Context: an optimization exercise on an open-source flow, tuned for small area, a short achievable clock period and few clock cycles. The choices shown serve that exercise and are no tape-out recipe.
In this exercise RTL edits were held to simulation tests only and were not proved equivalent to the original.
The series may have gaps, and a smaller design here may also do less where the tests do not look.

==> design/flow/run.sh <==
#!/bin/bash
# synth_recipe.tcl (not shown) runs the flow's synth.tcl, then flattens the netlist and writes it again
# the make line also repeats each setting of config.mk as NAME=value (left out here)
make -C /OpenROAD-flow-scripts/flow DESIGN_CONFIG=/design/flow/config.mk WORK_HOME=/design/flow/orfs CLKGATE_MAP_FILE= SYNTH_SCRIPT=/design/flow/synth_recipe.tcl finish
==> design/flow/constraint.sdc <==
create_clock -name core_clock -period 10.0 [get_ports {clk}]
set_input_delay 2.0000 -clock core_clock [delete_from_list [all_inputs] [get_ports {clk}]]
set_output_delay 2.0000 -clock core_clock [all_outputs]
set_load 0.01 [all_outputs]
==> design/flow/design.v <==
`timescale 1ns/1ps
module vector_element_alu #(
        parameter BITS = 8,
        parameter N = 16,
        parameter MULT_SHIFT = 0
    )(
        input  logic [BITS*N-1:0] A,
        input  logic [BITS*N-1:0] B,
        input  logic [BITS-1:0]   scalar,
        input  logic [2:0]        op_sel,
        input  logic              scalar_sel,
        output logic [BITS*N-1:0] S
    );
    genvar i;
    generate
        for (i = 0; i < N; i++) begin : lane
            logic [BITS-1:0] b_inter;
            assign b_inter = scalar_sel ? scalar : B[i*BITS +: BITS];
            single_element_alu #(
                .BITS(BITS),
                .MULT_SHIFT(MULT_SHIFT)
            ) alu (
                .A(A[i*BITS +: BITS]),
                .B(b_inter),
                .sel(op_sel),
                .S(S[i*BITS +: BITS])
            );
        end
    endgenerate
endmodule
module single_element_alu #(
        parameter BITS = 8,
        parameter MULT_SHIFT = 0
    )(
        input  logic [BITS-1:0] A,
        input  logic [BITS-1:0] B,
        input  logic [2:0]      sel,
        output logic [BITS-1:0] S
    );
    logic [BITS-1:0] add_sub_out;
    logic [BITS-1:0] mult_out;
    logic [BITS-1:0] cmp_out;
    always_comb begin
        if (sel[2]) begin  
            case (sel[1:0])
                2'b00: S = A & B;
                2'b01: S = A | B;
                2'b10: S = A ^ B;
                2'b11: S = ~A;
            endcase
        end else begin  
            if (sel[1]) begin  
                if (sel[0])
                    S = cmp_out;
                else
                    S = mult_out;
            end else begin  
                S = add_sub_out;
            end
        end
    end
    assign cmp_out[BITS-1:1] = { (BITS-1) {add_sub_out[BITS-1]} };
    assign cmp_out[0] = |add_sub_out;
    single_add_sub #(
        .BITS(BITS)
    ) adder (
        .A(A),
        .B(B),
        .sub(sel[0]),
        .S(add_sub_out)
    );
    single_multiplier #(
        .BITS(BITS),
        .OUT_SHIFT(MULT_SHIFT)
    ) mult (
        .A(A),
        .B(B),
        .P(mult_out)
    );
endmodule
module single_add_sub #(
        parameter BITS = 8
    )(
        input  logic [BITS-1:0] A,
        input  logic [BITS-1:0] B,
        input  logic            sub,
        output logic [BITS-1:0] S
    );
    logic [BITS-1:0] B_int;
    assign B_int = B ^ {BITS{sub}};
    assign S = A + B_int + {{(BITS-1){1'b0}}, sub};
endmodule
module single_multiplier #(
        parameter BITS = 8,
        parameter OUT_SHIFT = 0
    )(
        input  logic signed [BITS-1:0] A,
        input  logic signed [BITS-1:0] B,
        output logic        [BITS-1:0] P
    );
    logic signed [2*BITS-1:0] temp_P;
    assign temp_P = A * B;
    assign P = temp_P[OUT_SHIFT +: BITS];
endmodule
`timescale 1ns/1ps
module vec_accel #(
        parameter N = 16,
        parameter MULT_SHIFT = 0
    )(
        input  logic       clk,
        input  logic       rst_l,
        input  logic [7:0] in_data,
        input  logic       in_valid,
        output logic       in_ready,
        output logic [7:0] out_data,
        output logic       out_valid
    );
    localparam W  = 8*N;
    localparam IW = $clog2(N) + 1;
    typedef enum logic [3:0] {
        FET_lo, FET_hi, DEC, IMM_len, IMM_scal, IMM_vec,
        EX, WB, RED, RED_done, RET
    } state_t;
    state_t state;
    logic [W-1:0] vreg  [15:0];
    logic [7:0]   vlen  [15:0];
    logic [7:0]   scal_acc;
    logic [15:0]  inst;
    logic [W-1:0] imm_vec;
    logic [7:0]   imm_len;
    logic [7:0]   imm_scal;
    logic [IW-1:0] index;
    logic [W-1:0] alu_res;
    logic [7:0]   alu_res_len;
    logic signed [7:0] red_sum, red_or, red_min, red_max;
    logic [3:0] sel_a, sel_b;
    logic [2:0] alu_op;
    assign sel_a  = inst[3:0];
    assign sel_b  = inst[11:8];
    assign alu_op = inst[6:4];
    logic nop_inst, ld_vec_inst, ld_scal_inst, ret_vec_inst, mov_inst;
    logic vv_imm_inst, vv_inst, vs_imm_inst, vs_acc_inst, red_ret_inst, red_acc_inst;
    assign nop_inst     = inst[7:0] == 8'h00;
    assign ld_vec_inst  = !inst[7] && inst[6:4] == 3'b001;
    assign ld_scal_inst = !inst[7] && inst[6:4] == 3'b010;
    assign ret_vec_inst = inst[7] && inst[15:12] == 4'b0001;
    assign mov_inst     = inst[7] && inst[15:12] == 4'b0010;
    assign vv_imm_inst  = inst[7] && inst[15:12] == 4'b1110;
    assign vv_inst      = inst[7] && inst[15:12] == 4'b1010;
    assign vs_imm_inst  = inst[7] && inst[15:12] == 4'b1111;
    assign vs_acc_inst  = inst[7] && inst[15:12] == 4'b1011;
    assign red_ret_inst = inst[7] && inst[15:12] == 4'b1001;
    assign red_acc_inst = inst[7] && inst[15:12] == 4'b1000;
    logic [W-1:0] vec_a, vec_b;
    logic [7:0]   len_a, len_b;
    assign vec_a = vreg[sel_a];
    assign vec_b = vreg[sel_b];
    assign len_a = vlen[sel_a];
    assign len_b = vlen[sel_b];
    logic [7:0] elem_a, elem_b;
    assign elem_a = vec_a[index[IW-2:0]*8 +: 8];
    assign elem_b = vec_b[index[IW-2:0]*8 +: 8];
    logic          alu_scal_sel;
    logic [W-1:0]  alu_b;
    logic [7:0]    alu_scal;
    logic [W-1:0]  alu_out;
    logic [7:0]    alu_b_len;
    assign alu_scal_sel = vs_imm_inst || vs_acc_inst;
    assign alu_b        = vv_imm_inst ? imm_vec : vec_b;
    assign alu_b_len    = vv_imm_inst ? imm_len : len_b;
    assign alu_scal     = vs_imm_inst ? imm_scal : scal_acc;
    vector_element_alu #(
        .BITS(8),
        .N(N),
        .MULT_SHIFT(MULT_SHIFT)
    ) VecAlu (
        .A(vec_a),
        .B(alu_b),
        .scalar(alu_scal),
        .op_sel(alu_op),
        .scalar_sel(alu_scal_sel),
        .S(alu_out)
    );
    logic [7:0] red_result;
    always_comb begin
        case (inst[5:4])
            2'b00: red_result = red_sum;
            2'b01: red_result = red_or;
            2'b10: red_result = red_min;
            2'b11: red_result = red_max;
        endcase
    end
    logic [W-1:0] wb_vec;
    logic [7:0]   wb_len;
    always_comb begin
        if (mov_inst) begin
            wb_vec = vec_b;
            wb_len = len_b;
        end else if (ld_vec_inst || ld_scal_inst) begin
            wb_vec = imm_vec;
            wb_len = imm_len;
        end else begin
            wb_vec = alu_res;
            wb_len = alu_res_len;
        end
    end
    assign in_ready = (state == FET_lo) || (state == FET_hi) || (state == IMM_len) ||
                      (state == IMM_scal) || (state == IMM_vec);
    logic in_take;
    assign in_take = in_valid && in_ready;
    always_ff @(posedge clk, negedge rst_l) begin
        if (!rst_l) begin
            state     <= FET_lo;
            inst      <= 16'h0000;
            index     <= '0;
            out_valid <= 1'b0;
            out_data  <= 8'h00;
        end else begin
            out_valid <= 1'b0;
            case (state)
                FET_lo: begin
                    if (in_take) begin
                        inst[7:0] <= in_data;
                        state <= FET_hi;
                    end
                end
                FET_hi: begin
                    if (in_take) begin
                        inst[15:8] <= in_data;
                        state <= DEC;
                    end
                end
                DEC: begin
                    index <= '0;
                    if (nop_inst)
                        state <= FET_lo;
                    else if (ld_vec_inst || ld_scal_inst || vv_imm_inst)
                        state <= IMM_len;
                    else if (vs_imm_inst)
                        state <= IMM_scal;
                    else if (vv_inst || vs_acc_inst)
                        state <= EX;
                    else if (mov_inst)
                        state <= WB;
                    else if (red_ret_inst || red_acc_inst)
                        state <= RED;
                    else if (ret_vec_inst)
                        state <= RET;
                    else
                        state <= FET_lo;
                end
                IMM_len: begin
                    if (in_take) begin
                        if (ld_scal_inst)
                            state <= IMM_scal;
                        else if (in_data == 8'h00)
                            state <= ld_vec_inst ? WB : EX;
                        else
                            state <= IMM_vec;
                    end
                end
                IMM_scal: begin
                    if (in_take)
                        state <= ld_scal_inst ? WB : EX;
                end
                IMM_vec: begin
                    if (in_take) begin
                        index <= index + 1'b1;
                        if ({{(8-IW){1'b0}}, index} == imm_len - 8'd1)
                            state <= ld_vec_inst ? WB : EX;
                    end
                end
                EX: begin
                    state <= WB;
                end
                WB: begin
                    state <= FET_lo;
                end
                RED: begin
                    if ({{(8-IW){1'b0}}, index} < len_a)
                        index <= index + 1'b1;
                    else
                        state <= RED_done;
                end
                RED_done: begin
                    if (red_ret_inst) begin
                        out_valid <= 1'b1;
                        out_data  <= red_result;
                    end
                    state <= FET_lo;
                end
                RET: begin
                    if ({{(8-IW){1'b0}}, index} < len_b) begin
                        out_valid <= 1'b1;
                        out_data  <= elem_b;
                        index <= index + 1'b1;
                    end else begin
                        state <= FET_lo;
                    end
                end
                default: state <= FET_lo;
            endcase
        end
    end
    always_ff @(posedge clk) begin
        if (state == IMM_len && in_take) begin
            imm_len <= in_data;
            imm_vec <= '0;
        end
        if (state == IMM_scal && in_take) begin
            imm_scal <= in_data;
            if (ld_scal_inst) begin
                for (int i = 0; i < N; i++)
                    if (i < imm_len)
                        imm_vec[i*8 +: 8] <= in_data;
            end
        end
        if (state == IMM_vec && in_take)
            imm_vec[index[IW-2:0]*8 +: 8] <= in_data;
        if (state == EX) begin
            alu_res     <= alu_out;
            alu_res_len <= alu_scal_sel ? len_a : ((len_a > alu_b_len) ? len_a : alu_b_len);
        end
        if (state == WB) begin
            vreg[sel_a] <= wb_vec;
            vlen[sel_a] <= wb_len;
        end
        if (state == DEC) begin
            red_sum <= 8'sh00;
            red_or  <= 8'sh00;
            red_min <= 8'sh7f;
            red_max <= 8'sh80;
        end else if (state == RED && {{(8-IW){1'b0}}, index} < len_a) begin
            red_sum <= red_sum + $signed(elem_a);
            red_or  <= red_or | $signed(elem_a);
            if ($signed(elem_a) < red_min) red_min <= elem_a;
            if ($signed(elem_a) > red_max) red_max <= elem_a;
        end
        if (state == RED_done && red_acc_inst)
            scal_acc <= red_result;
    end
endmodule
==> design/flow/config.mk <==
export PLATFORM = sky130hd
export DESIGN_NAME = vec_accel
export DESIGN_NICKNAME = vec_accel
export VERILOG_FILES = /design/flow/design.v
export SDC_FILE = /design/flow/constraint.sdc
export NUM_CORES = 4
export LEC_CHECK = 0
export CAP_MARGIN = 20
export CORE_MARGIN = 2
export CORE_UTILIZATION = 40
export PLACE_DENSITY = 0.6
export SLEW_MARGIN = 20
==> impl_results.md, run 1 <==
- Number of DRC markers after the initial detailed-route iteration: 12292
- Number of setup buffers added after CTS: 0
- Number of unique standard cell types used by synthesis: 101
- Pre-CTS setup slack: 2.13 ns
- Highest-count cells in the layout ignoring fill and taps: 2336 x edfxtp_1, 1399 x mux4_2, 796 x inv_1, 746 x nand2_1, 700 x ha_1
- Total of fill cells in the finished design: 32936
- Count of input and output buffers: 20
- Number of flops mapped to enable cells by yosys: 2336
- Die footprint: 381000 µm²
- Register bit total from synthesis: 2530
- Cell type with the largest total area after synthesis: edfxtp_1
- Initial antenna violation count: 30
- End of the worst register-to-register path: alu_res[71]
- First-pass GRT wire length: 737 mm
- Clock tree from TritonCTS: yes
- Outcome: no timing/DRC/antenna violations
- RSZ-0062 raised after global routing: no
- Post-synthesis to final-layout area growth: 11.2%
- Kind of end point of the critical path: flop
- Placed cell count: 14998
- Cell with the most instances after synthesis: edfxtp_1
- Largest net degree at the start of global routing: 109
- Layout non-clock buf frac: 0.0245
- Crit path required time: 10.69 ns
- RR Startpoint: inst[8]
- Buffers and inverters on the worst path: 7
- Utilization after layout: 0.446
- Post-place instance area: 158000 µm²
- Dominant kind of cell: sequential cells
- Slew Viols, Final: 0
- Routed length per instance: 33.4 µm
- Total half-perimeter wirelength after legalization and detailed placement: 324 mm
- Worst-path clk slew: 0.07 ns
- Peak fanout along the critical path: 38
- Core area: 375000 µm²
- Worst hold slack: 0.467 ns
- Area of the multi-input gates: 70200 µm²
- Row cnt: 225
- Antenna Diode Count: 13
- DRC: 0
- Sequential area share after synthesis: 0.493
- Final-layout clock buffer total: 366
- Post-Syn Nets: 11124
- Mapped Cells: 10204
- Average instance area after synthesis: 14.8 µm²
- Final #Nets: 11222
- Post-synthesis mux area share: 0.245
- Total I/O pin count: 21
- Routability congestion estimate from global placement: 0.965
- Tmin final: 7.86 ns
- Xor and xnor area share after synthesis: 0.0297
- Worst Hold Launch: red_or[3]
- Global-route usage over all layers: 0.269
- Routed via count divided by cell count: 6.28
- Non-filler cells in the finished layout: 15538
- Number of buffers on the longest clock path: 4
- Hold buffer count at cts: 0
- Worst Hold Endpoint: red_or[3]
- Final setup violating endpoints: 0
- Post-Synth Adder-Cell Area: 0.0860
- Stage delay of the slowest cell on the critical path: 0.98 ns
- Maximum achievable frequency: 127 MHz
- Instance count along the most critical hold path: 2
- Number of tapcells: 4994
- Flip-flop cell with the highest count after synthesis: edfxtp_1
- Number of logic inverters in the finished layout: 810
- Launching instance or port of the critical path: inst[8]
- Data arrival time at the worst-slack endpoint: 8.55 ns
- Worst slew slack as a fraction of its limit: 0.185
- Crit Path Category: reg2reg
- Fraction of area in multi-input gates: 0.419
- Synthesized cell area: 151000 µm²
Testbench counts for the RTL of run 1, summed over its fixed seeds: cycles 49,035.
[run 1: worst reg2reg max path, cell delays in order (launching register included)]
cell,delay (ns)
dfrtp_4,0.98
buf_12,0.42
buf_4,0.52
mux4_2,0.56
mux2i_1,0.14
a21oi_1,0.30
a221oi_2,0.69
inv_1,0.15
ha_1,0.27
fa_1,0.42
inv_1,0.08
fa_1,0.41
inv_1,0.07
ha_1,0.23
inv_1,0.08
fa_1,0.44
inv_1,0.09
ha_1,0.23
a21o_1,0.18
a21oi_1,0.20
xnor2_1,0.20
xnor2_1,0.17
xnor2_1,0.16
xnor3_1,0.35
a21oi_1,0.20
o21ai_1,0.08
[run 1: flip-flops by register name (all words and copies together), names as in the netlist, 4 cells and up]
signal	count
alu_res	128
alu_res_len	8
red_max	8
index	5
imm_vec	128
red_sum	8
scal_acc	8
vlen	128
imm_len	8
out_data	8
red_min	8
state	4
red_or	8
inst	16
vreg	2048
imm_scal	8
[run 1: layer usage]
metal,vias up,global-route usage,share of wire
li1,39617,-,-
met1,51206,0.352,0.38
met2,5508,0.428,0.46
met3,1199,0.0506,0.094
met4,12,0.138,0.059
met5,-,0,0.00070
**Run 1: register map, names as in the netlist**

The bar under the picture is 200 µm long.
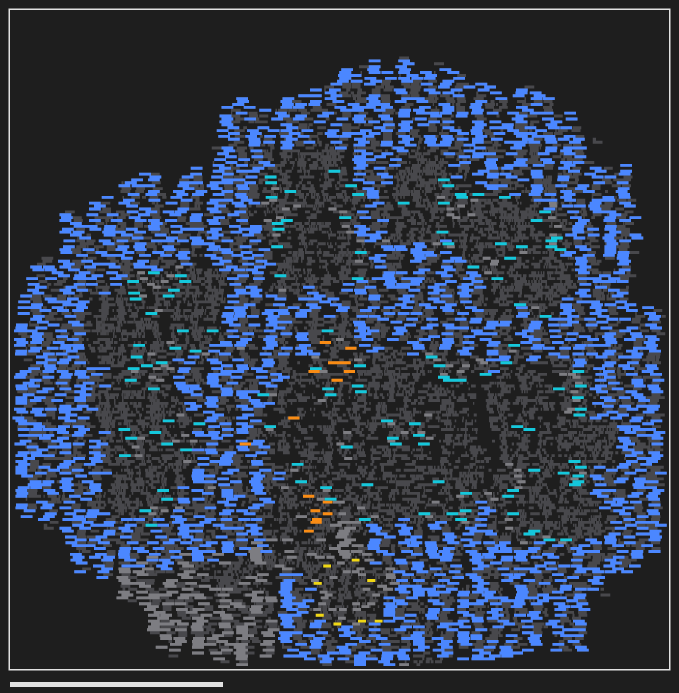
inst: drawn in orange, sequential cells 16. red_sum: drawn in yellow, sequential cells 8, where bottom middle. alu_res: drawn in cyan, sequential cells 128. vreg: drawn in blue, sequential cells 2048, where spread over the die.
register fraction of the total cell area: 0.443
Sequential cell area: 74300 µm²

**Run 1: close-up of the layout**

Window x 129 to 179, y 438 to 488 µm. Cells in gray, sequential cells in the stronger gray; small squares are vias.
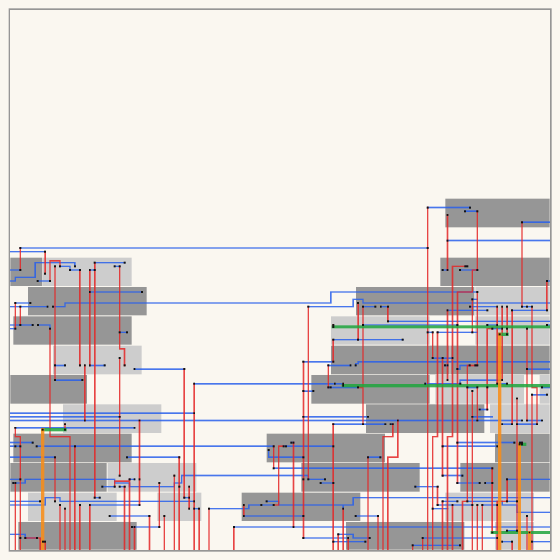
metal 4: drawn in orange. metal 3: drawn in green. metal 1: drawn in blue. metal 2: drawn in red.
Netlist names of flops here include vreg (18). 31 logic cells have their middle in the window. Most frequent: edfxtp_1 (18), mux4_2 (9), clkbuf_16 (2). Sequential cells in the window: 18.

**Run 1: signal wires on met2**

The bar under the picture is 200 µm long.
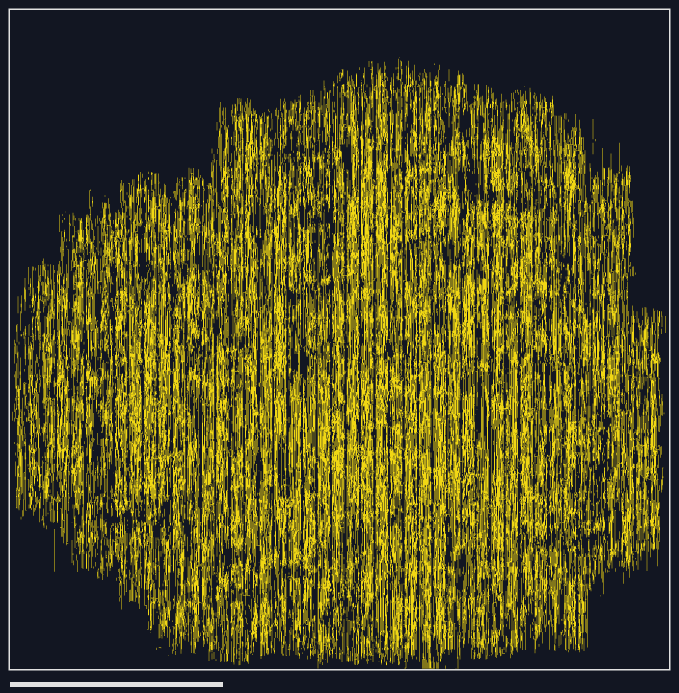
9561 nets have wire on it. The wires run mostly vertical. The longest straight run is 158 µm. The layer carries 241 mm of wire. The layer holds 46% of the routed length.
M2 GR Usage: 0.428
via count of the routed design: 97542
sum of routed wire length over all layers: 519 mm

**Run 1: clock tree after CTS**

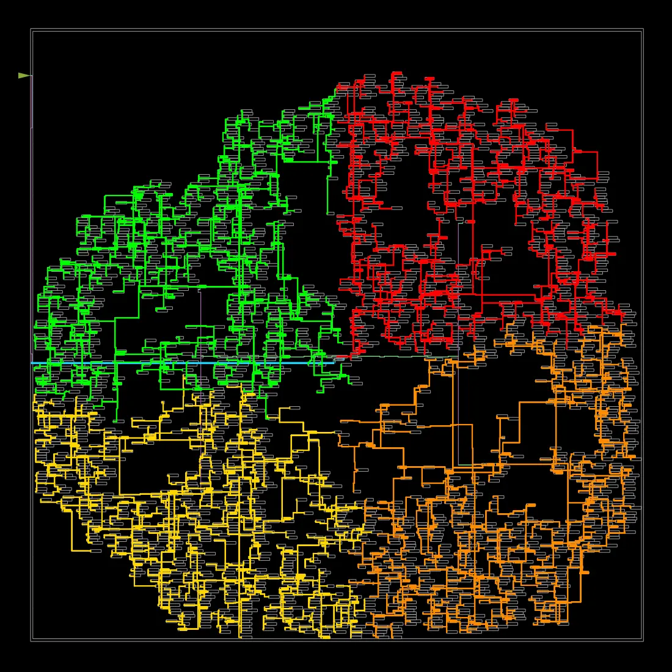
clock root cell: clkbuf_16
number of sequential storage elements: 2530
clock sink count: 2530

==> run 2: a larger rewrite; changed files in full <==
==> design/flow/design.v <==
`timescale 1ns/1ps
module vector_element_alu (
        input  logic [7:0] A,
        input  logic [7:0] B,
        input  logic [2:0] sel,
        output logic [7:0] S
    );
    logic [7:0] add_sub_out;
    logic [7:0] mult_out;
    logic [7:0] cmp_out;
    assign add_sub_out = A + (B ^ {8{sel[0]}}) + {7'd0, sel[0]};
    assign mult_out    = A * B;
    assign cmp_out     = {{7{add_sub_out[7]}}, |add_sub_out};
    always_comb begin
        case (sel)
            3'b000, 3'b001: S = add_sub_out;
            3'b010:         S = mult_out;
            3'b011:         S = cmp_out;
            3'b100:         S = A & B;
            3'b101:         S = A | B;
            3'b110:         S = A ^ B;
            default:        S = ~A;
        endcase
    end
endmodule
`timescale 1ns/1ps
module vec_accel (
        input  logic       clk,
        input  logic       rst_l,
        input  logic [7:0] in_data,
        input  logic       in_valid,
        output logic       in_ready,
        output logic [7:0] out_data,
        output logic       out_valid
    );
    localparam int LANES = 4;               
    localparam int K     = 16 / LANES;      
    localparam int KB    = $clog2(K);
    localparam int LB    = $clog2(LANES);
    localparam int CW    = 8 * LANES;       
    localparam int D     = 2;               
    localparam int WS    = K - D;           
    localparam int Q     = 4;               
    localparam int QB    = $clog2(Q);
    localparam int NR    = 17;              
    logic [KB-1:0] phase;
    always_ff @(posedge clk, negedge rst_l)
        if (!rst_l) phase <= '0;
        else        phase <= phase + 1'b1;
    logic [NR-1:0][K-1:0][CW-1:0] ring;
    logic [NR-1:0] wr_en;
    logic [CW-1:0] wr_data;
    genvar gr, gs;
    generate
        for (gr = 0; gr < NR; gr++) begin : g_reg
            for (gs = 0; gs < K; gs++) begin : g_stage
                if (gs == WS) begin : g_w
                    always_ff @(posedge clk)
                        ring[gr][gs] <= wr_en[gr] ? wr_data : ring[gr][(gs + 1) % K];
                end else begin : g_s
                    always_ff @(posedge clk)
                        ring[gr][gs] <= ring[gr][(gs + 1) % K];
                end
            end
        end
    endgenerate
    typedef enum logic [2:0] {S_LO, S_HI, S_LEN, S_SCAL, S_VEC} fstate_t;
    typedef enum logic [3:0] {
        F_NOP, F_LOAD, F_BCAST, F_RET, F_MOV, F_VVI, F_VV, F_VSI, F_VSA, F_RED
    } fkind_t;
    fstate_t    fst;
    fkind_t     fk;
    logic [7:0] inst_lo, inst_hi;
    logic [4:0] len_r;
    logic [7:0] scal_r;
    logic [3:0] idx;
    logic       vec_last;
    logic [15:0][7:0] imm;
    logic       imm_we_q;
    logic [3:0] imm_idx_q;
    logic [7:0] imm_byte_q;
    logic       imm_owned;
    logic       imm_release;
    logic [QB:0] cnt_res;       
    logic        push_d;        
    logic        p_valid;       
    logic        pop;
    fkind_t hi_kind;
    always_comb begin
        hi_kind = F_NOP;
        if (!inst_lo[7]) begin
            if (inst_lo[6:4] == 3'b001)      hi_kind = F_LOAD;
            else if (inst_lo[6:4] == 3'b010) hi_kind = F_BCAST;
        end else begin
            case (in_data[7:4])
                4'b0001: hi_kind = F_RET;
                4'b0010: hi_kind = F_MOV;
                4'b1110: hi_kind = F_VVI;
                4'b1010: hi_kind = F_VV;
                4'b1111: hi_kind = F_VSI;
                4'b1011: hi_kind = F_VSA;
                4'b1001, 4'b1000: hi_kind = F_RED;
                default: hi_kind = F_NOP;
            endcase
        end
    end
    logic room_needed;
    assign room_needed = (fst != S_LO) && !(fst == S_VEC && !vec_last);
    assign in_ready = !(room_needed && cnt_res == Q[QB:0]) &&
                      !(fst == S_VEC && idx == 4'd0 && imm_owned);
    logic take;
    assign take = in_valid && in_ready;
    always_comb begin
        push_d = 1'b0;
        if (take) begin
            case (fst)
                S_HI:   push_d = hi_kind == F_RET || hi_kind == F_MOV || hi_kind == F_VV ||
                                 hi_kind == F_VSA || hi_kind == F_RED;
                S_LEN:  push_d = fk != F_BCAST && in_data[4:0] == 5'd0;
                S_SCAL: push_d = 1'b1;
                S_VEC:  push_d = vec_last;
                default: push_d = 1'b0;
            endcase
        end
    end
    always_ff @(posedge clk, negedge rst_l) begin
        if (!rst_l) begin
            fst       <= S_LO;
            fk        <= F_NOP;
            idx       <= '0;
            vec_last  <= 1'b0;
            imm_we_q  <= 1'b0;
            imm_owned <= 1'b0;
            p_valid   <= 1'b0;
            cnt_res   <= '0;
        end else begin
            imm_we_q <= take && fst == S_VEC;
            p_valid  <= push_d;
            cnt_res  <= cnt_res + push_d - pop;
            if (imm_release)
                imm_owned <= 1'b0;
            if (take) begin
                case (fst)
                    S_LO: fst <= S_HI;
                    S_HI: begin
                        fk <= hi_kind;
                        if (hi_kind == F_LOAD || hi_kind == F_BCAST || hi_kind == F_VVI)
                            fst <= S_LEN;
                        else if (hi_kind == F_VSI)
                            fst <= S_SCAL;
                        else
                            fst <= S_LO;
                    end
                    S_LEN: begin
                        idx      <= '0;
                        vec_last <= in_data[4:0] == 5'd1;
                        if (fk == F_BCAST)
                            fst <= S_SCAL;
                        else if (in_data[4:0] == 5'd0)
                            fst <= S_LO;
                        else
                            fst <= S_VEC;
                    end
                    S_SCAL: fst <= S_LO;
                    S_VEC: begin
                        if (idx == 4'd0)
                            imm_owned <= 1'b1;
                        idx      <= idx + 1'b1;
                        vec_last <= {1'b0, idx} + 5'd2 == len_r;
                        if (vec_last)
                            fst <= S_LO;
                    end
                    default: fst <= S_LO;
                endcase
            end
        end
    end
    always_ff @(posedge clk) begin
        if (take && fst == S_LO) inst_lo <= in_data;
        if (take && fst == S_HI) inst_hi <= in_data;
        if (take && fst == S_LEN) len_r <= in_data[4:0];
        if (take && fst == S_SCAL) scal_r <= in_data;
        imm_idx_q  <= idx;
        imm_byte_q <= in_data;
        if (imm_we_q)
            imm[imm_idx_q] <= imm_byte_q;
    end
    localparam logic [1:0] B_VB = 2'd0, B_IMM = 2'd1, B_SCAL = 2'd2, B_ACC = 2'd3;
    typedef struct packed {
        logic [3:0] a;
        logic [3:0] b;
        logic [2:0] op;         
        logic [1:0] bsel;
        logic       mask;       
        logic [4:0] len;
        logic [7:0] scal;
        logic       we;         
        logic       zero_a;
        logic       red;
        logic       red_ret;
        logic       own_imm;
        logic       ret;        
    } op_t;
    logic [15:0][4:0] vlen;
    logic [4:0] la, lb, lnew;
    op_t        pe;
    logic       lwe;
    assign la = vlen[inst_lo[3:0]];
    assign lb = vlen[inst_hi[3:0]];
    always_comb begin
        pe         = '0;
        pe.a       = inst_lo[3:0];
        pe.b       = inst_hi[3:0];
        pe.op      = inst_lo[6:4];
        pe.len     = len_r;
        pe.scal    = scal_r;
        lwe        = 1'b0;
        lnew       = len_r;
        case (fk)
            F_LOAD: begin
                pe.we = 1'b1; pe.zero_a = 1'b1; pe.op = 3'b101; pe.bsel = B_IMM; pe.mask = 1'b1;
                pe.own_imm = len_r != 5'd0;
                lwe = 1'b1; lnew = len_r;
            end
            F_BCAST: begin
                pe.we = 1'b1; pe.zero_a = 1'b1; pe.op = 3'b101; pe.bsel = B_SCAL; pe.mask = 1'b1;
                lwe = 1'b1; lnew = len_r;
            end
            F_MOV: begin
                pe.we = 1'b1; pe.zero_a = 1'b1; pe.op = 3'b101; pe.bsel = B_VB;
                lwe = 1'b1; lnew = lb;
            end
            F_RET: begin
                pe.ret = 1'b1; pe.zero_a = 1'b1; pe.op = 3'b101; pe.bsel = B_VB; pe.len = lb;
            end
            F_VVI: begin
                pe.we = 1'b1; pe.bsel = B_IMM; pe.mask = 1'b1;
                pe.own_imm = len_r != 5'd0;
                lwe = 1'b1; lnew = (la > len_r) ? la : len_r;
            end
            F_VV: begin
                pe.we = 1'b1; pe.bsel = B_VB;
                lwe = 1'b1; lnew = (la > lb) ? la : lb;
            end
            F_VSI: begin
                pe.we = 1'b1; pe.bsel = B_SCAL;
            end
            F_VSA: begin
                pe.we = 1'b1; pe.bsel = B_ACC;
            end
            F_RED: begin
                pe.red = 1'b1; pe.red_ret = inst_hi[4]; pe.len = la;
            end
            default: ;
        endcase
    end
    always_ff @(posedge clk)
        if (p_valid && lwe)
            vlen[inst_lo[3:0]] <= lnew;
    localparam int OPW = 33;             
    logic [Q-1:0][OPW-1:0] qmem;
    logic [QB-1:0] q_wp, q_rp;
    logic [QB:0]   q_cnt;
    always_ff @(posedge clk)
        if (p_valid)
            qmem[q_wp] <= pe;
    always_ff @(posedge clk, negedge rst_l) begin
        if (!rst_l) begin
            q_wp  <= '0;
            q_rp  <= '0;
            q_cnt <= '0;
        end else begin
            if (p_valid) q_wp <= q_wp + 1'b1;
            if (pop)     q_rp <= q_rp + 1'b1;
            q_cnt <= q_cnt + p_valid - pop;
        end
    end
    op_t qh;
    assign qh = qmem[q_rp];
    op_t           cur;
    logic          busy;
    logic [KB-1:0] scnt;
    logic [4:0] out_cnt;
    logic [3:0] out_idx;
    logic [3:0] out_dly;
    logic       red_pending;
    logic [7:0] red_byte;
    logic [7:0] acc;
    logic x_valid, x_first, x_last, x_red, x_red_ret;
    logic red_busy, hazard, start;
    assign red_busy = red_pending || (busy && cur.red_ret) || (x_valid && x_red_ret);
    always_comb begin
        hazard = 1'b0;
        if (qh.bsel == B_ACC && !qh.red && busy && cur.red && !cur.red_ret)
            hazard = 1'b1;
        if (qh.ret && (out_cnt != 5'd0 || red_busy))
            hazard = 1'b1;
        if (qh.red && qh.red_ret && red_busy)
            hazard = 1'b1;
    end
    assign start = q_cnt != '0 && (!busy || scnt == KB'(K - 1)) && !hazard;
    assign pop   = start;
    assign imm_release = busy && scnt == KB'(K - 1) && cur.own_imm;
    always_ff @(posedge clk, negedge rst_l) begin
        if (!rst_l) begin
            busy <= 1'b0;
            scnt <= '0;
        end else begin
            if (start) begin
                busy <= 1'b1;
                scnt <= '0;
            end else if (busy) begin
                scnt <= scnt + 1'b1;
                if (scnt == KB'(K - 1))
                    busy <= 1'b0;
            end
        end
    end
    always_ff @(posedge clk)
        if (start)
            cur <= qh;
    logic [CW-1:0] head_a, head_b, imm_c;
    logic [NR-1:0][CW-1:0] heads;
    logic [K-1:0][CW-1:0]  obuf;
    logic [3:0]            cur_a, cur_b;
    generate
        for (gr = 0; gr < NR; gr++) begin : g_head
            assign heads[gr] = ring[gr][0];
        end
        for (gs = 0; gs < K; gs++) begin : g_obuf
            assign obuf[gs] = ring[16][gs];
        end
    endgenerate
    assign cur_a  = cur.a;
    assign cur_b  = cur.b;
    assign head_a = heads[cur_a];
    assign head_b = heads[cur_b];
    logic [4:0] lane0;
    assign lane0 = 5'(phase) * 5'(LANES);
    always_comb
        for (int l = 0; l < LANES; l++)
            imm_c[l*8 +: 8] = imm[4'(lane0 + 5'(l))];
    logic [CW-1:0]    r_b, r_a;
    logic [LANES-1:0] r_in;
    always_comb begin
        for (int l = 0; l < LANES; l++) begin
            r_in[l] = lane0 + 5'(l) < cur.len;
            case (cur.bsel)
                B_VB:    r_b[l*8 +: 8] = head_b[l*8 +: 8];
                B_IMM:   r_b[l*8 +: 8] = imm_c[l*8 +: 8];
                B_SCAL:  r_b[l*8 +: 8] = cur.scal;
                default: r_b[l*8 +: 8] = acc;
            endcase
            if (cur.mask && !r_in[l])
                r_b[l*8 +: 8] = 8'h00;
            r_a[l*8 +: 8] = cur.zero_a ? 8'h00 : head_a[l*8 +: 8];
        end
    end
    logic [CW-1:0]    x_a, x_b;
    logic [2:0]       x_op;
    logic [NR-1:0]    x_we;
    logic [LANES-1:0] x_rmask;
    logic [1:0]       x_rop;
    always_ff @(posedge clk, negedge rst_l) begin
        if (!rst_l) begin
            x_valid   <= 1'b0;
            x_first   <= 1'b0;
            x_last    <= 1'b0;
            x_red     <= 1'b0;
            x_red_ret <= 1'b0;
            x_we      <= '0;
        end else begin
            x_valid   <= busy;
            x_first   <= busy && scnt == '0;
            x_last    <= busy && scnt == KB'(K - 1);
            x_red     <= busy && cur.red;
            x_red_ret <= busy && cur.red && cur.red_ret;
            x_we      <= '0;
            if (busy) begin
                if (cur.we)  x_we[cur.a] <= 1'b1;
                if (cur.ret) x_we[16]    <= 1'b1;
            end
        end
    end
    always_ff @(posedge clk) begin
        x_op  <= cur.op;
        x_rop <= cur.op[1:0];
        x_a     <= r_a;
        x_b     <= r_b;
        x_rmask <= r_in;
    end
    genvar gl;
    generate
        for (gl = 0; gl < LANES; gl++) begin : g_lane
            vector_element_alu alu (
                .A(x_a[gl*8 +: 8]),
                .B(x_b[gl*8 +: 8]),
                .sel(x_op),
                .S(wr_data[gl*8 +: 8])
            );
        end
    endgenerate
    assign wr_en = x_we;
    logic [7:0] racc, rnext;
    logic [LANES-1:0][7:0] v;
    logic [7:0] ident, m;
    always_comb begin
        case (x_rop)
            2'b00, 2'b01: ident = 8'h00;
            2'b10:        ident = 8'h7f;
            default:      ident = 8'h80;
        endcase
        for (int l = 0; l < LANES; l++)
            v[l] = x_rmask[l] ? x_a[l*8 +: 8] : ident;
        m = x_first ? ident : racc;
        case (x_rop)
            2'b00: begin
                for (int l = 0; l < LANES; l++) m = m + v[l];
            end
            2'b01: begin
                for (int l = 0; l < LANES; l++) m = m | v[l];
            end
            2'b10: begin
                for (int l = 0; l < LANES; l++)
                    if ($signed(v[l]) < $signed(m)) m = v[l];
            end
            default: begin
                for (int l = 0; l < LANES; l++)
                    if ($signed(v[l]) > $signed(m)) m = v[l];
            end
        endcase
        rnext = m;
    end
    always_ff @(posedge clk) begin
        if (x_red)
            racc <= rnext;
        if (x_red && x_last && !x_red_ret)
            acc <= rnext;
        if (x_red_ret && x_last)
            red_byte <= rnext;
    end
    logic [KB-1:0] out_stage;
    logic [CW-1:0] out_chunk;
    assign out_stage = KB'(out_idx >> LB) - phase;
    assign out_chunk = obuf[out_stage];
    always_ff @(posedge clk, negedge rst_l) begin
        if (!rst_l) begin
            out_cnt     <= '0;
            out_idx     <= '0;
            out_dly     <= '0;
            red_pending <= 1'b0;
            out_valid   <= 1'b0;
            out_data    <= 8'h00;
        end else begin
            out_valid <= 1'b0;
            if (out_dly != 4'd0)
                out_dly <= out_dly - 1'b1;
            if (out_cnt != 5'd0 && out_dly == 4'd0) begin
                out_valid <= 1'b1;
                out_data  <= out_chunk[out_idx[LB-1:0]*8 +: 8];
                out_idx   <= out_idx + 1'b1;
                out_cnt   <= out_cnt - 1'b1;
            end else if (out_cnt == 5'd0 && red_pending) begin
                out_valid   <= 1'b1;
                out_data    <= red_byte;
                red_pending <= 1'b0;
            end
            if (start && qh.ret) begin
                out_cnt <= qh.len;
                out_idx <= '0;
                out_dly <= 4'(K + 1);
            end
            if (x_red_ret && x_last)
                red_pending <= 1'b1;
        end
    end
endmodule
**Run 2: nets reached from selected ports**

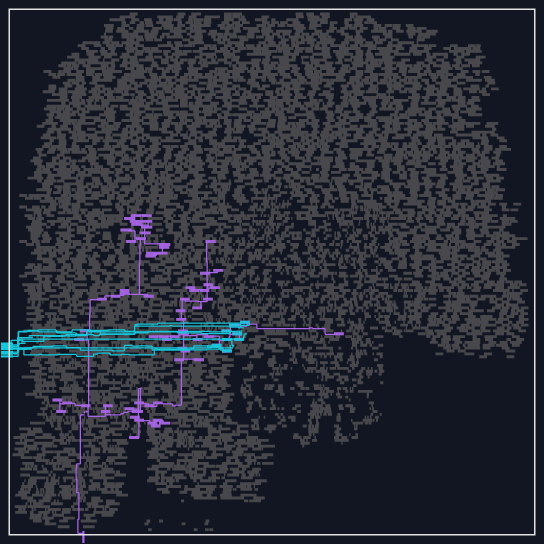
rst_l: drawn in purple, bits 1, direction input, edge bottom, end cells 75, wire 1170 µm. out_data: drawn in cyan, bits 8, direction output, edge left, end cells 8, wire 1940 µm.
total I/O pin count: 21
count of input and output buffers: 20

**Run 2: clock tree after CTS**

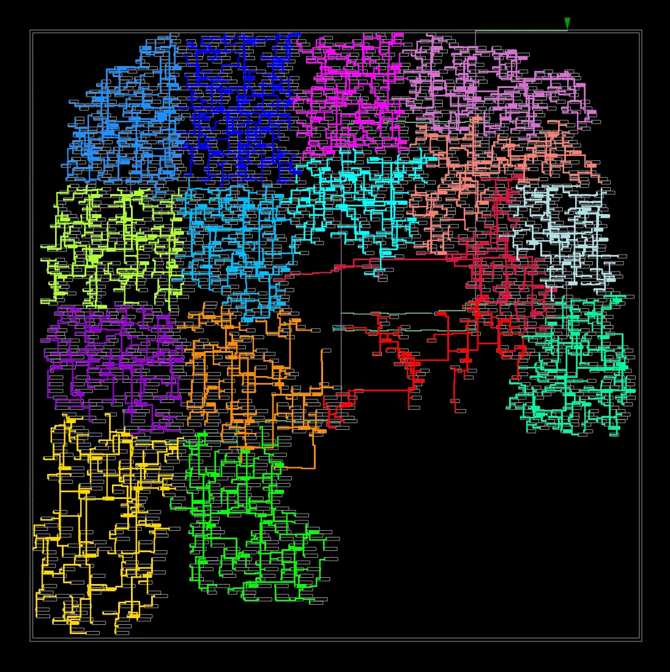
CTS buffer count: 293
number of sequential storage elements: 2757

**Run 2: close-up of the layout**

Window x 99 to 149, y 346 to 396 µm. Cells in gray, sequential cells in the stronger gray; small squares are vias.
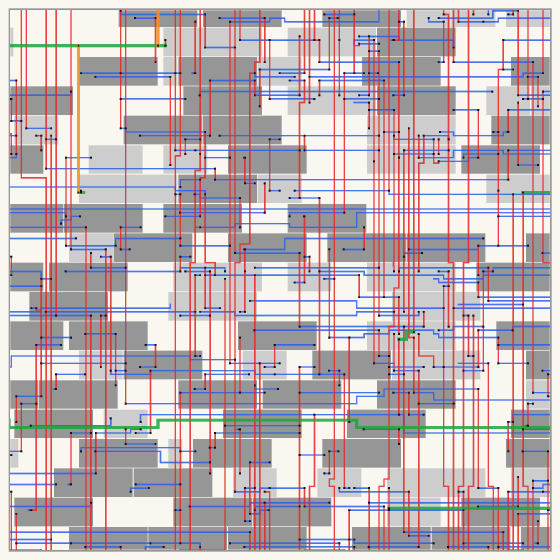
metal 4: drawn in orange. metal 1: drawn in blue. metal 2: drawn in red. metal 3: drawn in green.
Most frequent: dfxtp_1 (55), mux2_2 (16), mux4_2 (10). 89 logic cells have their middle in the window. Sequential cells in the window: 55. Netlist names of flops here include ring (55).

**Run 2: signal wires on met2**

The bar under the picture is 100 µm long.
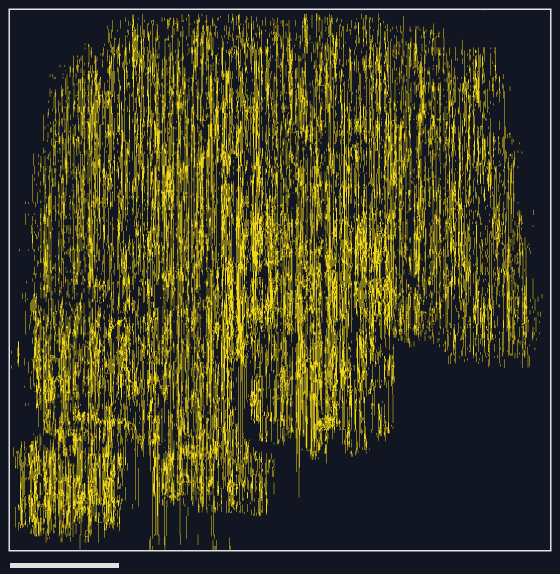
The layer carries 119 mm of wire. The longest straight run is 198 µm.
sum of routed wire length over all layers: 255 mm
M2 GR Usage: 0.332
via count of the routed design: 54534

==> impl_results.md, run 2 <==
- Dominant kind of cell: sequential cells (unchanged)
- Outcome: no timing/DRC/antenna violations (unchanged)
- Crit path required time: 10.73 ns (was 10.69 ns)
- Antenna Diode Count: 4 (was 13)
- Row cnt: 180 (was 225)
- Layout non-clock buf frac: 0.0114 (was 0.0245)
- Buffers and inverters on the worst path: 3 (was 7)
- Tmin final: 9.32 ns (was 7.86 ns)
- Biggest register: ring (was vreg)
- Maximum achievable frequency: 107 MHz (was 127 MHz)
- Utilization after layout: 0.459 (was 0.446)
- Cell type with the largest total area after synthesis: dfxtp_1 (was edfxtp_1)
- Worst-path clk slew: 0.07 ns (about the same)
- Die footprint: 245000 µm² (was 381000 µm²)
- Flip-flop cell with the highest count after synthesis: dfxtp_1 (was edfxtp_1)
- Hold buffer count at cts: 0 (unchanged)
- Highest-count cells in the layout ignoring fill and taps: 2255 x dfxtp_1, 652 x mux2_2, 467 x mux4_2, 423 x edfxtp_1, 343 x inv_1 (was 2336 x edfxtp_1, 1399 x mux4_2, 796 x inv_1, 746 x nand2_1, 700 x ha_1)
- Number of flops mapped to enable cells by yosys: 423 (was 2336)
- Core area: 240000 µm² (was 375000 µm²)
- DRC: 0 (unchanged)
- Sequential cell area: 59900 µm² (was 74300 µm²)
- Global-route usage over all layers: 0.207 (was 0.269)
- Number of buffers on the longest clock path: 4 (unchanged)
- Initial antenna violation count: 18 (was 30)
- Non-filler cells in the finished layout: 10282 (was 15538)
- Mapped Cells: 6766 (was 10204)
- Number of DRC markers after the initial detailed-route iteration: 4496 (was 12292)
- Final-layout clock buffer total: 398 (was 366)
- Worst hold slack: 0.273 ns (was 0.467 ns)
- Sequential area share after synthesis: 0.621 (was 0.493)
- Worst slew slack as a fraction of its limit: 0.255 (was 0.185)
- Register fraction of the total cell area: 0.543 (was 0.443)
- Number of tapcells: 3185 (was 4994)
- Worst Hold Endpoint: ring[680] (was red_or[3])
- Biggest regs: ring: 2176 flops, qmem: 132 flops, imm: 128 flops
- Cell with the most instances after synthesis: dfxtp_1 (was edfxtp_1)
- Number of flip-flops under the largest register name: 2176 (was 2048)
- Clock root cell: clkbuf_16 (unchanged)
- Crit Path Category: reg2reg (unchanged)
- Clock sink count: 2757 (was 2530)
- Fraction of area in multi-input gates: 0.309 (was 0.419)
- Slew Viols, Final: 0 (unchanged)
- RR Startpoint: x_a[2] (was inst[8])
- Largest net degree at the start of global routing: 90 (was 109)
- Instance count along the most critical hold path: 0 (was 2)
- Number of setup buffers added after CTS: 0 (unchanged)
- Area of the multi-input gates: 34100 µm² (was 70200 µm²)
- Register bit total from synthesis: 2757 (was 2530)
- Pre-CTS setup slack: 0.0129 ns (was 2.13 ns)
- Synthesized cell area: 96300 µm² (was 151000 µm²)
- Post-place instance area: 100000 µm² (was 158000 µm²)
- Kind of end point of the critical path: flop (unchanged)
- Placed cell count: 9769 (was 14998)
- Routed via count divided by cell count: 5.30 (was 6.28)
- Total half-perimeter wirelength after legalization and detailed placement: 162 mm (was 324 mm)
- RSZ-0062 raised after global routing: no (unchanged)
- Clock tree from TritonCTS: yes (unchanged)
- Number of unique standard cell types used by synthesis: 88 (was 101)
- Post-Syn Nets: 7106 (was 11124)
Testbench counts for the RTL of run 2, summed over its fixed seeds: cycles 25,813.
## run 2: cell types whose count changed in the layout (fill, tap and decap cells not counted), sizes merged, moves of 471 or more
cell    previous run  this run
mux2             122       655
dfxtp            160      2259
edfxtp          2336       423
mux4            1407       467
inv              829       351
nor2             713       242
## run 2: kinds of logic (layout without fill, tap and decap cells)
logic type / after synthesis / after routing / synth area share
compound gates: 801 / 801 / 0.0565
xor+xnor: 176 / 176 / 0.0160
flops: 2757 / 2757 / 0.621
mux: 1172 / 1172 / 0.191
buf+inv: 679 / 1006 / 0.0265
simple gates: 851 / 851 / 0.0404
fa+ha+maj: 330 / 330 / 0.0484
other cells: 0 / 4 / 0
## run 2: repair_timing
| action | CTS | global route |
|---|---|---|
| pin swaps | 0 | 0 |
| setup endpoints to repair | 4 | 24 |
| gates resized for setup | 2 | 10 |
## run 2: layer usage
layer | up-vias | wire length, µm | GRT usage
met1 | 27958 | 116000 | 0.289
met2 | 1621 | 119000 | 0.332
met3 | 433 | 14000 | 0.0325
li1 | 24518 | - | -
met5 | - | 27 | 0
met4 | 4 | 6750 | 0.0602
==> run 3: changes to the inputs <==
--- a/design/flow/design.v
+++ b/design/flow/design.v
@@ -1,3 +1,3 @@
 `timescale 1ns/1ps
-module vector_element_alu (
+module vector_element_alu_x1 (
         input  logic [7:0] A,
@@ -5,19 +5,32 @@
         input  logic [2:0] sel,
-        output logic [7:0] S
+        output logic [7:0] R,
+        output logic [3:0] MHI
     );
     logic [7:0] add_sub_out;
-    logic [7:0] mult_out;
-    logic [7:0] cmp_out;
+    logic [7:0] mlo;
     assign add_sub_out = A + (B ^ {8{sel[0]}}) + {7'd0, sel[0]};
-    assign mult_out    = A * B;
-    assign cmp_out     = {{7{add_sub_out[7]}}, |add_sub_out};
+    assign mlo         = A * {4'd0, B[3:0]};
+    assign MHI         = A[3:0] * B[7:4];
+    always_comb begin
+        case (sel)
+            3'b000, 3'b001, 3'b011: R = add_sub_out;
+            3'b010:                 R = mlo;
+            3'b100:                 R = A & B;
+            3'b101:                 R = A | B;
+            3'b110:                 R = A ^ B;
+            default:                R = ~A;
+        endcase
+    end
+endmodule
+module vector_element_alu_x2 (
+        input  logic [7:0] R,
+        input  logic [3:0] MHI,
+        input  logic [2:0] sel,
+        output logic [7:0] S
+    );
     always_comb begin
         case (sel)
-            3'b000, 3'b001: S = add_sub_out;
-            3'b010:         S = mult_out;
-            3'b011:         S = cmp_out;
-            3'b100:         S = A & B;
-            3'b101:         S = A | B;
-            3'b110:         S = A ^ B;
-            default:        S = ~A;
+            3'b010:  S = {R[7:4] + MHI, R[3:0]};
+            3'b011:  S = {{7{R[7]}}, |R};
+            default: S = R;
         endcase
@@ -40,3 +53,3 @@
     localparam int CW    = 8 * LANES;       
-    localparam int D     = 2;               
+    localparam int D     = 3;               
     localparam int WS    = K - D;           
@@ -106,20 +119,56 @@
     end
-    logic room_needed;
-    assign room_needed = (fst != S_LO) && !(fst == S_VEC && !vec_last);
-    assign in_ready = !(room_needed && cnt_res == Q[QB:0]) &&
-                      !(fst == S_VEC && idx == 4'd0 && imm_owned);
     logic take;
     assign take = in_valid && in_ready;
+    fstate_t     fst_n;
+    logic [3:0]  idx_n;
+    logic        vec_last_n, imm_owned_n;
+    logic [QB:0] cnt_res_n;
     always_comb begin
-        push_d = 1'b0;
+        push_d      = 1'b0;
+        fst_n       = fst;
+        idx_n       = idx;
+        vec_last_n  = vec_last;
+        imm_owned_n = imm_owned && !imm_release;
         if (take) begin
             case (fst)
-                S_HI:   push_d = hi_kind == F_RET || hi_kind == F_MOV || hi_kind == F_VV ||
-                                 hi_kind == F_VSA || hi_kind == F_RED;
-                S_LEN:  push_d = fk != F_BCAST && in_data[4:0] == 5'd0;
-                S_SCAL: push_d = 1'b1;
-                S_VEC:  push_d = vec_last;
-                default: push_d = 1'b0;
+                S_LO: fst_n = S_HI;
+                S_HI: begin
+                    push_d = hi_kind == F_RET || hi_kind == F_MOV || hi_kind == F_VV ||
+                             hi_kind == F_VSA || hi_kind == F_RED;
+                    if (hi_kind == F_LOAD || hi_kind == F_BCAST || hi_kind == F_VVI)
+                        fst_n = S_LEN;
+                    else if (hi_kind == F_VSI)
+                        fst_n = S_SCAL;
+                    else
+                        fst_n = S_LO;
+                end
+                S_LEN: begin
+                    idx_n      = '0;
+                    vec_last_n = in_data[4:0] == 5'd1;
+                    if (fk == F_BCAST)
+                        fst_n = S_SCAL;
+                    else if (in_data[4:0] == 5'd0) begin
+                        push_d = 1'b1;
+                        fst_n  = S_LO;
+                    end else
+                        fst_n = S_VEC;
+                end
+                S_SCAL: begin
+                    push_d = 1'b1;
+                    fst_n  = S_LO;
+                end
+                S_VEC: begin
+                    if (idx == 4'd0)
+                        imm_owned_n = 1'b1;
+                    idx_n      = idx + 1'b1;
+                    vec_last_n = {1'b0, idx} + 5'd2 == len_r;
+                    if (vec_last) begin
+                        push_d = 1'b1;
+                        fst_n  = S_LO;
+                    end
+                end
+                default: fst_n = S_LO;
             endcase
         end
+        cnt_res_n = cnt_res + push_d - pop;
     end
@@ -135,42 +184,16 @@
             cnt_res   <= '0;
+            in_ready  <= 1'b1;
         end else begin
-            imm_we_q <= take && fst == S_VEC;
-            p_valid  <= push_d;
-            cnt_res  <= cnt_res + push_d - pop;
-            if (imm_release)
-                imm_owned <= 1'b0;
-            if (take) begin
-                case (fst)
-                    S_LO: fst <= S_HI;
-                    S_HI: begin
-                        fk <= hi_kind;
-                        if (hi_kind == F_LOAD || hi_kind == F_BCAST || hi_kind == F_VVI)
-                            fst <= S_LEN;
-                        else if (hi_kind == F_VSI)
-                            fst <= S_SCAL;
-                        else
-                            fst <= S_LO;
-                    end
-                    S_LEN: begin
-                        idx      <= '0;
-                        vec_last <= in_data[4:0] == 5'd1;
-                        if (fk == F_BCAST)
-                            fst <= S_SCAL;
-                        else if (in_data[4:0] == 5'd0)
-                            fst <= S_LO;
-                        else
-                            fst <= S_VEC;
-                    end
-                    S_SCAL: fst <= S_LO;
-                    S_VEC: begin
-                        if (idx == 4'd0)
-                            imm_owned <= 1'b1;
-                        idx      <= idx + 1'b1;
-                        vec_last <= {1'b0, idx} + 5'd2 == len_r;
-                        if (vec_last)
-                            fst <= S_LO;
-                    end
-                    default: fst <= S_LO;
-                endcase
-            end
+            imm_we_q  <= take && fst == S_VEC;
+            p_valid   <= push_d;
+            cnt_res   <= cnt_res_n;
+            fst       <= fst_n;
+            idx       <= idx_n;
+            vec_last  <= vec_last_n;
+            imm_owned <= imm_owned_n;
+            if (take && fst == S_HI)
+                fk <= hi_kind;
+            in_ready  <= !(fst_n != S_LO && !(fst_n == S_VEC && !vec_last_n) &&
+                           cnt_res_n == Q[QB:0]) &&
+                         !(fst_n == S_VEC && idx_n == 4'd0 && imm_owned_n);
         end
@@ -289,7 +312,10 @@
     logic x_valid, x_first, x_last, x_red, x_red_ret;
+    logic y_valid, y_first, y_last, y_red, y_red_ret;
     logic red_busy, hazard, start;
-    assign red_busy = red_pending || (busy && cur.red_ret) || (x_valid && x_red_ret);
+    assign red_busy = red_pending || (busy && cur.red && cur.red_ret) ||
+                      (x_red && x_red_ret) || (y_red && y_red_ret);
     always_comb begin
         hazard = 1'b0;
-        if (qh.bsel == B_ACC && !qh.red && busy && cur.red && !cur.red_ret)
+        if (qh.bsel == B_ACC && !qh.red &&
+            ((busy && cur.red && !cur.red_ret) || (x_red && !x_red_ret)))
             hazard = 1'b1;
@@ -360,5 +386,4 @@
     logic [2:0]       x_op;
-    logic [NR-1:0]    x_we;
+    logic [NR-1:0]    x_we, y_we;
     logic [LANES-1:0] x_rmask;
-    logic [1:0]       x_rop;
     always_ff @(posedge clk, negedge rst_l) begin
@@ -371,2 +396,8 @@
             x_we      <= '0;
+            y_valid   <= 1'b0;
+            y_first   <= 1'b0;
+            y_last    <= 1'b0;
+            y_red     <= 1'b0;
+            y_red_ret <= 1'b0;
+            y_we      <= '0;
         end else begin
@@ -382,2 +413,8 @@
             end
+            y_valid   <= x_valid;
+            y_first   <= x_first;
+            y_last    <= x_last;
+            y_red     <= x_red;
+            y_red_ret <= x_red_ret;
+            y_we      <= x_we;
         end
@@ -385,4 +422,3 @@
     always_ff @(posedge clk) begin
-        x_op  <= cur.op;
-        x_rop <= cur.op[1:0];
+        x_op    <= cur.op;
         x_a     <= r_a;
@@ -391,2 +427,7 @@
     end
+    logic [2:0]                y_op;
+    logic [LANES-1:0][7:0]     y_res;
+    logic [LANES-1:0][3:0]     y_mhi;
+    logic [LANES-1:0][7:0]     x_res;
+    logic [LANES-1:0][3:0]     x_mhi;
     genvar gl;
@@ -394,3 +435,3 @@
         for (gl = 0; gl < LANES; gl++) begin : g_lane
-            vector_element_alu alu (
+            vector_element_alu_x1 alu1 (
                 .A(x_a[gl*8 +: 8]),
@@ -398,2 +439,9 @@
                 .sel(x_op),
+                .R(x_res[gl]),
+                .MHI(x_mhi[gl])
+            );
+            vector_element_alu_x2 alu2 (
+                .R(y_res[gl]),
+                .MHI(y_mhi[gl]),
+                .sel(y_op),
                 .S(wr_data[gl*8 +: 8])
@@ -402,7 +450,23 @@
     endgenerate
-    assign wr_en = x_we;
-    logic [7:0] racc, rnext;
-    logic [LANES-1:0][7:0] v;
-    logic [7:0] ident, m;
-    always_comb begin
+    always_ff @(posedge clk) begin
+        y_op  <= x_op;
+        y_res <= x_res;
+        y_mhi <= x_mhi;
+    end
+    assign wr_en = y_we;
+    logic [1:0] x_rop, y_rop;
+    assign x_rop = x_op[1:0];
+    function automatic logic [7:0] rcomb(input logic [1:0] op, input logic [7:0] p,
+                                         input logic [7:0] q);
+        logic lt;
+        lt = $signed(p) < $signed(q);
+        case (op)
+            2'b00:   rcomb = p + q;
+            2'b01:   rcomb = p | q;
+            2'b10:   rcomb = lt ? p : q;
+            default: rcomb = lt ? q : p;
+        endcase
+    endfunction
+    logic [7:0] ident;
+    always_comb
         case (x_rop)
@@ -412,29 +476,20 @@
         endcase
+    logic [LANES-1:0][7:0] rv;
+    logic [7:0] rpart, y_rpart, racc, rnext;
+    always_comb begin
         for (int l = 0; l < LANES; l++)
-            v[l] = x_rmask[l] ? x_a[l*8 +: 8] : ident;
-        m = x_first ? ident : racc;
-        case (x_rop)
-            2'b00: begin
-                for (int l = 0; l < LANES; l++) m = m + v[l];
-            end
-            2'b01: begin
-                for (int l = 0; l < LANES; l++) m = m | v[l];
-            end
-            2'b10: begin
-                for (int l = 0; l < LANES; l++)
-                    if ($signed(v[l]) < $signed(m)) m = v[l];
-            end
-            default: begin
-                for (int l = 0; l < LANES; l++)
-                    if ($signed(v[l]) > $signed(m)) m = v[l];
-            end
-        endcase
-        rnext = m;
+            rv[l] = x_rmask[l] ? x_a[l*8 +: 8] : ident;
+        rpart = rcomb(x_rop, rcomb(x_rop, rv[0], rv[1]), rcomb(x_rop, rv[2], rv[3]));
+    end
+    always_ff @(posedge clk) begin
+        y_rop   <= x_rop;
+        y_rpart <= rpart;
     end
+    assign rnext = y_first ? y_rpart : rcomb(y_rop, racc, y_rpart);
     always_ff @(posedge clk) begin
-        if (x_red)
+        if (y_red)
             racc <= rnext;
-        if (x_red && x_last && !x_red_ret)
+        if (y_red && y_last && !y_red_ret)
             acc <= rnext;
-        if (x_red_ret && x_last)
+        if (y_red && y_red_ret && y_last)
             red_byte <= rnext;
@@ -470,5 +525,5 @@
                 out_idx <= '0;
-                out_dly <= 4'(K + 1);
+                out_dly <= 4'(K + D - 1);
             end
-            if (x_red_ret && x_last)
+            if (y_red && y_red_ret && y_last)
                 red_pending <= 1'b1;
**Run 3: close-up of the layout**

Window x 100 to 150, y 350 to 400 µm. Cells in gray, sequential cells in the stronger gray; small squares are vias.
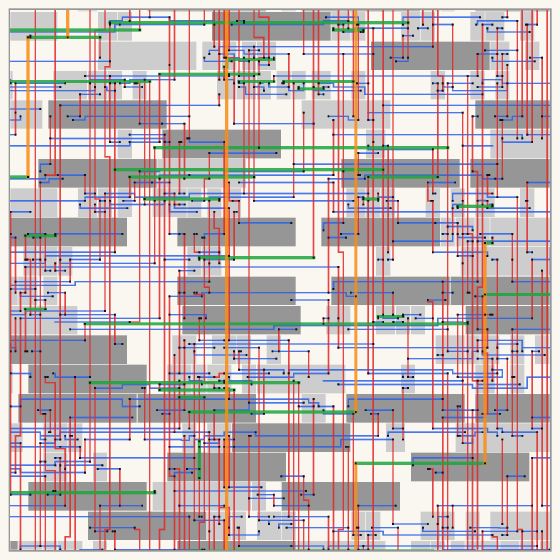
metal 4: drawn in orange. metal 3: drawn in green. metal 1: drawn in blue. metal 2: drawn in red.
Netlist names of flops here include qmem (27), cur (1). Sequential cells in the window: 28. Most frequent: inv_1 (33), edfxtp_1 (28), nand2_1 (25). 137 logic cells have their middle in the window.

**Run 3: clock tree after CTS**

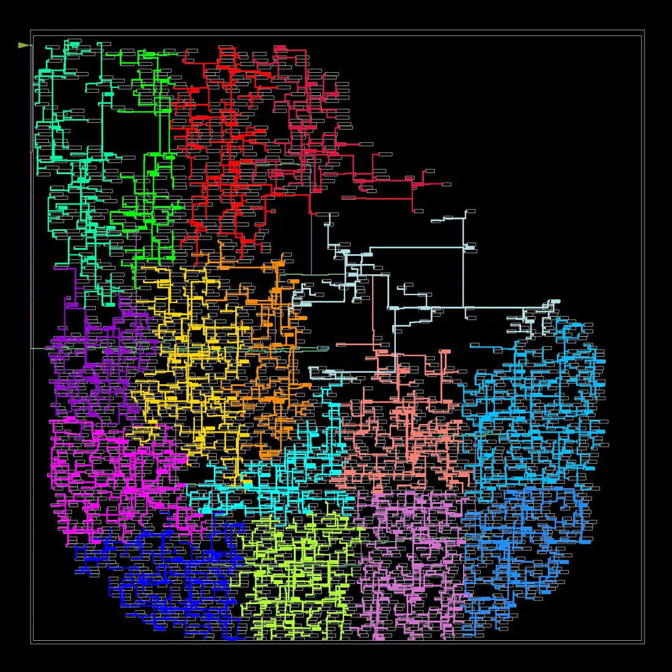
number of sequential storage elements: 2837
clock sink count: 2837
level count of the clock H-tree: 5

**Run 3: nets reached from selected ports**

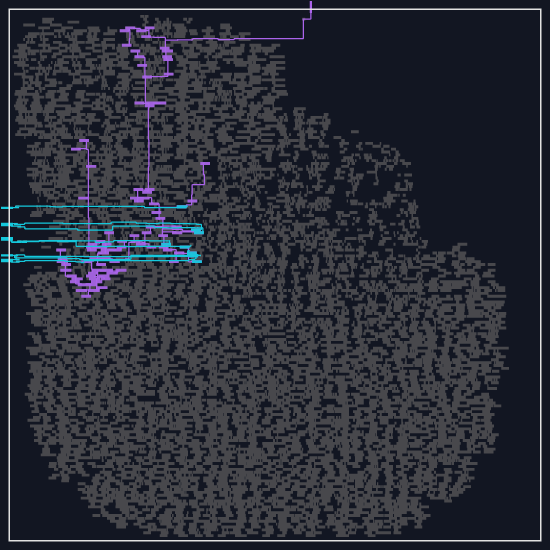
out_data: drawn in cyan, bits 8, direction output, edge left, end cells 8, wire 1510 µm. rst_l: drawn in purple, bits 1, direction input, edge top, end cells 96, wire 1170 µm.

**Run 3: register map, names as in the netlist**

The bar under the picture is 100 µm long.
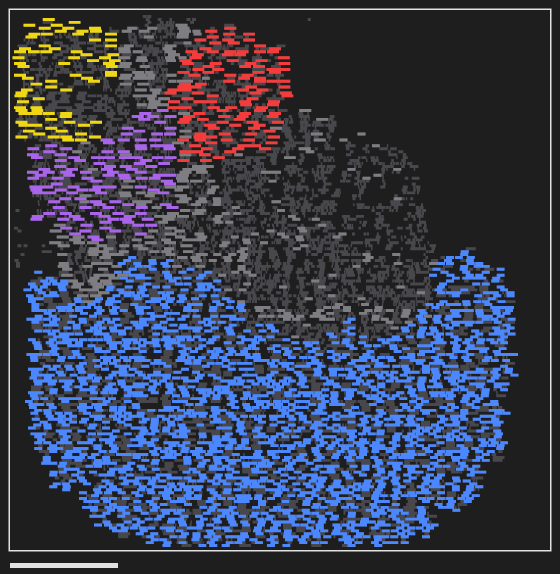
imm: drawn in red, sequential cells 128, where top middle. qmem: drawn in purple, sequential cells 132. vlen: drawn in yellow, sequential cells 80, where top left. ring: drawn in blue, sequential cells 2176.
Sequential cell area: 61600 µm²
register fraction of the total cell area: 0.552

==> impl_results.md, run 3 <==
- Outcome: no timing/DRC/antenna violations (unchanged)
- Synthesized cell area: 98300 µm² (was 96300 µm²)
- Routability congestion estimate from global placement: 0.930 (was 0.932)
- Cell with the most instances after synthesis: dfxtp_1 (unchanged)
- Sequential area share after synthesis: 0.626 (was 0.621)
- Average instance area after synthesis: 13.0 µm² (was 14.2 µm²)
- Post-synthesis to final-layout area growth: 13.5% (was 14.5%)
- Initial antenna violation count: 9 (was 18)
- Clock root cell: clkbuf_16 (unchanged)
- Buffers and inverters on the worst path: 2 (was 3)
- RR Startpoint: x_op[0] (was x_a[2])
- Worst Hold Launch: ring[293] (was ring[712])
- First-pass GRT wire length: 391 mm (was 377 mm)
- Number of flip-flops under the largest register name: 2176 (unchanged)
- Sum of met3 wire segment lengths after detailed routing: 14.9 mm (was 14.0 mm)
- Sum of routed wire length over all layers: 261 mm (was 255 mm)
- Utilization after layout: 0.458 (was 0.459)
- Maximum achievable frequency: 142 MHz (was 107 MHz)
- Post-Syn Nets: 7895 (was 7106)
- RSZ-0062 raised after global routing: no (unchanged)
- Worst hold slack: 0.242 ns (was 0.273 ns)
- Instance count along the most critical hold path: 0 (unchanged)
- Number of gates resized after cts: 0 (was 2)
- Slew Viols, Final: 0 (unchanged)
- Layer with the highest usage: met2 (unchanged)
- Top routing layer used: met5 (unchanged)
- Pre-CTS setup slack: 2.90 ns (was 0.0129 ns)
- Clock tree from TritonCTS: yes (unchanged)
- Number of buffers on the longest clock path: 4 (unchanged)
- Number of DRC markers after the initial detailed-route iteration: 5031 (was 4496)
- Data arrival time at the worst-slack endpoint: 7.78 ns (was 10.06 ns)
- Kind of end point of the critical path: flop (unchanged)
- Tmin final: 7.06 ns (was 9.32 ns)
- Count of input and output buffers: 20 (unchanged)
- Via count of the routed design: 58529 (was 54534)
- Biggest regs: ring: 2176 flops, qmem: 132 flops, imm: 128 flops (unchanged)
- Crit path required time: 10.73 ns (about the same)
- Core area: 244000 µm² (was 240000 µm²)
- DRC: 0 (unchanged)
- Number of flops mapped to enable cells by yosys: 423 (unchanged)
- Largest net degree at the start of global routing: 100 (was 90)
- Non-filler cells in the finished layout: 10980 (was 10282)
- Stage delay of the slowest cell on the critical path: 0.89 ns (was 0.43 ns)
- Worst slew slack as a fraction of its limit: 0.125 (was 0.255)
- Final #Nets: 7914 (was 7221)
- Number of setup buffers added after CTS: 0 (unchanged)
- CTS buffer count: 293 (unchanged)
- Placed cell count: 10476 (was 9769)
- Mapped Cells: 7553 (was 6766)
- GR Util met1: 0.281 (was 0.289)
- Global-route usage over all layers: 0.207 (about the same)
- Register bit total from synthesis: 2837 (was 2757)
- Biggest register: ring (unchanged)
- Worst-path clk slew: 0.06 ns (was 0.07 ns)
- M1 WL: 116 mm (about the same)
- Hold buffer count at cts: 0 (unchanged)
- Final setup violating endpoints: 0 (unchanged)
- Crit Path Category: reg2reg (unchanged)
- Row cnt: 181 (was 180)
Testbench counts for the RTL of run 3, summed over its fixed seeds: cycles 25,990.
==> run 3: cell count changes in the layout (fill, tap and decap cells not counted), moves of 41 or more <==
cell,before,now
o22ai_1,58,99
mux2i_1,48,102
a22o_1,121,71
a21oi_1,134,555
nor2_1,239,703
o221ai_1,1,43
nand2_1,305,349
dfxtp_1,2255,2314
mux2_2,652,203
inv_1,343,404
buf_4,127,85
==> run 3: logic make-up (layout without fill, tap and decap cells) <==
family / after synthesis / count (layout) / share of synthesized area
flops: 2837 / 2837 / 0.626
simple gates: 1366 / 1366 / 0.0597
compound gates: 1276 / 1276 / 0.0798
buf+inv: 795 / 1018 / 0.0310
mux: 782 / 782 / 0.143
fa+ha+maj: 331 / 331 / 0.0460
xor+xnor: 166 / 166 / 0.0148
other cells: 0 / 2 / 0
==> run 3: layout make-up <==
class	count	area, µm²
clock inverter	88	1140
fill	21642	132000
clock buffer	411	8490
sequential	2837	61600
antenna	2	5.00
inverter	408	1530
tap	3202	4010
timing repair buffer	111	937
multi-input combinational	3921	33900
==> run 4: changes to the inputs <==
--- a/design/flow/config.mk
+++ b/design/flow/config.mk
@@ -7,2 +7,3 @@
 export LEC_CHECK = 0
+export ABC_CLOCK_PERIOD_IN_PS = 4000
 export CAP_MARGIN = 20
@@ -11,2 +12,3 @@
 export PLACE_DENSITY = 0.6
+export SETUP_SLACK_MARGIN = 5
 export SLEW_MARGIN = 20
**Run 4: close-up of the layout**

Window x 100 to 150, y 350 to 400 µm. Cells in gray, sequential cells in the stronger gray; small squares are vias.
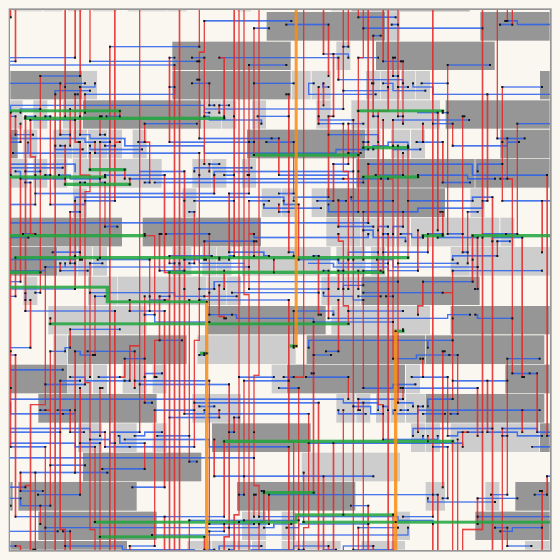
metal 3: drawn in green. metal 1: drawn in blue. metal 2: drawn in red. metal 4: drawn in orange.
122 logic cells have their middle in the window. Sequential cells in the window: 29. Netlist names of flops here include qmem (23), cur (3), imm (2). Most frequent: edfxtp_1 (28), inv_1 (26), nand2_1 (25).

**Run 4: signal wires on met2**

The bar under the picture is 100 µm long.
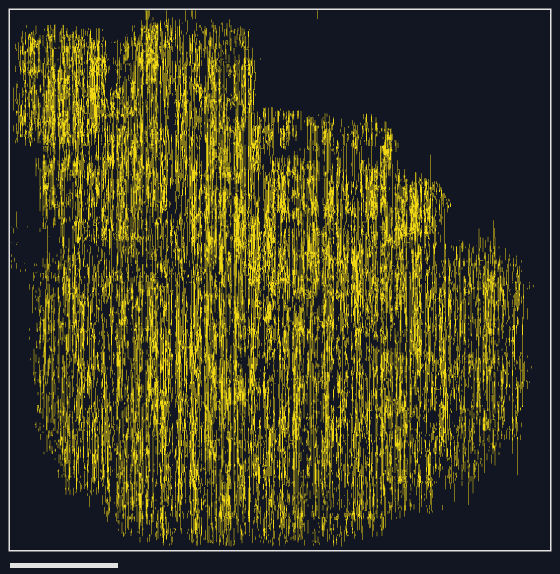
The layer holds 47% of the routed length. The wires run mostly vertical. 6739 nets have wire on it.
M2 GR Usage: 0.337
via count of the routed design: 58974
sum of routed wire length over all layers: 263 mm

**Run 4: nets reached from selected ports**

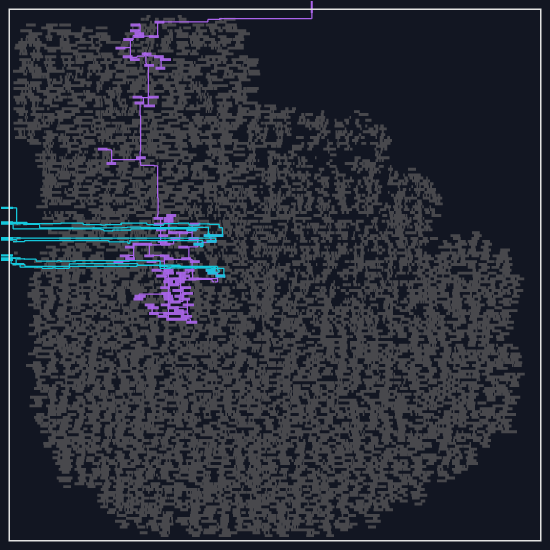
rst_l: drawn in purple, bits 1, direction input, edge top, end cells 96, wire 1120 µm. out_data: drawn in cyan, bits 8, direction output, edge left, end cells 8, wire 1700 µm.

**Run 4: clock tree after CTS**

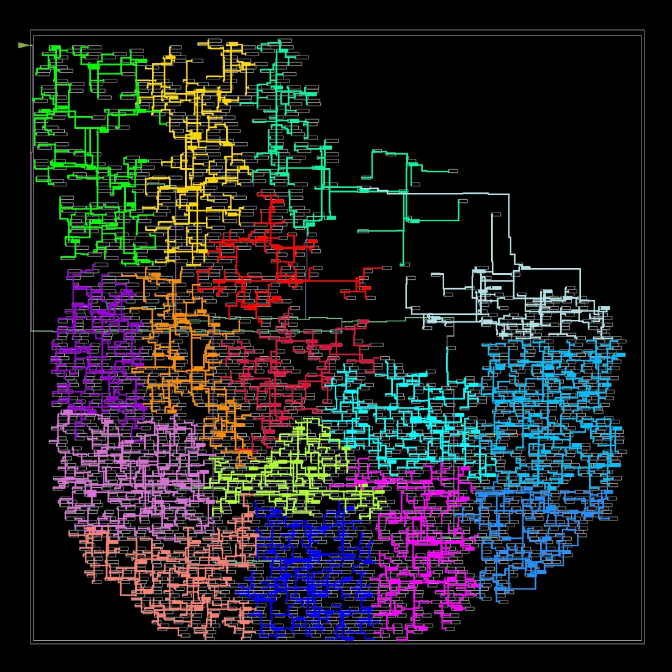
CTS buffer count: 302

==> impl_results.md, run 4 <==
- Synthesized cell area: 98300 µm² (unchanged)
- Outcome: no timing/DRC/antenna violations (unchanged)
- Proportion of register bits with asynchronous set or reset after synthesis: 0.0338 (unchanged)
- Cell type with the largest total area after synthesis: dfxtp_1 (unchanged)
- Worst Hold Endpoint: ring[88] (was ring[261])
- Post-synthesis to final-layout area growth: 15.0% (was 13.5%)
- Sequential area share after synthesis: 0.626 (unchanged)
- Routing usage on met3: 0.0313 (was 0.0336)
- Ratio of cells with drive above 1 in the final layout: 0.188 (was 0.167)
- Stage delay of the slowest cell on the critical path: 0.40 ns (was 0.89 ns)
- Worst-path clk slew: 0.06 ns (about the same)
- Number of DRC markers after the initial detailed-route iteration: 5126 (was 5031)
- Worst slew pin tran: 1.19 ns (was 1.31 ns)
- Slowest cell on the critical path: or3b_4 (was a211oi_4)
- Row cnt: 181 (unchanged)
- Clock tree from TritonCTS: yes (unchanged)
- Final #Nets: 7983 (was 7914)
- Core area: 244000 µm² (unchanged)
- Cell with the most instances after synthesis: dfxtp_1 (unchanged)
- Data arrival time at the worst-slack endpoint: 5.63 ns (was 7.78 ns)
- Global-route usage over all layers: 0.208 (was 0.207)
- Met2 wire length: 123 mm (was 122 mm)
- Kind of path behind the tightest hold check: reg2reg (unchanged)
- Pre-CTS setup slack: 2.64 ns (was 2.90 ns)
- Post-Syn Nets: 7895 (unchanged)
- Routed length per instance: 23.8 µm (about the same)
- Mapped Cells: 7553 (unchanged)
- Clock sink count: 2837 (unchanged)
- Instance count along the most critical hold path: 0 (unchanged)
- Number of unique standard cell types used by synthesis: 85 (unchanged)
- Biggest register: ring (unchanged)
- Average instance area after synthesis: 13.0 µm² (unchanged)
- Clock Skew: 0.116 ns (was 0.0973 ns)
- Highest-count cells in the layout ignoring fill and taps: 2310 x dfxtp_1, 697 x nor2_1, 534 x a21oi_1, 477 x mux4_2, 423 x edfxtp_1 (was 2314 x dfxtp_1, 703 x nor2_1, 555 x a21oi_1, 477 x mux4_2, 423 x edfxtp_1)
- Launching instance or port of the critical path: x_op[1] (was x_op[0])
- Largest net degree at the start of global routing: 104 (was 100)
- M1 WL: 117 mm (was 116 mm)
- Total I/O pin count: 21 (unchanged)
- Clock root cell: clkbuf_16 (unchanged)
- DRC: 0 (unchanged)
- RSZ-0062 raised after global routing: no (unchanged)
- Non-filler cells in the finished layout: 11058 (was 10980)
- Register bit total from synthesis: 2837 (unchanged)
- GR Util met1: 0.286 (was 0.281)
- Routed via count divided by cell count: 5.33 (about the same)
- Count of input and output buffers: 20 (unchanged)
- Peak fanout along the critical path: 7 (was 49)
- Utilization after layout: 0.464 (was 0.458)
- Top routing layer used: met5 (unchanged)
- Maximum achievable frequency: 205 MHz (was 142 MHz)
- Post-place instance area: 102000 µm² (about the same)
- Worst Hold Launch: ring[120] (was ring[293])
- Tmin final: 4.87 ns (was 7.06 ns)
- Sum of met3 wire segment lengths after detailed routing: 14.4 mm (was 14.9 mm)
- End of the worst register-to-register path: y_rpart[1] (was y_rpart[3])
- Biggest regs: ring: 2176 flops, qmem: 132 flops, imm: 128 flops (unchanged)
- Crit path required time: 10.76 ns (was 10.73 ns)
- First-pass GRT wire length: 395 mm (was 391 mm)
- Layer with the highest usage: met2 (unchanged)
- Number of flops mapped to enable cells by yosys: 423 (unchanged)
- Worst slew slack as a fraction of its limit: 0.209 (was 0.125)
- Number of buffers on the longest clock path: 4 (unchanged)
- RR Startpoint: x_op[1] (was x_op[0])
- Flip-flop cell with the highest count after synthesis: dfxtp_1 (unchanged)
- Initial antenna violation count: 16 (was 9)
- Placed cell count: 10481 (was 10476)
- Die footprint: 250000 µm² (unchanged)
- Routability congestion estimate from global placement: 0.891 (was 0.930)
- Kind of end point of the critical path: flop (unchanged)
- Buffers and inverters on the worst path: 7 (was 2)
- Number of flip-flops under the largest register name: 2176 (unchanged)
- Initial Utilization: 0.403 (unchanged)
## run 4: cell type report
type / instances / area [µm²]
Antenna cell: 3 / 7.51
Clock buffer: 406 / 8510
Clock inverter: 110 / 1230
Fill cell: 21408 / 131000
Inverter: 408 / 1530
Multi-Input combinational cell: 3922 / 34600
Sequential cell: 2837 / 61600
Tap cell: 3202 / 4010
Timing Repair Buffer: 170 / 1520
## run 4: what timing repair did
action	CTS	global route
gates resized for setup	88	74
endpoints found under the setup margin	9	19
pin swaps	14	28
setup buffers	40	13
gates cloned	3	1
## run 4: cells by family (layout without fill, tap and decap cells)
| kind of cell | after synthesis | count (layout) | share of synthesized area |
|---|---|---|---|
| xor gates and xnor gates | 166 | 166 | 0.0148 |
| adders and majority gates | 331 | 331 | 0.0460 |
| AOI/OAI and AO/OA | 1276 | 1276 | 0.0798 |
| and+or+nand+nor | 1366 | 1367 | 0.0597 |
| buffers and inverters | 795 | 1094 | 0.0310 |
| other | 0 | 3 | 0 |
| DFF | 2837 | 2837 | 0.626 |
| muxes | 782 | 782 | 0.143 |
==> run 5: changes to the inputs <==
--- a/design/flow/design.v
+++ b/design/flow/design.v
@@ -230,4 +230,8 @@
     logic       lwe;
-    assign la = vlen[inst_lo[3:0]];
-    assign lb = vlen[inst_hi[3:0]];
+    always_ff @(posedge clk) begin
+        if (fst == S_HI) begin
+            la <= vlen[inst_lo[3:0]];
+            lb <= vlen[in_data[3:0]];
+        end
+    end
     always_comb begin
@@ -315,3 +319,4 @@
     assign red_busy = red_pending || (busy && cur.red && cur.red_ret) ||
-                      (x_red && x_red_ret) || (y_red && y_red_ret);
+                      (x_red && x_red_ret) || (y_red && y_red_ret) ||
+                      (z_red && z_red_ret);
     always_comb begin
@@ -319,3 +324,4 @@
         if (qh.bsel == B_ACC && !qh.red &&
-            ((busy && cur.red && !cur.red_ret) || (x_red && !x_red_ret)))
+            ((busy && cur.red && !cur.red_ret) || (x_red && !x_red_ret) ||
+             (y_red && !y_red_ret)))
             hazard = 1'b1;
@@ -370,2 +376,9 @@
     logic [LANES-1:0] r_in;
+    logic [7:0]       r_ident;      
+    always_comb
+        case (cur.op[1:0])
+            2'b00, 2'b01: r_ident = 8'h00;
+            2'b10:        r_ident = 8'h7f;
+            default:      r_ident = 8'h80;
+        endcase
     always_comb begin
@@ -381,3 +394,8 @@
                 r_b[l*8 +: 8] = 8'h00;
-            r_a[l*8 +: 8] = cur.zero_a ? 8'h00 : head_a[l*8 +: 8];
+            if (cur.zero_a)
+                r_a[l*8 +: 8] = 8'h00;
+            else if (cur.red && !r_in[l])
+                r_a[l*8 +: 8] = r_ident;
+            else
+                r_a[l*8 +: 8] = head_a[l*8 +: 8];
         end
@@ -456,4 +474,2 @@
     assign wr_en = y_we;
-    logic [1:0] x_rop, y_rop;
-    assign x_rop = x_op[1:0];
     function automatic logic [7:0] rcomb(input logic [1:0] op, input logic [7:0] p,
@@ -469,27 +485,34 @@
     endfunction
-    logic [7:0] ident;
-    always_comb
-        case (x_rop)
-            2'b00, 2'b01: ident = 8'h00;
-            2'b10:        ident = 8'h7f;
-            default:      ident = 8'h80;
-        endcase
-    logic [LANES-1:0][7:0] rv;
-    logic [7:0] rpart, y_rpart, racc, rnext;
-    always_comb begin
-        for (int l = 0; l < LANES; l++)
-            rv[l] = x_rmask[l] ? x_a[l*8 +: 8] : ident;
-        rpart = rcomb(x_rop, rcomb(x_rop, rv[0], rv[1]), rcomb(x_rop, rv[2], rv[3]));
-    end
+    logic [1:0] x_rop, y_rop, z_rop;
+    assign x_rop = x_op[1:0];
+    logic [LANES/2-1:0][7:0] y_pair;
+    logic [7:0] z_part, racc, rnext;
+    logic z_first, z_last, z_red, z_red_ret;
     always_ff @(posedge clk) begin
-        y_rop   <= x_rop;
-        y_rpart <= rpart;
+        for (int l = 0; l < LANES / 2; l++)
+            y_pair[l] <= rcomb(x_rop, x_a[16*l +: 8], x_a[16*l+8 +: 8]);
+        y_rop  <= x_rop;
+        z_part <= rcomb(y_rop, y_pair[0], y_pair[1]);
+        z_rop  <= y_rop;
+    end
+    always_ff @(posedge clk, negedge rst_l) begin
+        if (!rst_l) begin
+            z_first   <= 1'b0;
+            z_last    <= 1'b0;
+            z_red     <= 1'b0;
+            z_red_ret <= 1'b0;
+        end else begin
+            z_first   <= y_first;
+            z_last    <= y_last;
+            z_red     <= y_red;
+            z_red_ret <= y_red_ret;
+        end
     end
-    assign rnext = y_first ? y_rpart : rcomb(y_rop, racc, y_rpart);
+    assign rnext = z_first ? z_part : rcomb(z_rop, racc, z_part);
     always_ff @(posedge clk) begin
-        if (y_red)
+        if (z_red)
             racc <= rnext;
-        if (y_red && y_last && !y_red_ret)
+        if (z_red && z_last && !z_red_ret)
             acc <= rnext;
-        if (y_red && y_red_ret && y_last)
+        if (z_red && z_red_ret && z_last)
             red_byte <= rnext;
@@ -527,3 +550,3 @@
             end
-            if (y_red && y_red_ret && y_last)
+            if (z_red && z_red_ret && z_last)
                 red_pending <= 1'b1;
**Run 5: signal wires on met2**

The bar under the picture is 200 µm long.
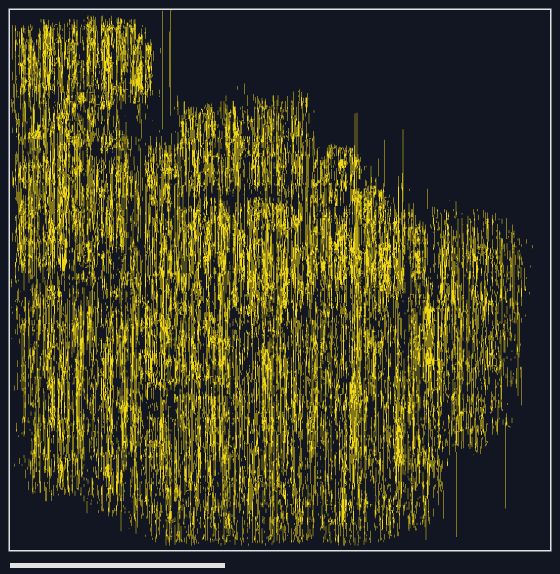
The layer carries 120 mm of wire. 6879 nets have wire on it. The longest straight run is 204 µm. The layer holds 46% of the routed length.
sum of routed wire length over all layers: 264 mm
via count of the routed design: 60915
M2 GR Usage: 0.326

**Run 5: nets reached from selected ports**

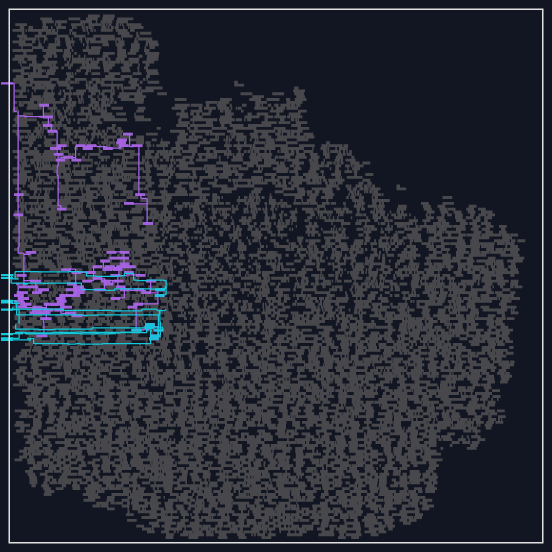
out_data: drawn in cyan, bits 8, direction output, edge left, end cells 8, wire 1350 µm. rst_l: drawn in purple, bits 1, direction input, edge left, end cells 100, wire 1070 µm.

**Run 5: register map, names as in the netlist**

The bar under the picture is 200 µm long.
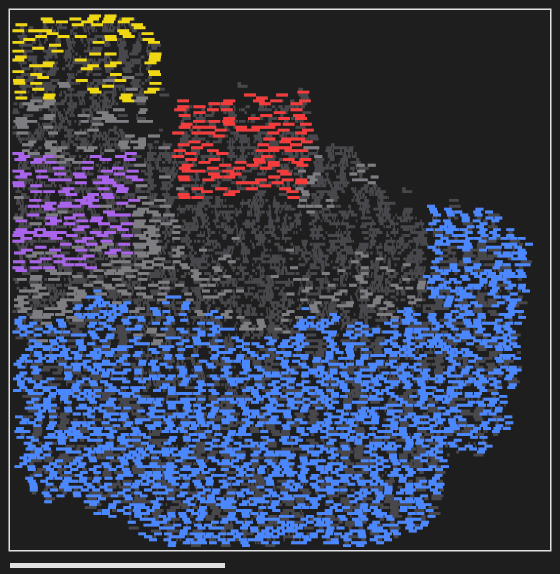
qmem: drawn in purple, sequential cells 132. vlen: drawn in yellow, sequential cells 80, where top left. ring: drawn in blue, sequential cells 2176. imm: drawn in red, sequential cells 128, where top middle.
Another 349 sequential cells are not colored.
Sequential cell area: 62300 µm²
register fraction of the total cell area: 0.551

**Run 5: clock tree after CTS**

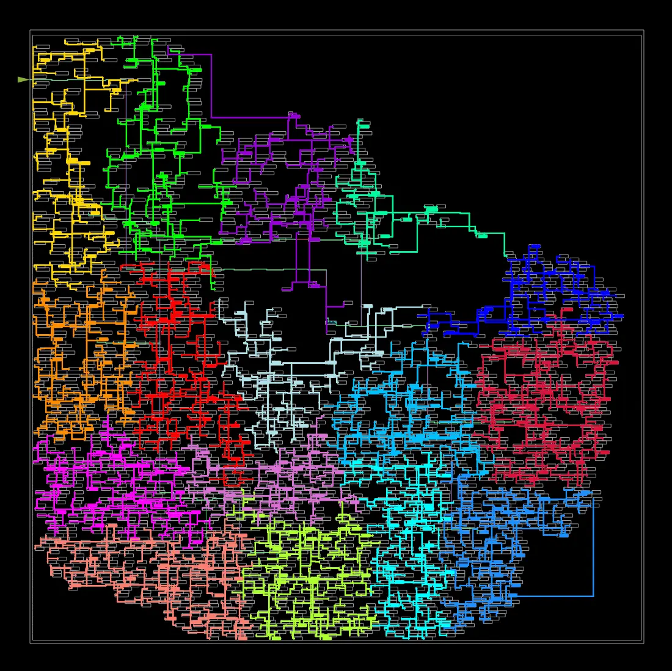
clock sink count: 2865
number of sequential storage elements: 2865

==> impl_results.md, run 5 <==
- Stage delay of the slowest cell on the critical path: 0.58 ns (was 0.40 ns)
- Worst hold slack: 0.244 ns (was 0.234 ns)
- Count of input and output buffers: 20 (unchanged)
- Mapped Cells: 7842 (was 7553)
- Total half-perimeter wirelength after legalization and detailed placement: 169 mm (was 167 mm)
- Met2 wire length: 120 mm (was 123 mm)
- RR Startpoint: cur[25] (was x_op[1])
- Worst Hold Launch: ring[104] (was ring[120])
- Worst-path clk slew: 0.06 ns (about the same)
- Crit Path Category: in2reg (was reg2reg)
- Tmin final: 4.76 ns (was 4.87 ns)
- Number of DRC markers after the initial detailed-route iteration: 5520 (was 5126)
- Number of flip-flops under the largest register name: 2176 (unchanged)
- Core area: 246000 µm² (was 244000 µm²)
- M1 WL: 120 mm (was 117 mm)
- Pre-CTS setup slack: 4.11 ns (was 2.64 ns)
- Average instance area after synthesis: 12.7 µm² (was 13.0 µm²)
- Final #Nets: 8192 (was 7983)
- Row cnt: 182 (was 181)
- Layer with the highest usage: met2 (unchanged)
- Total I/O pin count: 21 (unchanged)
- Largest net degree at the start of global routing: 93 (was 104)
- Highest-count cells in the layout ignoring fill and taps: 2328 x dfxtp_1, 647 x nor2_1, 570 x a21oi_1, 533 x nand2_1, 438 x mux4_2 (was 2310 x dfxtp_1, 697 x nor2_1, 534 x a21oi_1, 477 x mux4_2, 423 x edfxtp_1)
- Dominant kind of cell: sequential cells (unchanged)
- Level count of the clock H-tree: 5 (unchanged)
- Synthesized cell area: 99200 µm² (was 98300 µm²)
- Slowest cell on the critical path: clkdlybuf4s50_1 (was or3b_4)
- Total number of multi-input combinational cells: 4187 (was 3922)
- Crit path required time: 10.80 ns (was 10.76 ns)
- Placed cell count: 10856 (was 10481)
- Number of unique standard cell types used by synthesis: 84 (was 85)
- Die footprint: 252000 µm² (was 250000 µm²)
- Clock tree from TritonCTS: yes (unchanged)
- Kind of path behind the tightest hold check: reg2reg (unchanged)
- Worst slew pin tran: 1.13 ns (was 1.19 ns)
- Final-layout clock buffer total: 419 (was 406)
- DRC: 0 (unchanged)
- Initial Utilization: 0.403 (about the same)
- Buffers and inverters on the worst path: 3 (was 7)
- Initial antenna violation count: 12 (was 16)
- Register bit total from synthesis: 2865 (was 2837)
- Cell with the most instances after synthesis: dfxtp_1 (unchanged)
- CTS buffer count: 302 (unchanged)
- Maximum achievable frequency: 210 MHz (was 205 MHz)
- Area of the multi-input gates: 34200 µm² (was 34600 µm²)
- Clock Skew: 0.120 ns (was 0.116 ns)
- Total of fill cells in the finished design: 21979 (was 21408)
- Fraction of area in multi-input gates: 0.303 (was 0.306)
- Layout non-clock buf frac: 0.00934 (was 0.0135)
- Slew Viols, Final: 0 (unchanged)
- First-pass GRT wire length: 396 mm (was 395 mm)
- Cell type with the largest total area after synthesis: dfxtp_1 (unchanged)
- Post-synthesis to final-layout area growth: 13.8% (was 15.0%)
- Sum of met3 wire segment lengths after detailed routing: 16.1 mm (was 14.4 mm)
- Biggest register: ring (unchanged)
- Routed via count divided by cell count: 5.35 (was 5.33)
- Number of logic inverters in the finished layout: 369 (was 408)
- Flip-flop cell with the highest count after synthesis: dfxtp_1 (unchanged)
- Number of flops mapped to enable cells by yosys: 433 (was 423)
- Clock network contribution to total cell area: 0.0872 (was 0.0863)
- GR Util met1: 0.294 (was 0.286)
- Antenna Diode Count: 2 (was 3)
- Utilization after layout: 0.458 (was 0.464)
- Kind of end point of the critical path: flop (unchanged)
- Launching instance or port of the critical path: in_data[6] (was x_op[1])
- Worst slew slack as a fraction of its limit: 0.244 (was 0.209)
- Peak fanout along the critical path: 11 (was 7)
- Data arrival time at the worst-slack endpoint: 5.56 ns (was 5.63 ns)
- Routing usage on met3: 0.0333 (was 0.0313)
- Final setup violating endpoints: 0 (unchanged)
- Outcome: no timing/DRC/antenna violations (unchanged)
- Post-Syn Nets: 8184 (was 7895)
- Worst Hold Endpoint: ring[72] (was ring[88])
- Number of tapcells: 3312 (was 3202)
- Number of buffers on the longest clock path: 4 (unchanged)
- Sequential area share after synthesis: 0.627 (was 0.626)
- Non-filler cells in the finished layout: 11381 (was 11058)
- RSZ-0062 raised after global routing: no (unchanged)
- Top routing layer used: met4 (was met5)
- Hold buffer count at cts: 0 (unchanged)
- Routed length per instance: 23.2 µm (was 23.8 µm)
- Routability congestion estimate from global placement: 0.912 (was 0.891)
- End of the worst register-to-register path: x_b[21] (was y_rpart[1])
- Buffers outside the clock class: 125 (was 170)
- Number of setup buffers added after CTS: 0 (was 40)
- Ratio of cells with drive above 1 in the final layout: 0.157 (was 0.188)
- Proportion of register bits with asynchronous set or reset after synthesis: 0.0349 (was 0.0338)
Testbench counts for the RTL of run 5, summed over its fixed seeds: cycles 26,072.
run 5: changes by cell type in the layout (fill, tap and decap cells not counted), sizes merged, moves of 39 or more:
cell | previous run | this run
inv | 418 | 378
mux4 | 477 | 438
mux2i | 102 | 50
nand2 | 349 | 534
buf | 149 | 107
nand3 | 23 | 103
nor2 | 704 | 652
run 5: logic make-up (layout without fill, tap and decap cells):
| group | after synthesis | in the layout | synth area share |
|---|---|---|---|
| and+or+nand+nor | 1635 | 1635 | 0.0715 |
| buffers and inverters | 790 | 1015 | 0.0306 |
| muxes | 657 | 657 | 0.124 |
| AOI/OAI and AO/OA | 1402 | 1402 | 0.0869 |
| adders and majority gates | 331 | 331 | 0.0455 |
| DFF | 2865 | 2865 | 0.627 |
| other | 0 | 2 | 0 |
| xor gates and xnor gates | 162 | 162 | 0.0149 |
==> run 6: changes to the inputs <==
==> design/flow/flow/run.sh (new file) <==
#!/bin/bash
set -euo pipefail
MARGIN=6.5
sed "s/CLKGATE_MAP_FILE= /CLKGATE_MAP_FILE= SETUP_SLACK_MARGIN=${MARGIN} /" standard.sh > standard_margin.sh
bash standard_margin.sh > flow.log 2>&1
==> design/flow/standard.sh (new file) <==
#!/bin/bash
# synth_recipe.tcl (not shown) runs the flow's synth.tcl, then flattens the netlist and writes it again
# the make line also repeats each setting of config.mk as NAME=value (left out here)
make -C /OpenROAD-flow-scripts/flow DESIGN_CONFIG=/design/flow/config.mk WORK_HOME=/design/flow/orfs CLKGATE_MAP_FILE= SYNTH_SCRIPT=/design/flow/synth_recipe.tcl "${@:-finish}"
--- a/design/flow/config.mk
+++ b/design/flow/config.mk
@@ -7,3 +7,3 @@
 export LEC_CHECK = 0
-export ABC_CLOCK_PERIOD_IN_PS = 4000
+export ABC_CLOCK_PERIOD_IN_PS = 3500
 export CAP_MARGIN = 20
@@ -12,3 +12,2 @@
 export PLACE_DENSITY = 0.6
-export SETUP_SLACK_MARGIN = 5
 export SLEW_MARGIN = 20
removed: design/flow/run.sh
**Run 6: signal wires on met2**

The bar under the picture is 200 µm long.
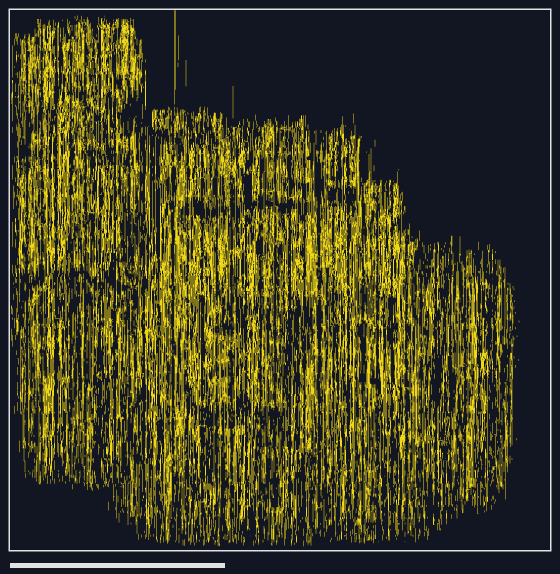
The longest straight run is 167 µm. The layer holds 46% of the routed length. The wires run mostly vertical. The layer carries 122 mm of wire.
M2 GR Usage: 0.326
via count of the routed design: 61162

**Run 6: clock tree after CTS**

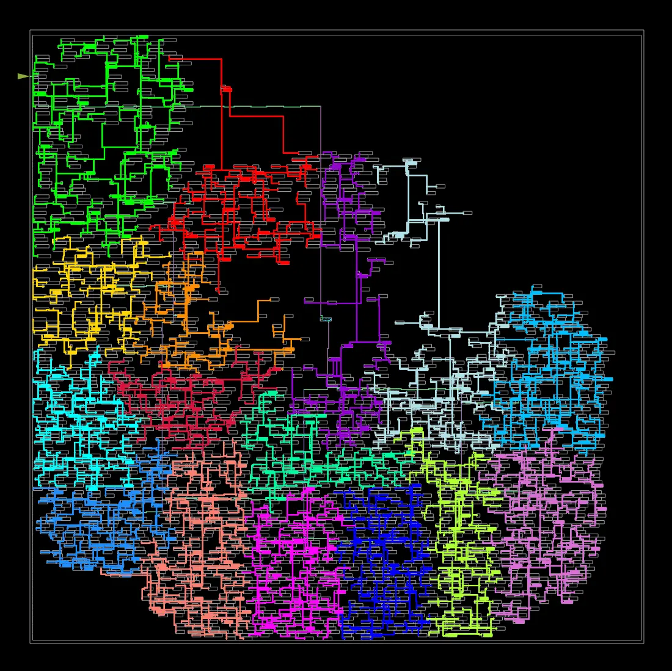
CTS buffer count: 298

**Run 6: close-up of the layout**

Window x 101 to 151, y 352 to 402 µm. Cells in gray, sequential cells in the stronger gray; small squares are vias.
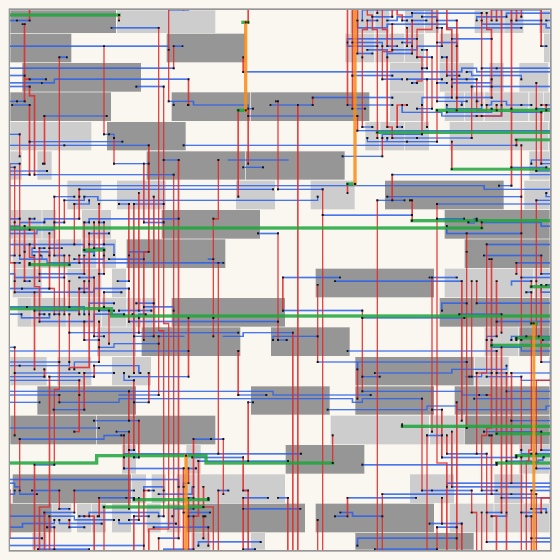
metal 3: drawn in green. metal 1: drawn in blue. metal 4: drawn in orange. metal 2: drawn in red.
Most frequent: edfxtp_1 (18), inv_1 (10), nand2_1 (10). Netlist names of flops here include imm (8), idx (4), imm_idx_q (4). Sequential cells in the window: 33. 112 logic cells have their middle in the window.

**Run 6: nets reached from selected ports**

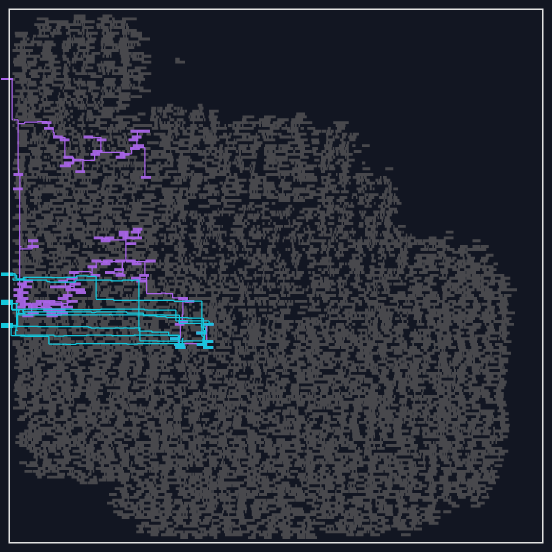
out_data: drawn in cyan, bits 8, direction output, edge left, end cells 8, wire 1780 µm. rst_l: drawn in purple, bits 1, direction input, edge left, end cells 100, wire 1000 µm.

==> impl_results.md, run 6 <==
- Clock tree from TritonCTS: yes (unchanged)
- Kind of end point of the critical path: flop (unchanged)
- RSZ-0062 raised after global routing: yes (was no)
- Mapped Cells: 7842 (unchanged)
- Clock network contribution to total cell area: 0.0851 (was 0.0872)
- Worst slew pin tran: 1.16 ns (was 1.13 ns)
- Tmin final: 3.99 ns (was 4.76 ns)
- Cell with the most instances after synthesis: dfxtp_1 (unchanged)
- Fraction of area in multi-input gates: 0.303 (about the same)
- Xor and xnor area share after synthesis: 0.0149 (unchanged)
- Post-place instance area: 103000 µm² (about the same)
- Worst slew slack as a fraction of its limit: 0.224 (was 0.244)
- Routed via count divided by cell count: 5.37 (was 5.35)
- Slew Viols, Final: 0 (unchanged)
- Cell type with the largest total area after synthesis: dfxtp_1 (unchanged)
- Number of setup buffers added after CTS: 4 (was 0)
- Hold buffer count at cts: 0 (unchanged)
- Worst-path clk slew: 0.06 ns (about the same)
- Clock Skew: 0.0918 ns (was 0.120 ns)
- Antenna Diode Count: 2 (unchanged)
- Instance count along the most critical hold path: 0 (unchanged)
- Clock root cell: clkbuf_16 (unchanged)
- Average instance area after synthesis: 12.7 µm² (unchanged)
- Crit Path Category: in2reg (unchanged)
- Proportion of register bits with asynchronous set or reset after synthesis: 0.0349 (unchanged)
- Total of fill cells in the finished design: 22071 (was 21979)
- Area of the multi-input gates: 34300 µm² (was 34200 µm²)
- Crit path required time: 10.86 ns (was 10.80 ns)
- Layout non-clock buf frac: 0.0112 (was 0.00934)
- Initial antenna violation count: 13 (was 12)
- DRC: 0 (unchanged)
- Flip-flop cell with the highest count after synthesis: dfxtp_1 (unchanged)
- Clock sink count: 2865 (unchanged)
- Largest family of logic cells by synthesized area: multiplexers (unchanged)
- Non-filler cells in the finished layout: 11390 (was 11381)
- Largest net degree at the start of global routing: 99 (was 93)
- Worst hold slack: 0.264 ns (was 0.244 ns)
- Dominant kind of cell: sequential cells (unchanged)
- Sequential area share after synthesis: 0.627 (unchanged)
- Maximum achievable frequency: 251 MHz (was 210 MHz)
- Highest-count cells in the layout ignoring fill and taps: 2303 x dfxtp_1, 649 x nor2_1, 570 x a21oi_1, 532 x nand2_1, 438 x mux4_2 (was 2328 x dfxtp_1, 647 x nor2_1, 570 x a21oi_1, 533 x nand2_1, 438 x mux4_2)
- Simple-gate share of the synthesized area: 0.0715 (unchanged)
- Biggest regs: ring: 2176 flops, qmem: 132 flops, imm: 128 flops (unchanged)
- Peak fanout along the critical path: 2 (was 11)
- Post-synthesis mux area share: 0.124 (unchanged)
- Register bit total from synthesis: 2865 (unchanged)
- Pre-CTS setup slack: 4.18 ns (was 4.11 ns)
- Post-Syn Nets: 8184 (unchanged)
- Number of buffers on the longest clock path: 4 (unchanged)
- Global-route usage over all layers: 0.208 (was 0.207)
- Buffers outside the clock class: 137 (was 125)
- Outcome: no timing/DRC/antenna violations (unchanged)
- Synthesized cell area: 99200 µm² (unchanged)
- Number of DRC markers after the initial detailed-route iteration: 5420 (was 5520)
- Level count of the clock H-tree: 5 (unchanged)
- Final-layout clock buffer total: 422 (was 419)
- Synth Area in Compound Gates: 0.0869 (unchanged)
==> run 6: cell counts after synthesis <==
Identical to the previous run, type by type.
==> run 6: critical path, delay by kind of cell <==
kind            cells  cell delay, ns
compound gates      2            0.30
fa+ha+maj           3            0.85
xor+xnor            2            0.29
simple gates        5            1.08
buf+inv             4            0.30
==> run 6: worst paths after layout <==
kind	startpoint	end	slack [ns]
worst max-delay path	in_data[2]	in_ready	6.01
worst min-delay path	ring[698]	ring[666]	0.26
worst max register to register	fk[1]	in_ready	6.33
worst min register to register	ring[698]	ring[666]	0.26
max in group asynchronous	rst_l	y_we[1]	7.52
min in group asynchronous	rst_l	fk[1]	0.99
==> run 6: routing by layer <==
layer	share of wire	track usage	wire, µm	vias to the layer above
li1	-	-	-	27803
met3	0.061	0.0331	16200	443
met1	0.45	0.292	120000	30879
met4	0.031	0.0714	8350	0
met5	0	0	0	-
met2	0.46	0.326	122000	2037
==> run 7: changes to the inputs <==
--- a/design/flow/design.v
+++ b/design/flow/design.v
@@ -91,4 +91,3 @@
     logic [15:0][7:0] imm;
-    logic       imm_we_q;
-    logic [3:0] imm_idx_q;
+    logic [15:0] imm_we_oh;
     logic [7:0] imm_byte_q;
@@ -125,2 +124,3 @@
     logic [QB:0] cnt_res_n;
+    logic        full_n;
     always_comb begin
@@ -172,3 +172,16 @@
         end
-        cnt_res_n = cnt_res + push_d - pop;
+        case ({push_d, pop})
+            2'b10: begin
+                cnt_res_n = cnt_res + 1'b1;
+                full_n    = cnt_res == QB'(Q - 1);
+            end
+            2'b01: begin
+                cnt_res_n = cnt_res - 1'b1;
+                full_n    = 1'b0;
+            end
+            default: begin
+                cnt_res_n = cnt_res;
+                full_n    = cnt_res == Q[QB:0];
+            end
+        endcase
     end
@@ -180,3 +193,3 @@
             vec_last  <= 1'b0;
-            imm_we_q  <= 1'b0;
+            imm_we_oh <= '0;
             imm_owned <= 1'b0;
@@ -186,3 +199,3 @@
         end else begin
-            imm_we_q  <= take && fst == S_VEC;
+            imm_we_oh <= (take && fst == S_VEC) ? 16'(1) << idx : '0;
             p_valid   <= push_d;
@@ -195,4 +208,3 @@
                 fk <= hi_kind;
-            in_ready  <= !(fst_n != S_LO && !(fst_n == S_VEC && !vec_last_n) &&
-                           cnt_res_n == Q[QB:0]) &&
+            in_ready  <= !(fst_n != S_LO && !(fst_n == S_VEC && !vec_last_n) && full_n) &&
                          !(fst_n == S_VEC && idx_n == 4'd0 && imm_owned_n);
@@ -205,6 +217,6 @@
         if (take && fst == S_SCAL) scal_r <= in_data;
-        imm_idx_q  <= idx;
         imm_byte_q <= in_data;
-        if (imm_we_q)
-            imm[imm_idx_q] <= imm_byte_q;
+        for (int i = 0; i < 16; i++)
+            if (imm_we_oh[i])
+                imm[i] <= imm_byte_q;
     end
@@ -290,2 +302,3 @@
     logic [QB:0]   q_cnt;
+    logic          q_ne;           
     always_ff @(posedge clk)
@@ -298,2 +311,3 @@
             q_cnt <= '0;
+            q_ne  <= 1'b0;
         end else begin
@@ -301,3 +315,13 @@
             if (pop)     q_rp <= q_rp + 1'b1;
-            q_cnt <= q_cnt + p_valid - pop;
+            case ({p_valid, pop})
+                2'b10: begin
+                    q_cnt <= q_cnt + 1'b1;
+                    q_ne  <= 1'b1;
+                end
+                2'b01: begin
+                    q_cnt <= q_cnt - 1'b1;
+                    q_ne  <= q_cnt != (QB+1)'(1);
+                end
+                default: ;
+            endcase
         end
@@ -310,2 +334,3 @@
     logic [4:0] out_cnt;
+    logic       out_nz;         
     logic [3:0] out_idx;
@@ -327,3 +352,3 @@
             hazard = 1'b1;
-        if (qh.ret && (out_cnt != 5'd0 || red_busy))
+        if (qh.ret && (out_nz || red_busy))
             hazard = 1'b1;
@@ -332,3 +357,3 @@
     end
-    assign start = q_cnt != '0 && (!busy || scnt == KB'(K - 1)) && !hazard;
+    assign start = q_ne && (!busy || scnt == KB'(K - 1)) && !hazard;
     assign pop   = start;
@@ -521,4 +546,5 @@
     logic [CW-1:0] out_chunk;
-    assign out_stage = KB'(out_idx >> LB) - phase;
+    logic          out_emit;
     assign out_chunk = obuf[out_stage];
+    assign out_emit  = out_nz && out_dly == 4'd0;
     always_ff @(posedge clk, negedge rst_l) begin
@@ -526,2 +552,4 @@
             out_cnt     <= '0;
+            out_nz      <= 1'b0;
+            out_stage   <= '0;
             out_idx     <= '0;
@@ -535,3 +563,5 @@
                 out_dly <= out_dly - 1'b1;
-            if (out_cnt != 5'd0 && out_dly == 4'd0) begin
+            out_stage <= out_stage - 1'b1 +
+                         KB'(out_emit && out_idx[LB-1:0] == LB'(LANES - 1));
+            if (out_emit) begin
                 out_valid <= 1'b1;
@@ -540,3 +570,4 @@
                 out_cnt   <= out_cnt - 1'b1;
-            end else if (out_cnt == 5'd0 && red_pending) begin
+                out_nz    <= out_cnt != 5'd1;
+            end else if (!out_nz && red_pending) begin
                 out_valid   <= 1'b1;
@@ -546,4 +577,6 @@
             if (start && qh.ret) begin
-                out_cnt <= qh.len;
-                out_idx <= '0;
+                out_cnt   <= qh.len;
+                out_nz    <= qh.len != 5'd0;
+                out_idx   <= '0;
+                out_stage <= ~phase;
                 out_dly <= 4'(K + D - 1);
==> design/flow/flow/run.sh (replaced) <==
#!/bin/bash
set -euo pipefail
MARGIN=6.7
sed "s/CLKGATE_MAP_FILE= /CLKGATE_MAP_FILE= SETUP_SLACK_MARGIN=${MARGIN} /" standard.sh > standard_margin.sh
bash standard_margin.sh > flow.log 2>&1
**Run 7: signal wires on met2**

The bar under the picture is 100 µm long.
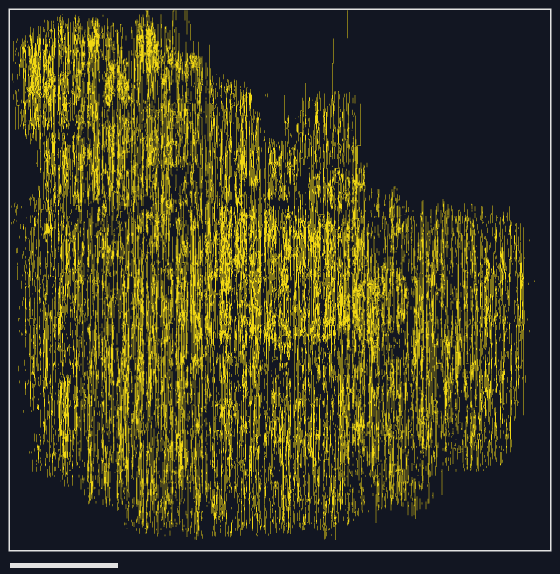
The longest straight run is 171 µm. The wires run mostly vertical. 6503 nets have wire on it. The layer holds 46% of the routed length.
via count of the routed design: 57520
sum of routed wire length over all layers: 257 mm

**Run 7: close-up of the layout**

Window x 99 to 149, y 348 to 398 µm. Cells in gray, sequential cells in the stronger gray; small squares are vias.
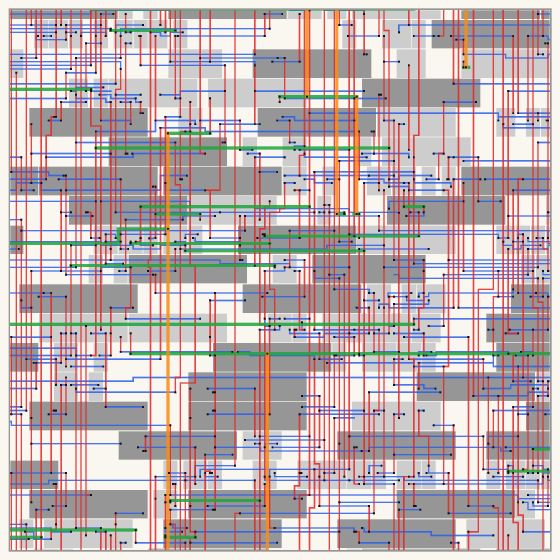
metal 1: drawn in blue. metal 3: drawn in green. metal 4: drawn in orange. metal 2: drawn in red.
Sequential cells in the window: 30. 119 logic cells have their middle in the window. Netlist names of flops here include qmem (27), cur (2). Most frequent: edfxtp_1 (29), inv_1 (28), o22ai_1 (20).

**Run 7: nets reached from selected ports**

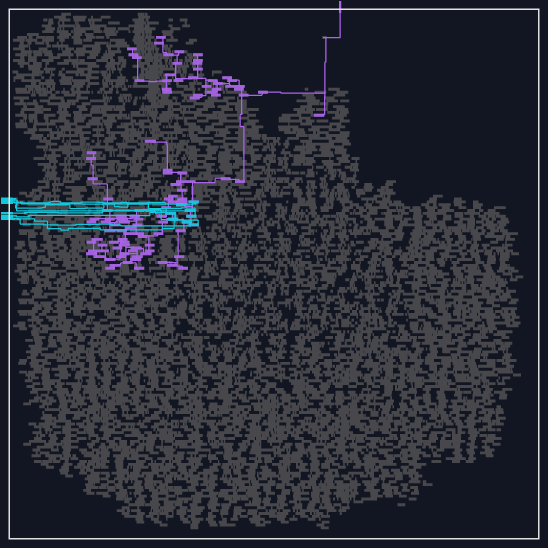
out_data: drawn in cyan, bits 8, direction output, edge left, end cells 8, wire 1520 µm. rst_l: drawn in purple, bits 1, direction input, edge top, end cells 117, wire 1300 µm.

**Run 7: register map, names as in the netlist**

The bar under the picture is 100 µm long.
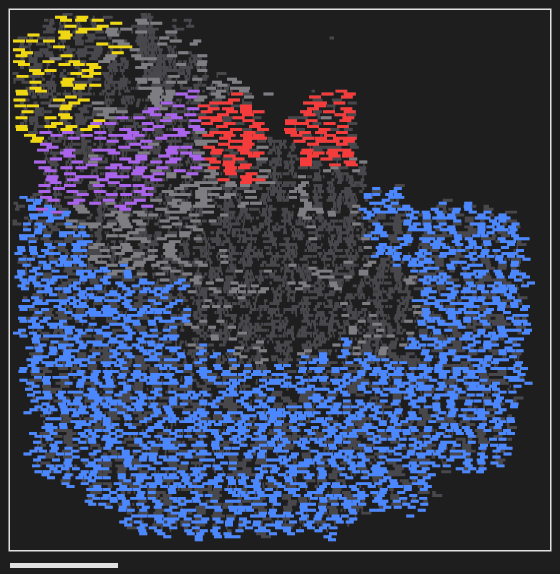
vlen: drawn in yellow, sequential cells 80, where top left. qmem: drawn in purple, sequential cells 132, where top left. imm: drawn in red, sequential cells 128, where top middle. ring: drawn in blue, sequential cells 2176.
Another 362 sequential cells are not colored.
register fraction of the total cell area: 0.558
utilization after layout: 0.463

==> impl_results.md, run 7 <==
- Met2 wire length: 119 mm (was 122 mm)
- Synthesized cell area: 97500 µm² (was 99200 µm²)
- Number of setup buffers added after CTS: 46 (was 4)
- Kind of end point of the critical path: primary output (was flop)
- Register bit total from synthesis: 2878 (was 2865)
- Post-Syn Nets: 7673 (was 8184)
- Tmin final: 3.59 ns (was 3.99 ns)
- Layout non-clock buf frac: 0.0166 (was 0.0112)
- Sum of met3 wire segment lengths after detailed routing: 15.1 mm (was 16.2 mm)
- Global-route usage over all layers: 0.204 (was 0.208)
- Top routing layer used: met5 (was met4)
- RSZ-0062 raised after global routing: yes (unchanged)
- Routed via count divided by cell count: 5.29 (was 5.37)
- DRC: 0 (unchanged)
- Mapped Cells: 7327 (was 7842)
- Final #Nets: 7788 (was 8200)
- Clock Skew: 0.105 ns (was 0.0918 ns)
- Worst-path clk slew: 0.06 ns (about the same)
- Level count of the clock H-tree: 5 (unchanged)
- Sequential area share after synthesis: 0.641 (was 0.627)
- Hold buffer count at cts: 0 (unchanged)
- Placed cell count: 10262 (was 10850)
- Buffers outside the clock class: 190 (was 137)
- Initial Utilization: 0.402 (was 0.403)
- Number of gates resized after cts: 176 (was 130)
- Number of unique standard cell types used by synthesis: 78 (was 84)
- Worst hold slack: 0.256 ns (was 0.264 ns)
- Flip-flop cell with the highest count after synthesis: dfxtp_1 (unchanged)
- GR Util met1: 0.282 (was 0.292)
- Number of logic inverters in the finished layout: 374 (was 369)
- Post-synthesis to final-layout area growth: 15.3% (was 14.0%)
- M1 WL: 115 mm (was 120 mm)
- Worst slew pin tran: 1.12 ns (was 1.16 ns)
- Routing usage on met3: 0.0335 (was 0.0331)
- Final setup violating endpoints: 0 (unchanged)
- Routed length per instance: 23.7 µm (was 23.4 µm)
- Initial antenna violation count: 18 (was 13)
- Proportion of register bits with asynchronous set or reset after synthesis: 0.0407 (was 0.0349)
- Slowest cell on the critical path: dfstp_2 (was or4_4)
- Worst slew slack as a fraction of its limit: 0.253 (was 0.224)
- Total I/O pin count: 21 (unchanged)
- Non-filler cells in the finished layout: 10867 (was 11390)
- Peak fanout along the critical path: 2 (unchanged)
- Cell with the most instances after synthesis: dfxtp_1 (unchanged)
- Antenna Diode Count: 1 (was 2)
- Slew Viols, Final: 0 (unchanged)
- Highest-count cells in the layout ignoring fill and taps: 2295 x dfxtp_1, 644 x nor2_1, 593 x a21oi_1, 478 x mux4_2, 433 x edfxtp_1 (was 2303 x dfxtp_1, 649 x nor2_1, 570 x a21oi_1, 532 x nand2_1, 438 x mux4_2)
- Final-layout clock buffer total: 444 (was 422)
- Fraction of area in multi-input gates: 0.289 (was 0.303)
- Clock root cell: clkbuf_16 (unchanged)
- Clock sink count: 2878 (was 2865)
- Total number of multi-input combinational cells: 3692 (was 4187)
- Flop-to-flop setup slack: 6.64 ns (was 6.33 ns)
- Total of fill cells in the finished design: 21262 (was 22071)
- Area of the multi-input gates: 32500 µm² (was 34300 µm²)
- Maximum achievable frequency: 279 MHz (was 251 MHz)
- Cell type with the largest total area after synthesis: dfxtp_1 (unchanged)
- Buffers and inverters on the worst path: 1 (was 4)
- Crit Path Category: reg2out (was in2reg)
- Clock tree from TritonCTS: yes (unchanged)
- Routability congestion estimate from global placement: 0.928 (was 0.895)
- Biggest register: ring (unchanged)
- Dominant kind of cell: sequential cells (unchanged)
- Data arrival time at the worst-slack endpoint: 1.59 ns (was 4.85 ns)
- Outcome: no timing/DRC/antenna violations (unchanged)
- Clock network contribution to total cell area: 0.0879 (was 0.0851)
- Ratio of cells with drive above 1 in the final layout: 0.188 (was 0.164)
- CTS buffer count: 306 (was 298)
Testbench counts for the RTL of run 7, summed over its fixed seeds: cycles 26,072.
[run 7: path summary, 6_finish.rpt]
path,from,endpoint,depth (start not counted)
worst max register to register,inst_lo[4],in_ready,11
worst min register to register,ring[1081],ring[1049],0
worst min-delay path,ring[1081],ring[1049],0
min in group asynchronous,rst_l,imm_we_oh[3],1
worst max-delay path,in_ready,in_ready,1
max in group asynchronous,rst_l,q_rp[0],2
[run 7: per-stage QoR]
stage | setup slack [ns] | utilization
finish | 6.41 | 0.463
global route | 6.31 | 0.463
CTS | 6.36 | 0.461
detailed placement | 4.79 | 0.417
global placement | 4.70 | 0.417
floorplan | 5.54 | -
[run 7: cell families (layout without fill, tap and decap cells)]
logic type | count (synthesis) | count (layout) | synth area share
mux | 718 | 718 | 0.137
buf+inv | 757 | 1094 | 0.0303
fa+ha+maj | 335 | 335 | 0.0468
compound gates | 1205 | 1205 | 0.0731
simple gates | 1249 | 1249 | 0.0546
xor+xnor | 185 | 185 | 0.0168
other cells | 0 | 1 | 0
flops | 2878 | 2878 | 0.641
==> run 8: changes to the inputs <==
--- a/design/flow/config.mk
+++ b/design/flow/config.mk
@@ -11,2 +11,3 @@
 export CORE_UTILIZATION = 40
+export CTS_BUF_LIST = sky130_fd_sc_hd__clkbuf_4 sky130_fd_sc_hd__clkbuf_8
 export PLACE_DENSITY = 0.6
**Run 8: signal wires on met2**

The bar under the picture is 100 µm long.
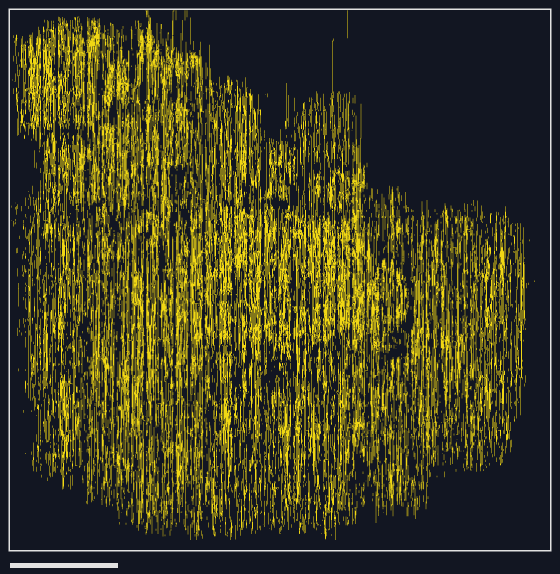
The layer carries 119 mm of wire. The layer holds 46% of the routed length. 6619 nets have wire on it. The longest straight run is 146 µm. The wires run mostly vertical.
sum of routed wire length over all layers: 259 mm
via count of the routed design: 58129
M2 GR Usage: 0.324

**Run 8: nets reached from selected ports**

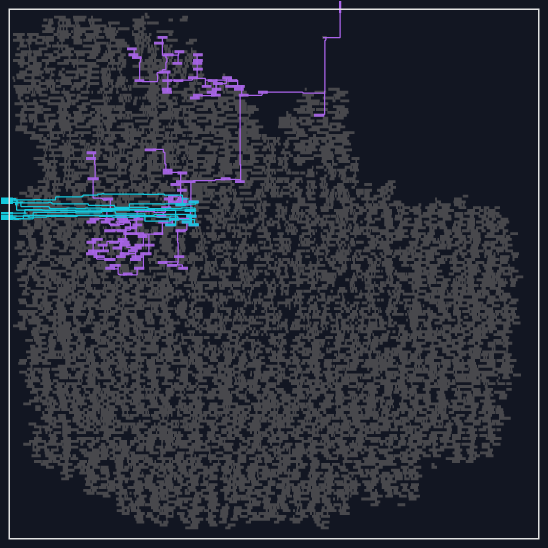
out_data: drawn in cyan, bits 8, direction output, edge left, end cells 8, wire 1510 µm. rst_l: drawn in purple, bits 1, direction input, edge top, end cells 117, wire 1320 µm.

**Run 8: clock tree after CTS**

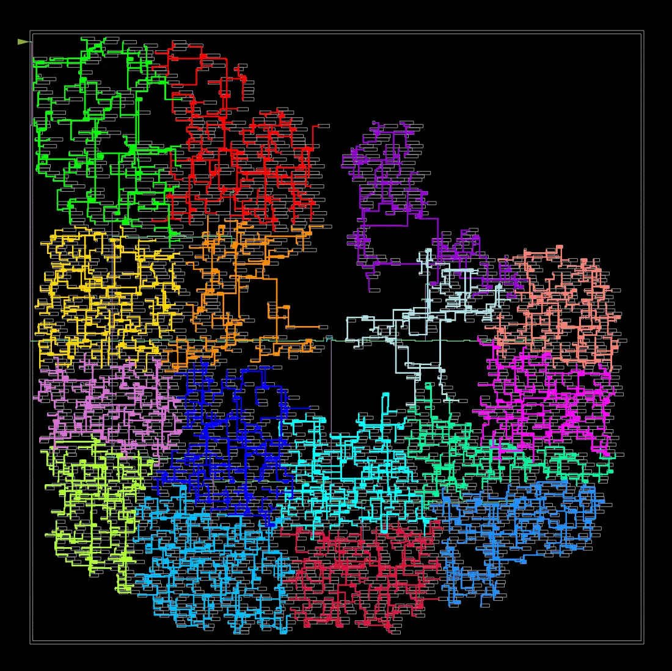
clock sink count: 2878
number of sequential storage elements: 2878
clock root cell: clkbuf_8
CTS buffer count: 449

**Run 8: register map, names as in the netlist**

The bar under the picture is 100 µm long.
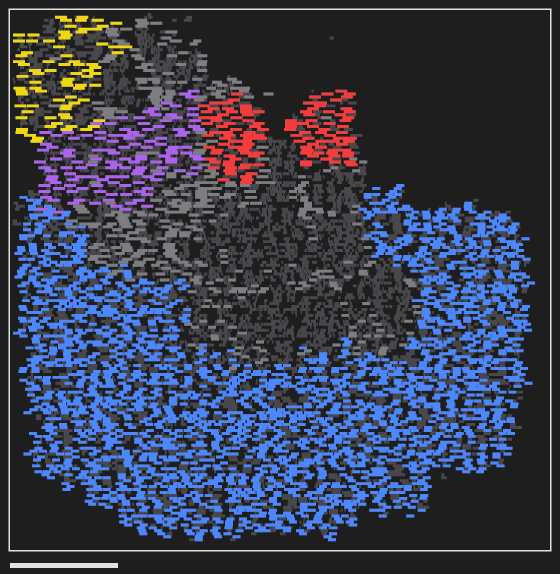
vlen: drawn in yellow, sequential cells 80, where top left. ring: drawn in blue, sequential cells 2176. qmem: drawn in purple, sequential cells 132, where top left. imm: drawn in red, sequential cells 128, where top middle.
Another 362 sequential cells are not colored.
register fraction of the total cell area: 0.561
Sequential cell area: 62700 µm²

==> impl_results.md, run 8 <==
- Layer with the highest usage: met2 (unchanged)
- Post-place instance area: 101000 µm² (unchanged)
- RSZ-0062 raised after global routing: yes (unchanged)
- Pre-CTS setup slack: 4.79 ns (unchanged)
- Synthesized cell area: 97500 µm² (unchanged)
- Initial Utilization: 0.402 (unchanged)
- Ratio of cells with drive above 1 in the final layout: 0.220 (was 0.188)
- Register bit total from synthesis: 2878 (unchanged)
- Post-synthesis to final-layout area growth: 14.7% (was 15.3%)
- Crit Path Category: reg2out (unchanged)
- Number of gates resized after cts: 171 (was 176)
- Flop-to-flop setup slack: 6.78 ns (was 6.64 ns)
- First-pass GRT wire length: 384 mm (was 382 mm)
- Biggest register: ring (unchanged)
- Number of buffers on the longest clock path: 4 (unchanged)
- Utilization after layout: 0.461 (was 0.463)
- Slowest cell on the critical path: dfstp_2 (unchanged)
- Outcome: no timing/DRC/antenna violations (unchanged)
- Clock tree from TritonCTS: yes (unchanged)
- Die footprint: 248000 µm² (unchanged)
- Crit path required time: 8.00 ns (about the same)
- Routed via count divided by cell count: 5.23 (was 5.29)
- Worst slew slack as a fraction of its limit: 0.256 (was 0.253)
- Instance count along the most critical hold path: 0 (unchanged)
- Highest-count cells in the layout ignoring fill and taps: 2297 x dfxtp_1, 643 x nor2_1, 594 x a21oi_1, 571 x clkbuf_8, 478 x mux4_2 (was 2295 x dfxtp_1, 644 x nor2_1, 593 x a21oi_1, 478 x mux4_2, 433 x edfxtp_1)
- Largest family of logic cells by synthesized area: multiplexers (unchanged)
- Kind of end point of the critical path: primary output (unchanged)
- Row cnt: 181 (unchanged)
- Mapped Cells: 7327 (unchanged)
- Stage delay of the slowest cell on the critical path: 0.55 ns (about the same)
- DRC: 0 (unchanged)
- Worst hold slack: 0.265 ns (was 0.256 ns)
- Placed cell count: 10262 (unchanged)
- Least setup slack across all paths after layout: 6.24 ns (was 6.41 ns)
- Peak fanout along the critical path: 2 (unchanged)
- Maximum achievable frequency: 266 MHz (was 279 MHz)
- Non-filler cells in the finished layout: 11104 (was 10867)
- GR Util met1: 0.280 (was 0.282)
- Proportion of register bits with asynchronous set or reset after synthesis: 0.0407 (unchanged)
- Sequential area share after synthesis: 0.641 (unchanged)
- Worst slew pin tran: 1.12 ns (about the same)
- Total half-perimeter wirelength after legalization and detailed placement: 160 mm (unchanged)
- Synth Area in Compound Gates: 0.0731 (unchanged)
- Biggest regs: ring: 2176 flops, qmem: 132 flops, imm: 128 flops (unchanged)
- Post-Synth Adder-Cell Area: 0.0468 (unchanged)
- End of the worst register-to-register path: out_data[0] (was in_ready)
## run 8: area by class of cell
class                   instances  area, µm²
diodes                          2       5.00
clock buffers                 703       8850
clock inverters               101        872
inverters                     374       1430
repair buffers                152       1500
multi-input cells            3692      32500
well taps                    3202       4010
fillers                     21543     131000
flip-flops and latches       2878      62700
## run 8: per-layer routing
layer	wire [µm]	up-vias
li1	-	26307
met1	114000	29359
met2	119000	1962
met3	16400	501
met4	9310	0
met5	0	-
## run 8: worst max path at each step
stage,startpoint,endpoint,slack [ns],depth (start not counted)
after floorplan,p_valid,vlen[0],5.54,2
after global placement,in_data[3],cnt_res[2],4.70,13
after detailed placement,in_data[3],in_ready,4.79,13
after CTS,in_ready,in_ready,6.12,1
after global routing,in_ready,in_ready,6.16,1
final,in_ready,in_ready,6.24,1
## run 8: kinds of logic after synthesis
group / count (synthesis)
buffers and inverters: 757
adder cells (fa/ha/maj): 335
AO/OA/AOI/OAI: 1205
flip-flops: 2878
multiplexers: 718
XOR/XNOR: 185
AND/OR/NAND/NOR: 1249

==> screenshots <==
Register map, names as in the netlist.
picture 1
The bar under the picture is 100 µm long.
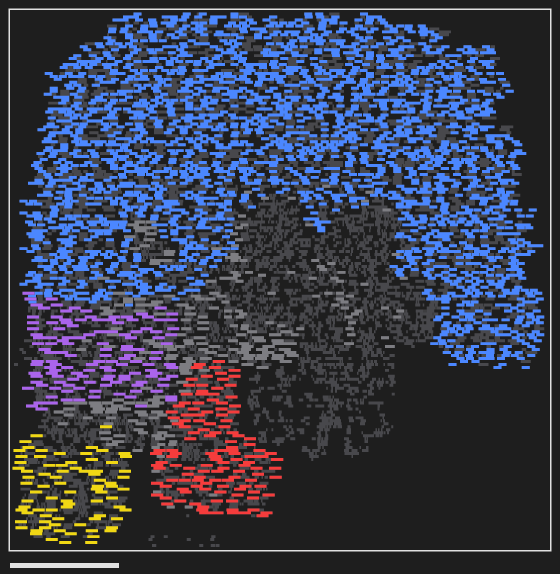
picture 2
The bar under the picture is 200 µm long.
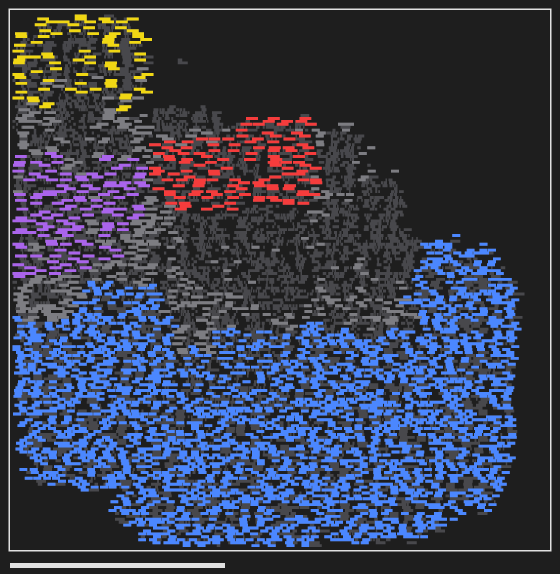
picture 3
The bar under the picture is 100 µm long.
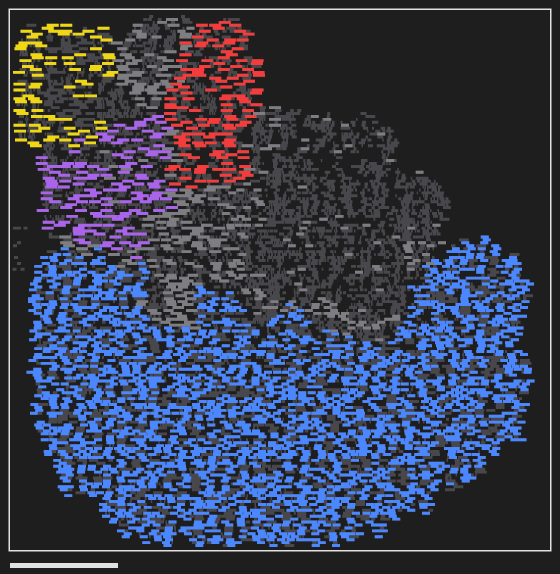
Run 6 is picture 2.
Run 2 is picture 1.
Run 4 is picture 3.

Key to picture 1:
vlen: drawn in yellow, sequential cells 80, where bottom left. ring: drawn in blue, sequential cells 2176. imm: drawn in red, sequential cells 128. qmem: drawn in purple, sequential cells 132.
Another 241 sequential cells are not colored.

afterwards: timing with drivers on the ports:
Ports are ideal in the flow. The routed layouts listed here were re-timed in OpenROAD.
Step 1, drivers: a clkbuf_16 drives clk and a buf_2 each remaining input, both assumed.
Step 2 adds t to the input delays and takes it off the output delays; t is the mean of the earliest and latest rising clock arrival at the registers after step 1. Input paths then give back, and output paths get back, about the clock's delay inside the block.
Slacks: ideal ports / drivers / drivers and shift; pairs: ideal ports / drivers.
run	shift t [ns]	setup WS [ns]	worst register clock-pin slew, ns	worst data-port slew with drivers (ns)	pins driven straight from the clock port
run 1	1.035	2.137 / 2.137 / 2.137	0.08 / 0.08	0.08	1
run 2	0.992	0.675 / 0.675 / 0.675	0.07 / 0.07	0.11	1
run 3	1.001	2.945 / 2.945 / 2.945	0.07 / 0.07	0.03	1
run 4	0.997	5.126 / 5.126 / 4.372	0.08 / 0.08	0.07	1
run 5	0.986	5.237 / 5.314 / 4.328	0.07 / 0.07	0.10	1
run 6	0.994	6.010 / 6.070 / 5.075	0.07 / 0.07	0.10	1
run 7	1.020	6.411 / 6.320 / 5.320	0.07 / 0.07	0.22	1
run 8	1.143	6.243 / 6.153 / 5.491	0.07 / 0.07	0.13	1
After both steps setup and hold are still met in every run listed. For run 7, which loses most, drivers alone change the setup slack by -0.091 ns; drivers and shift together by -1.091 ns.
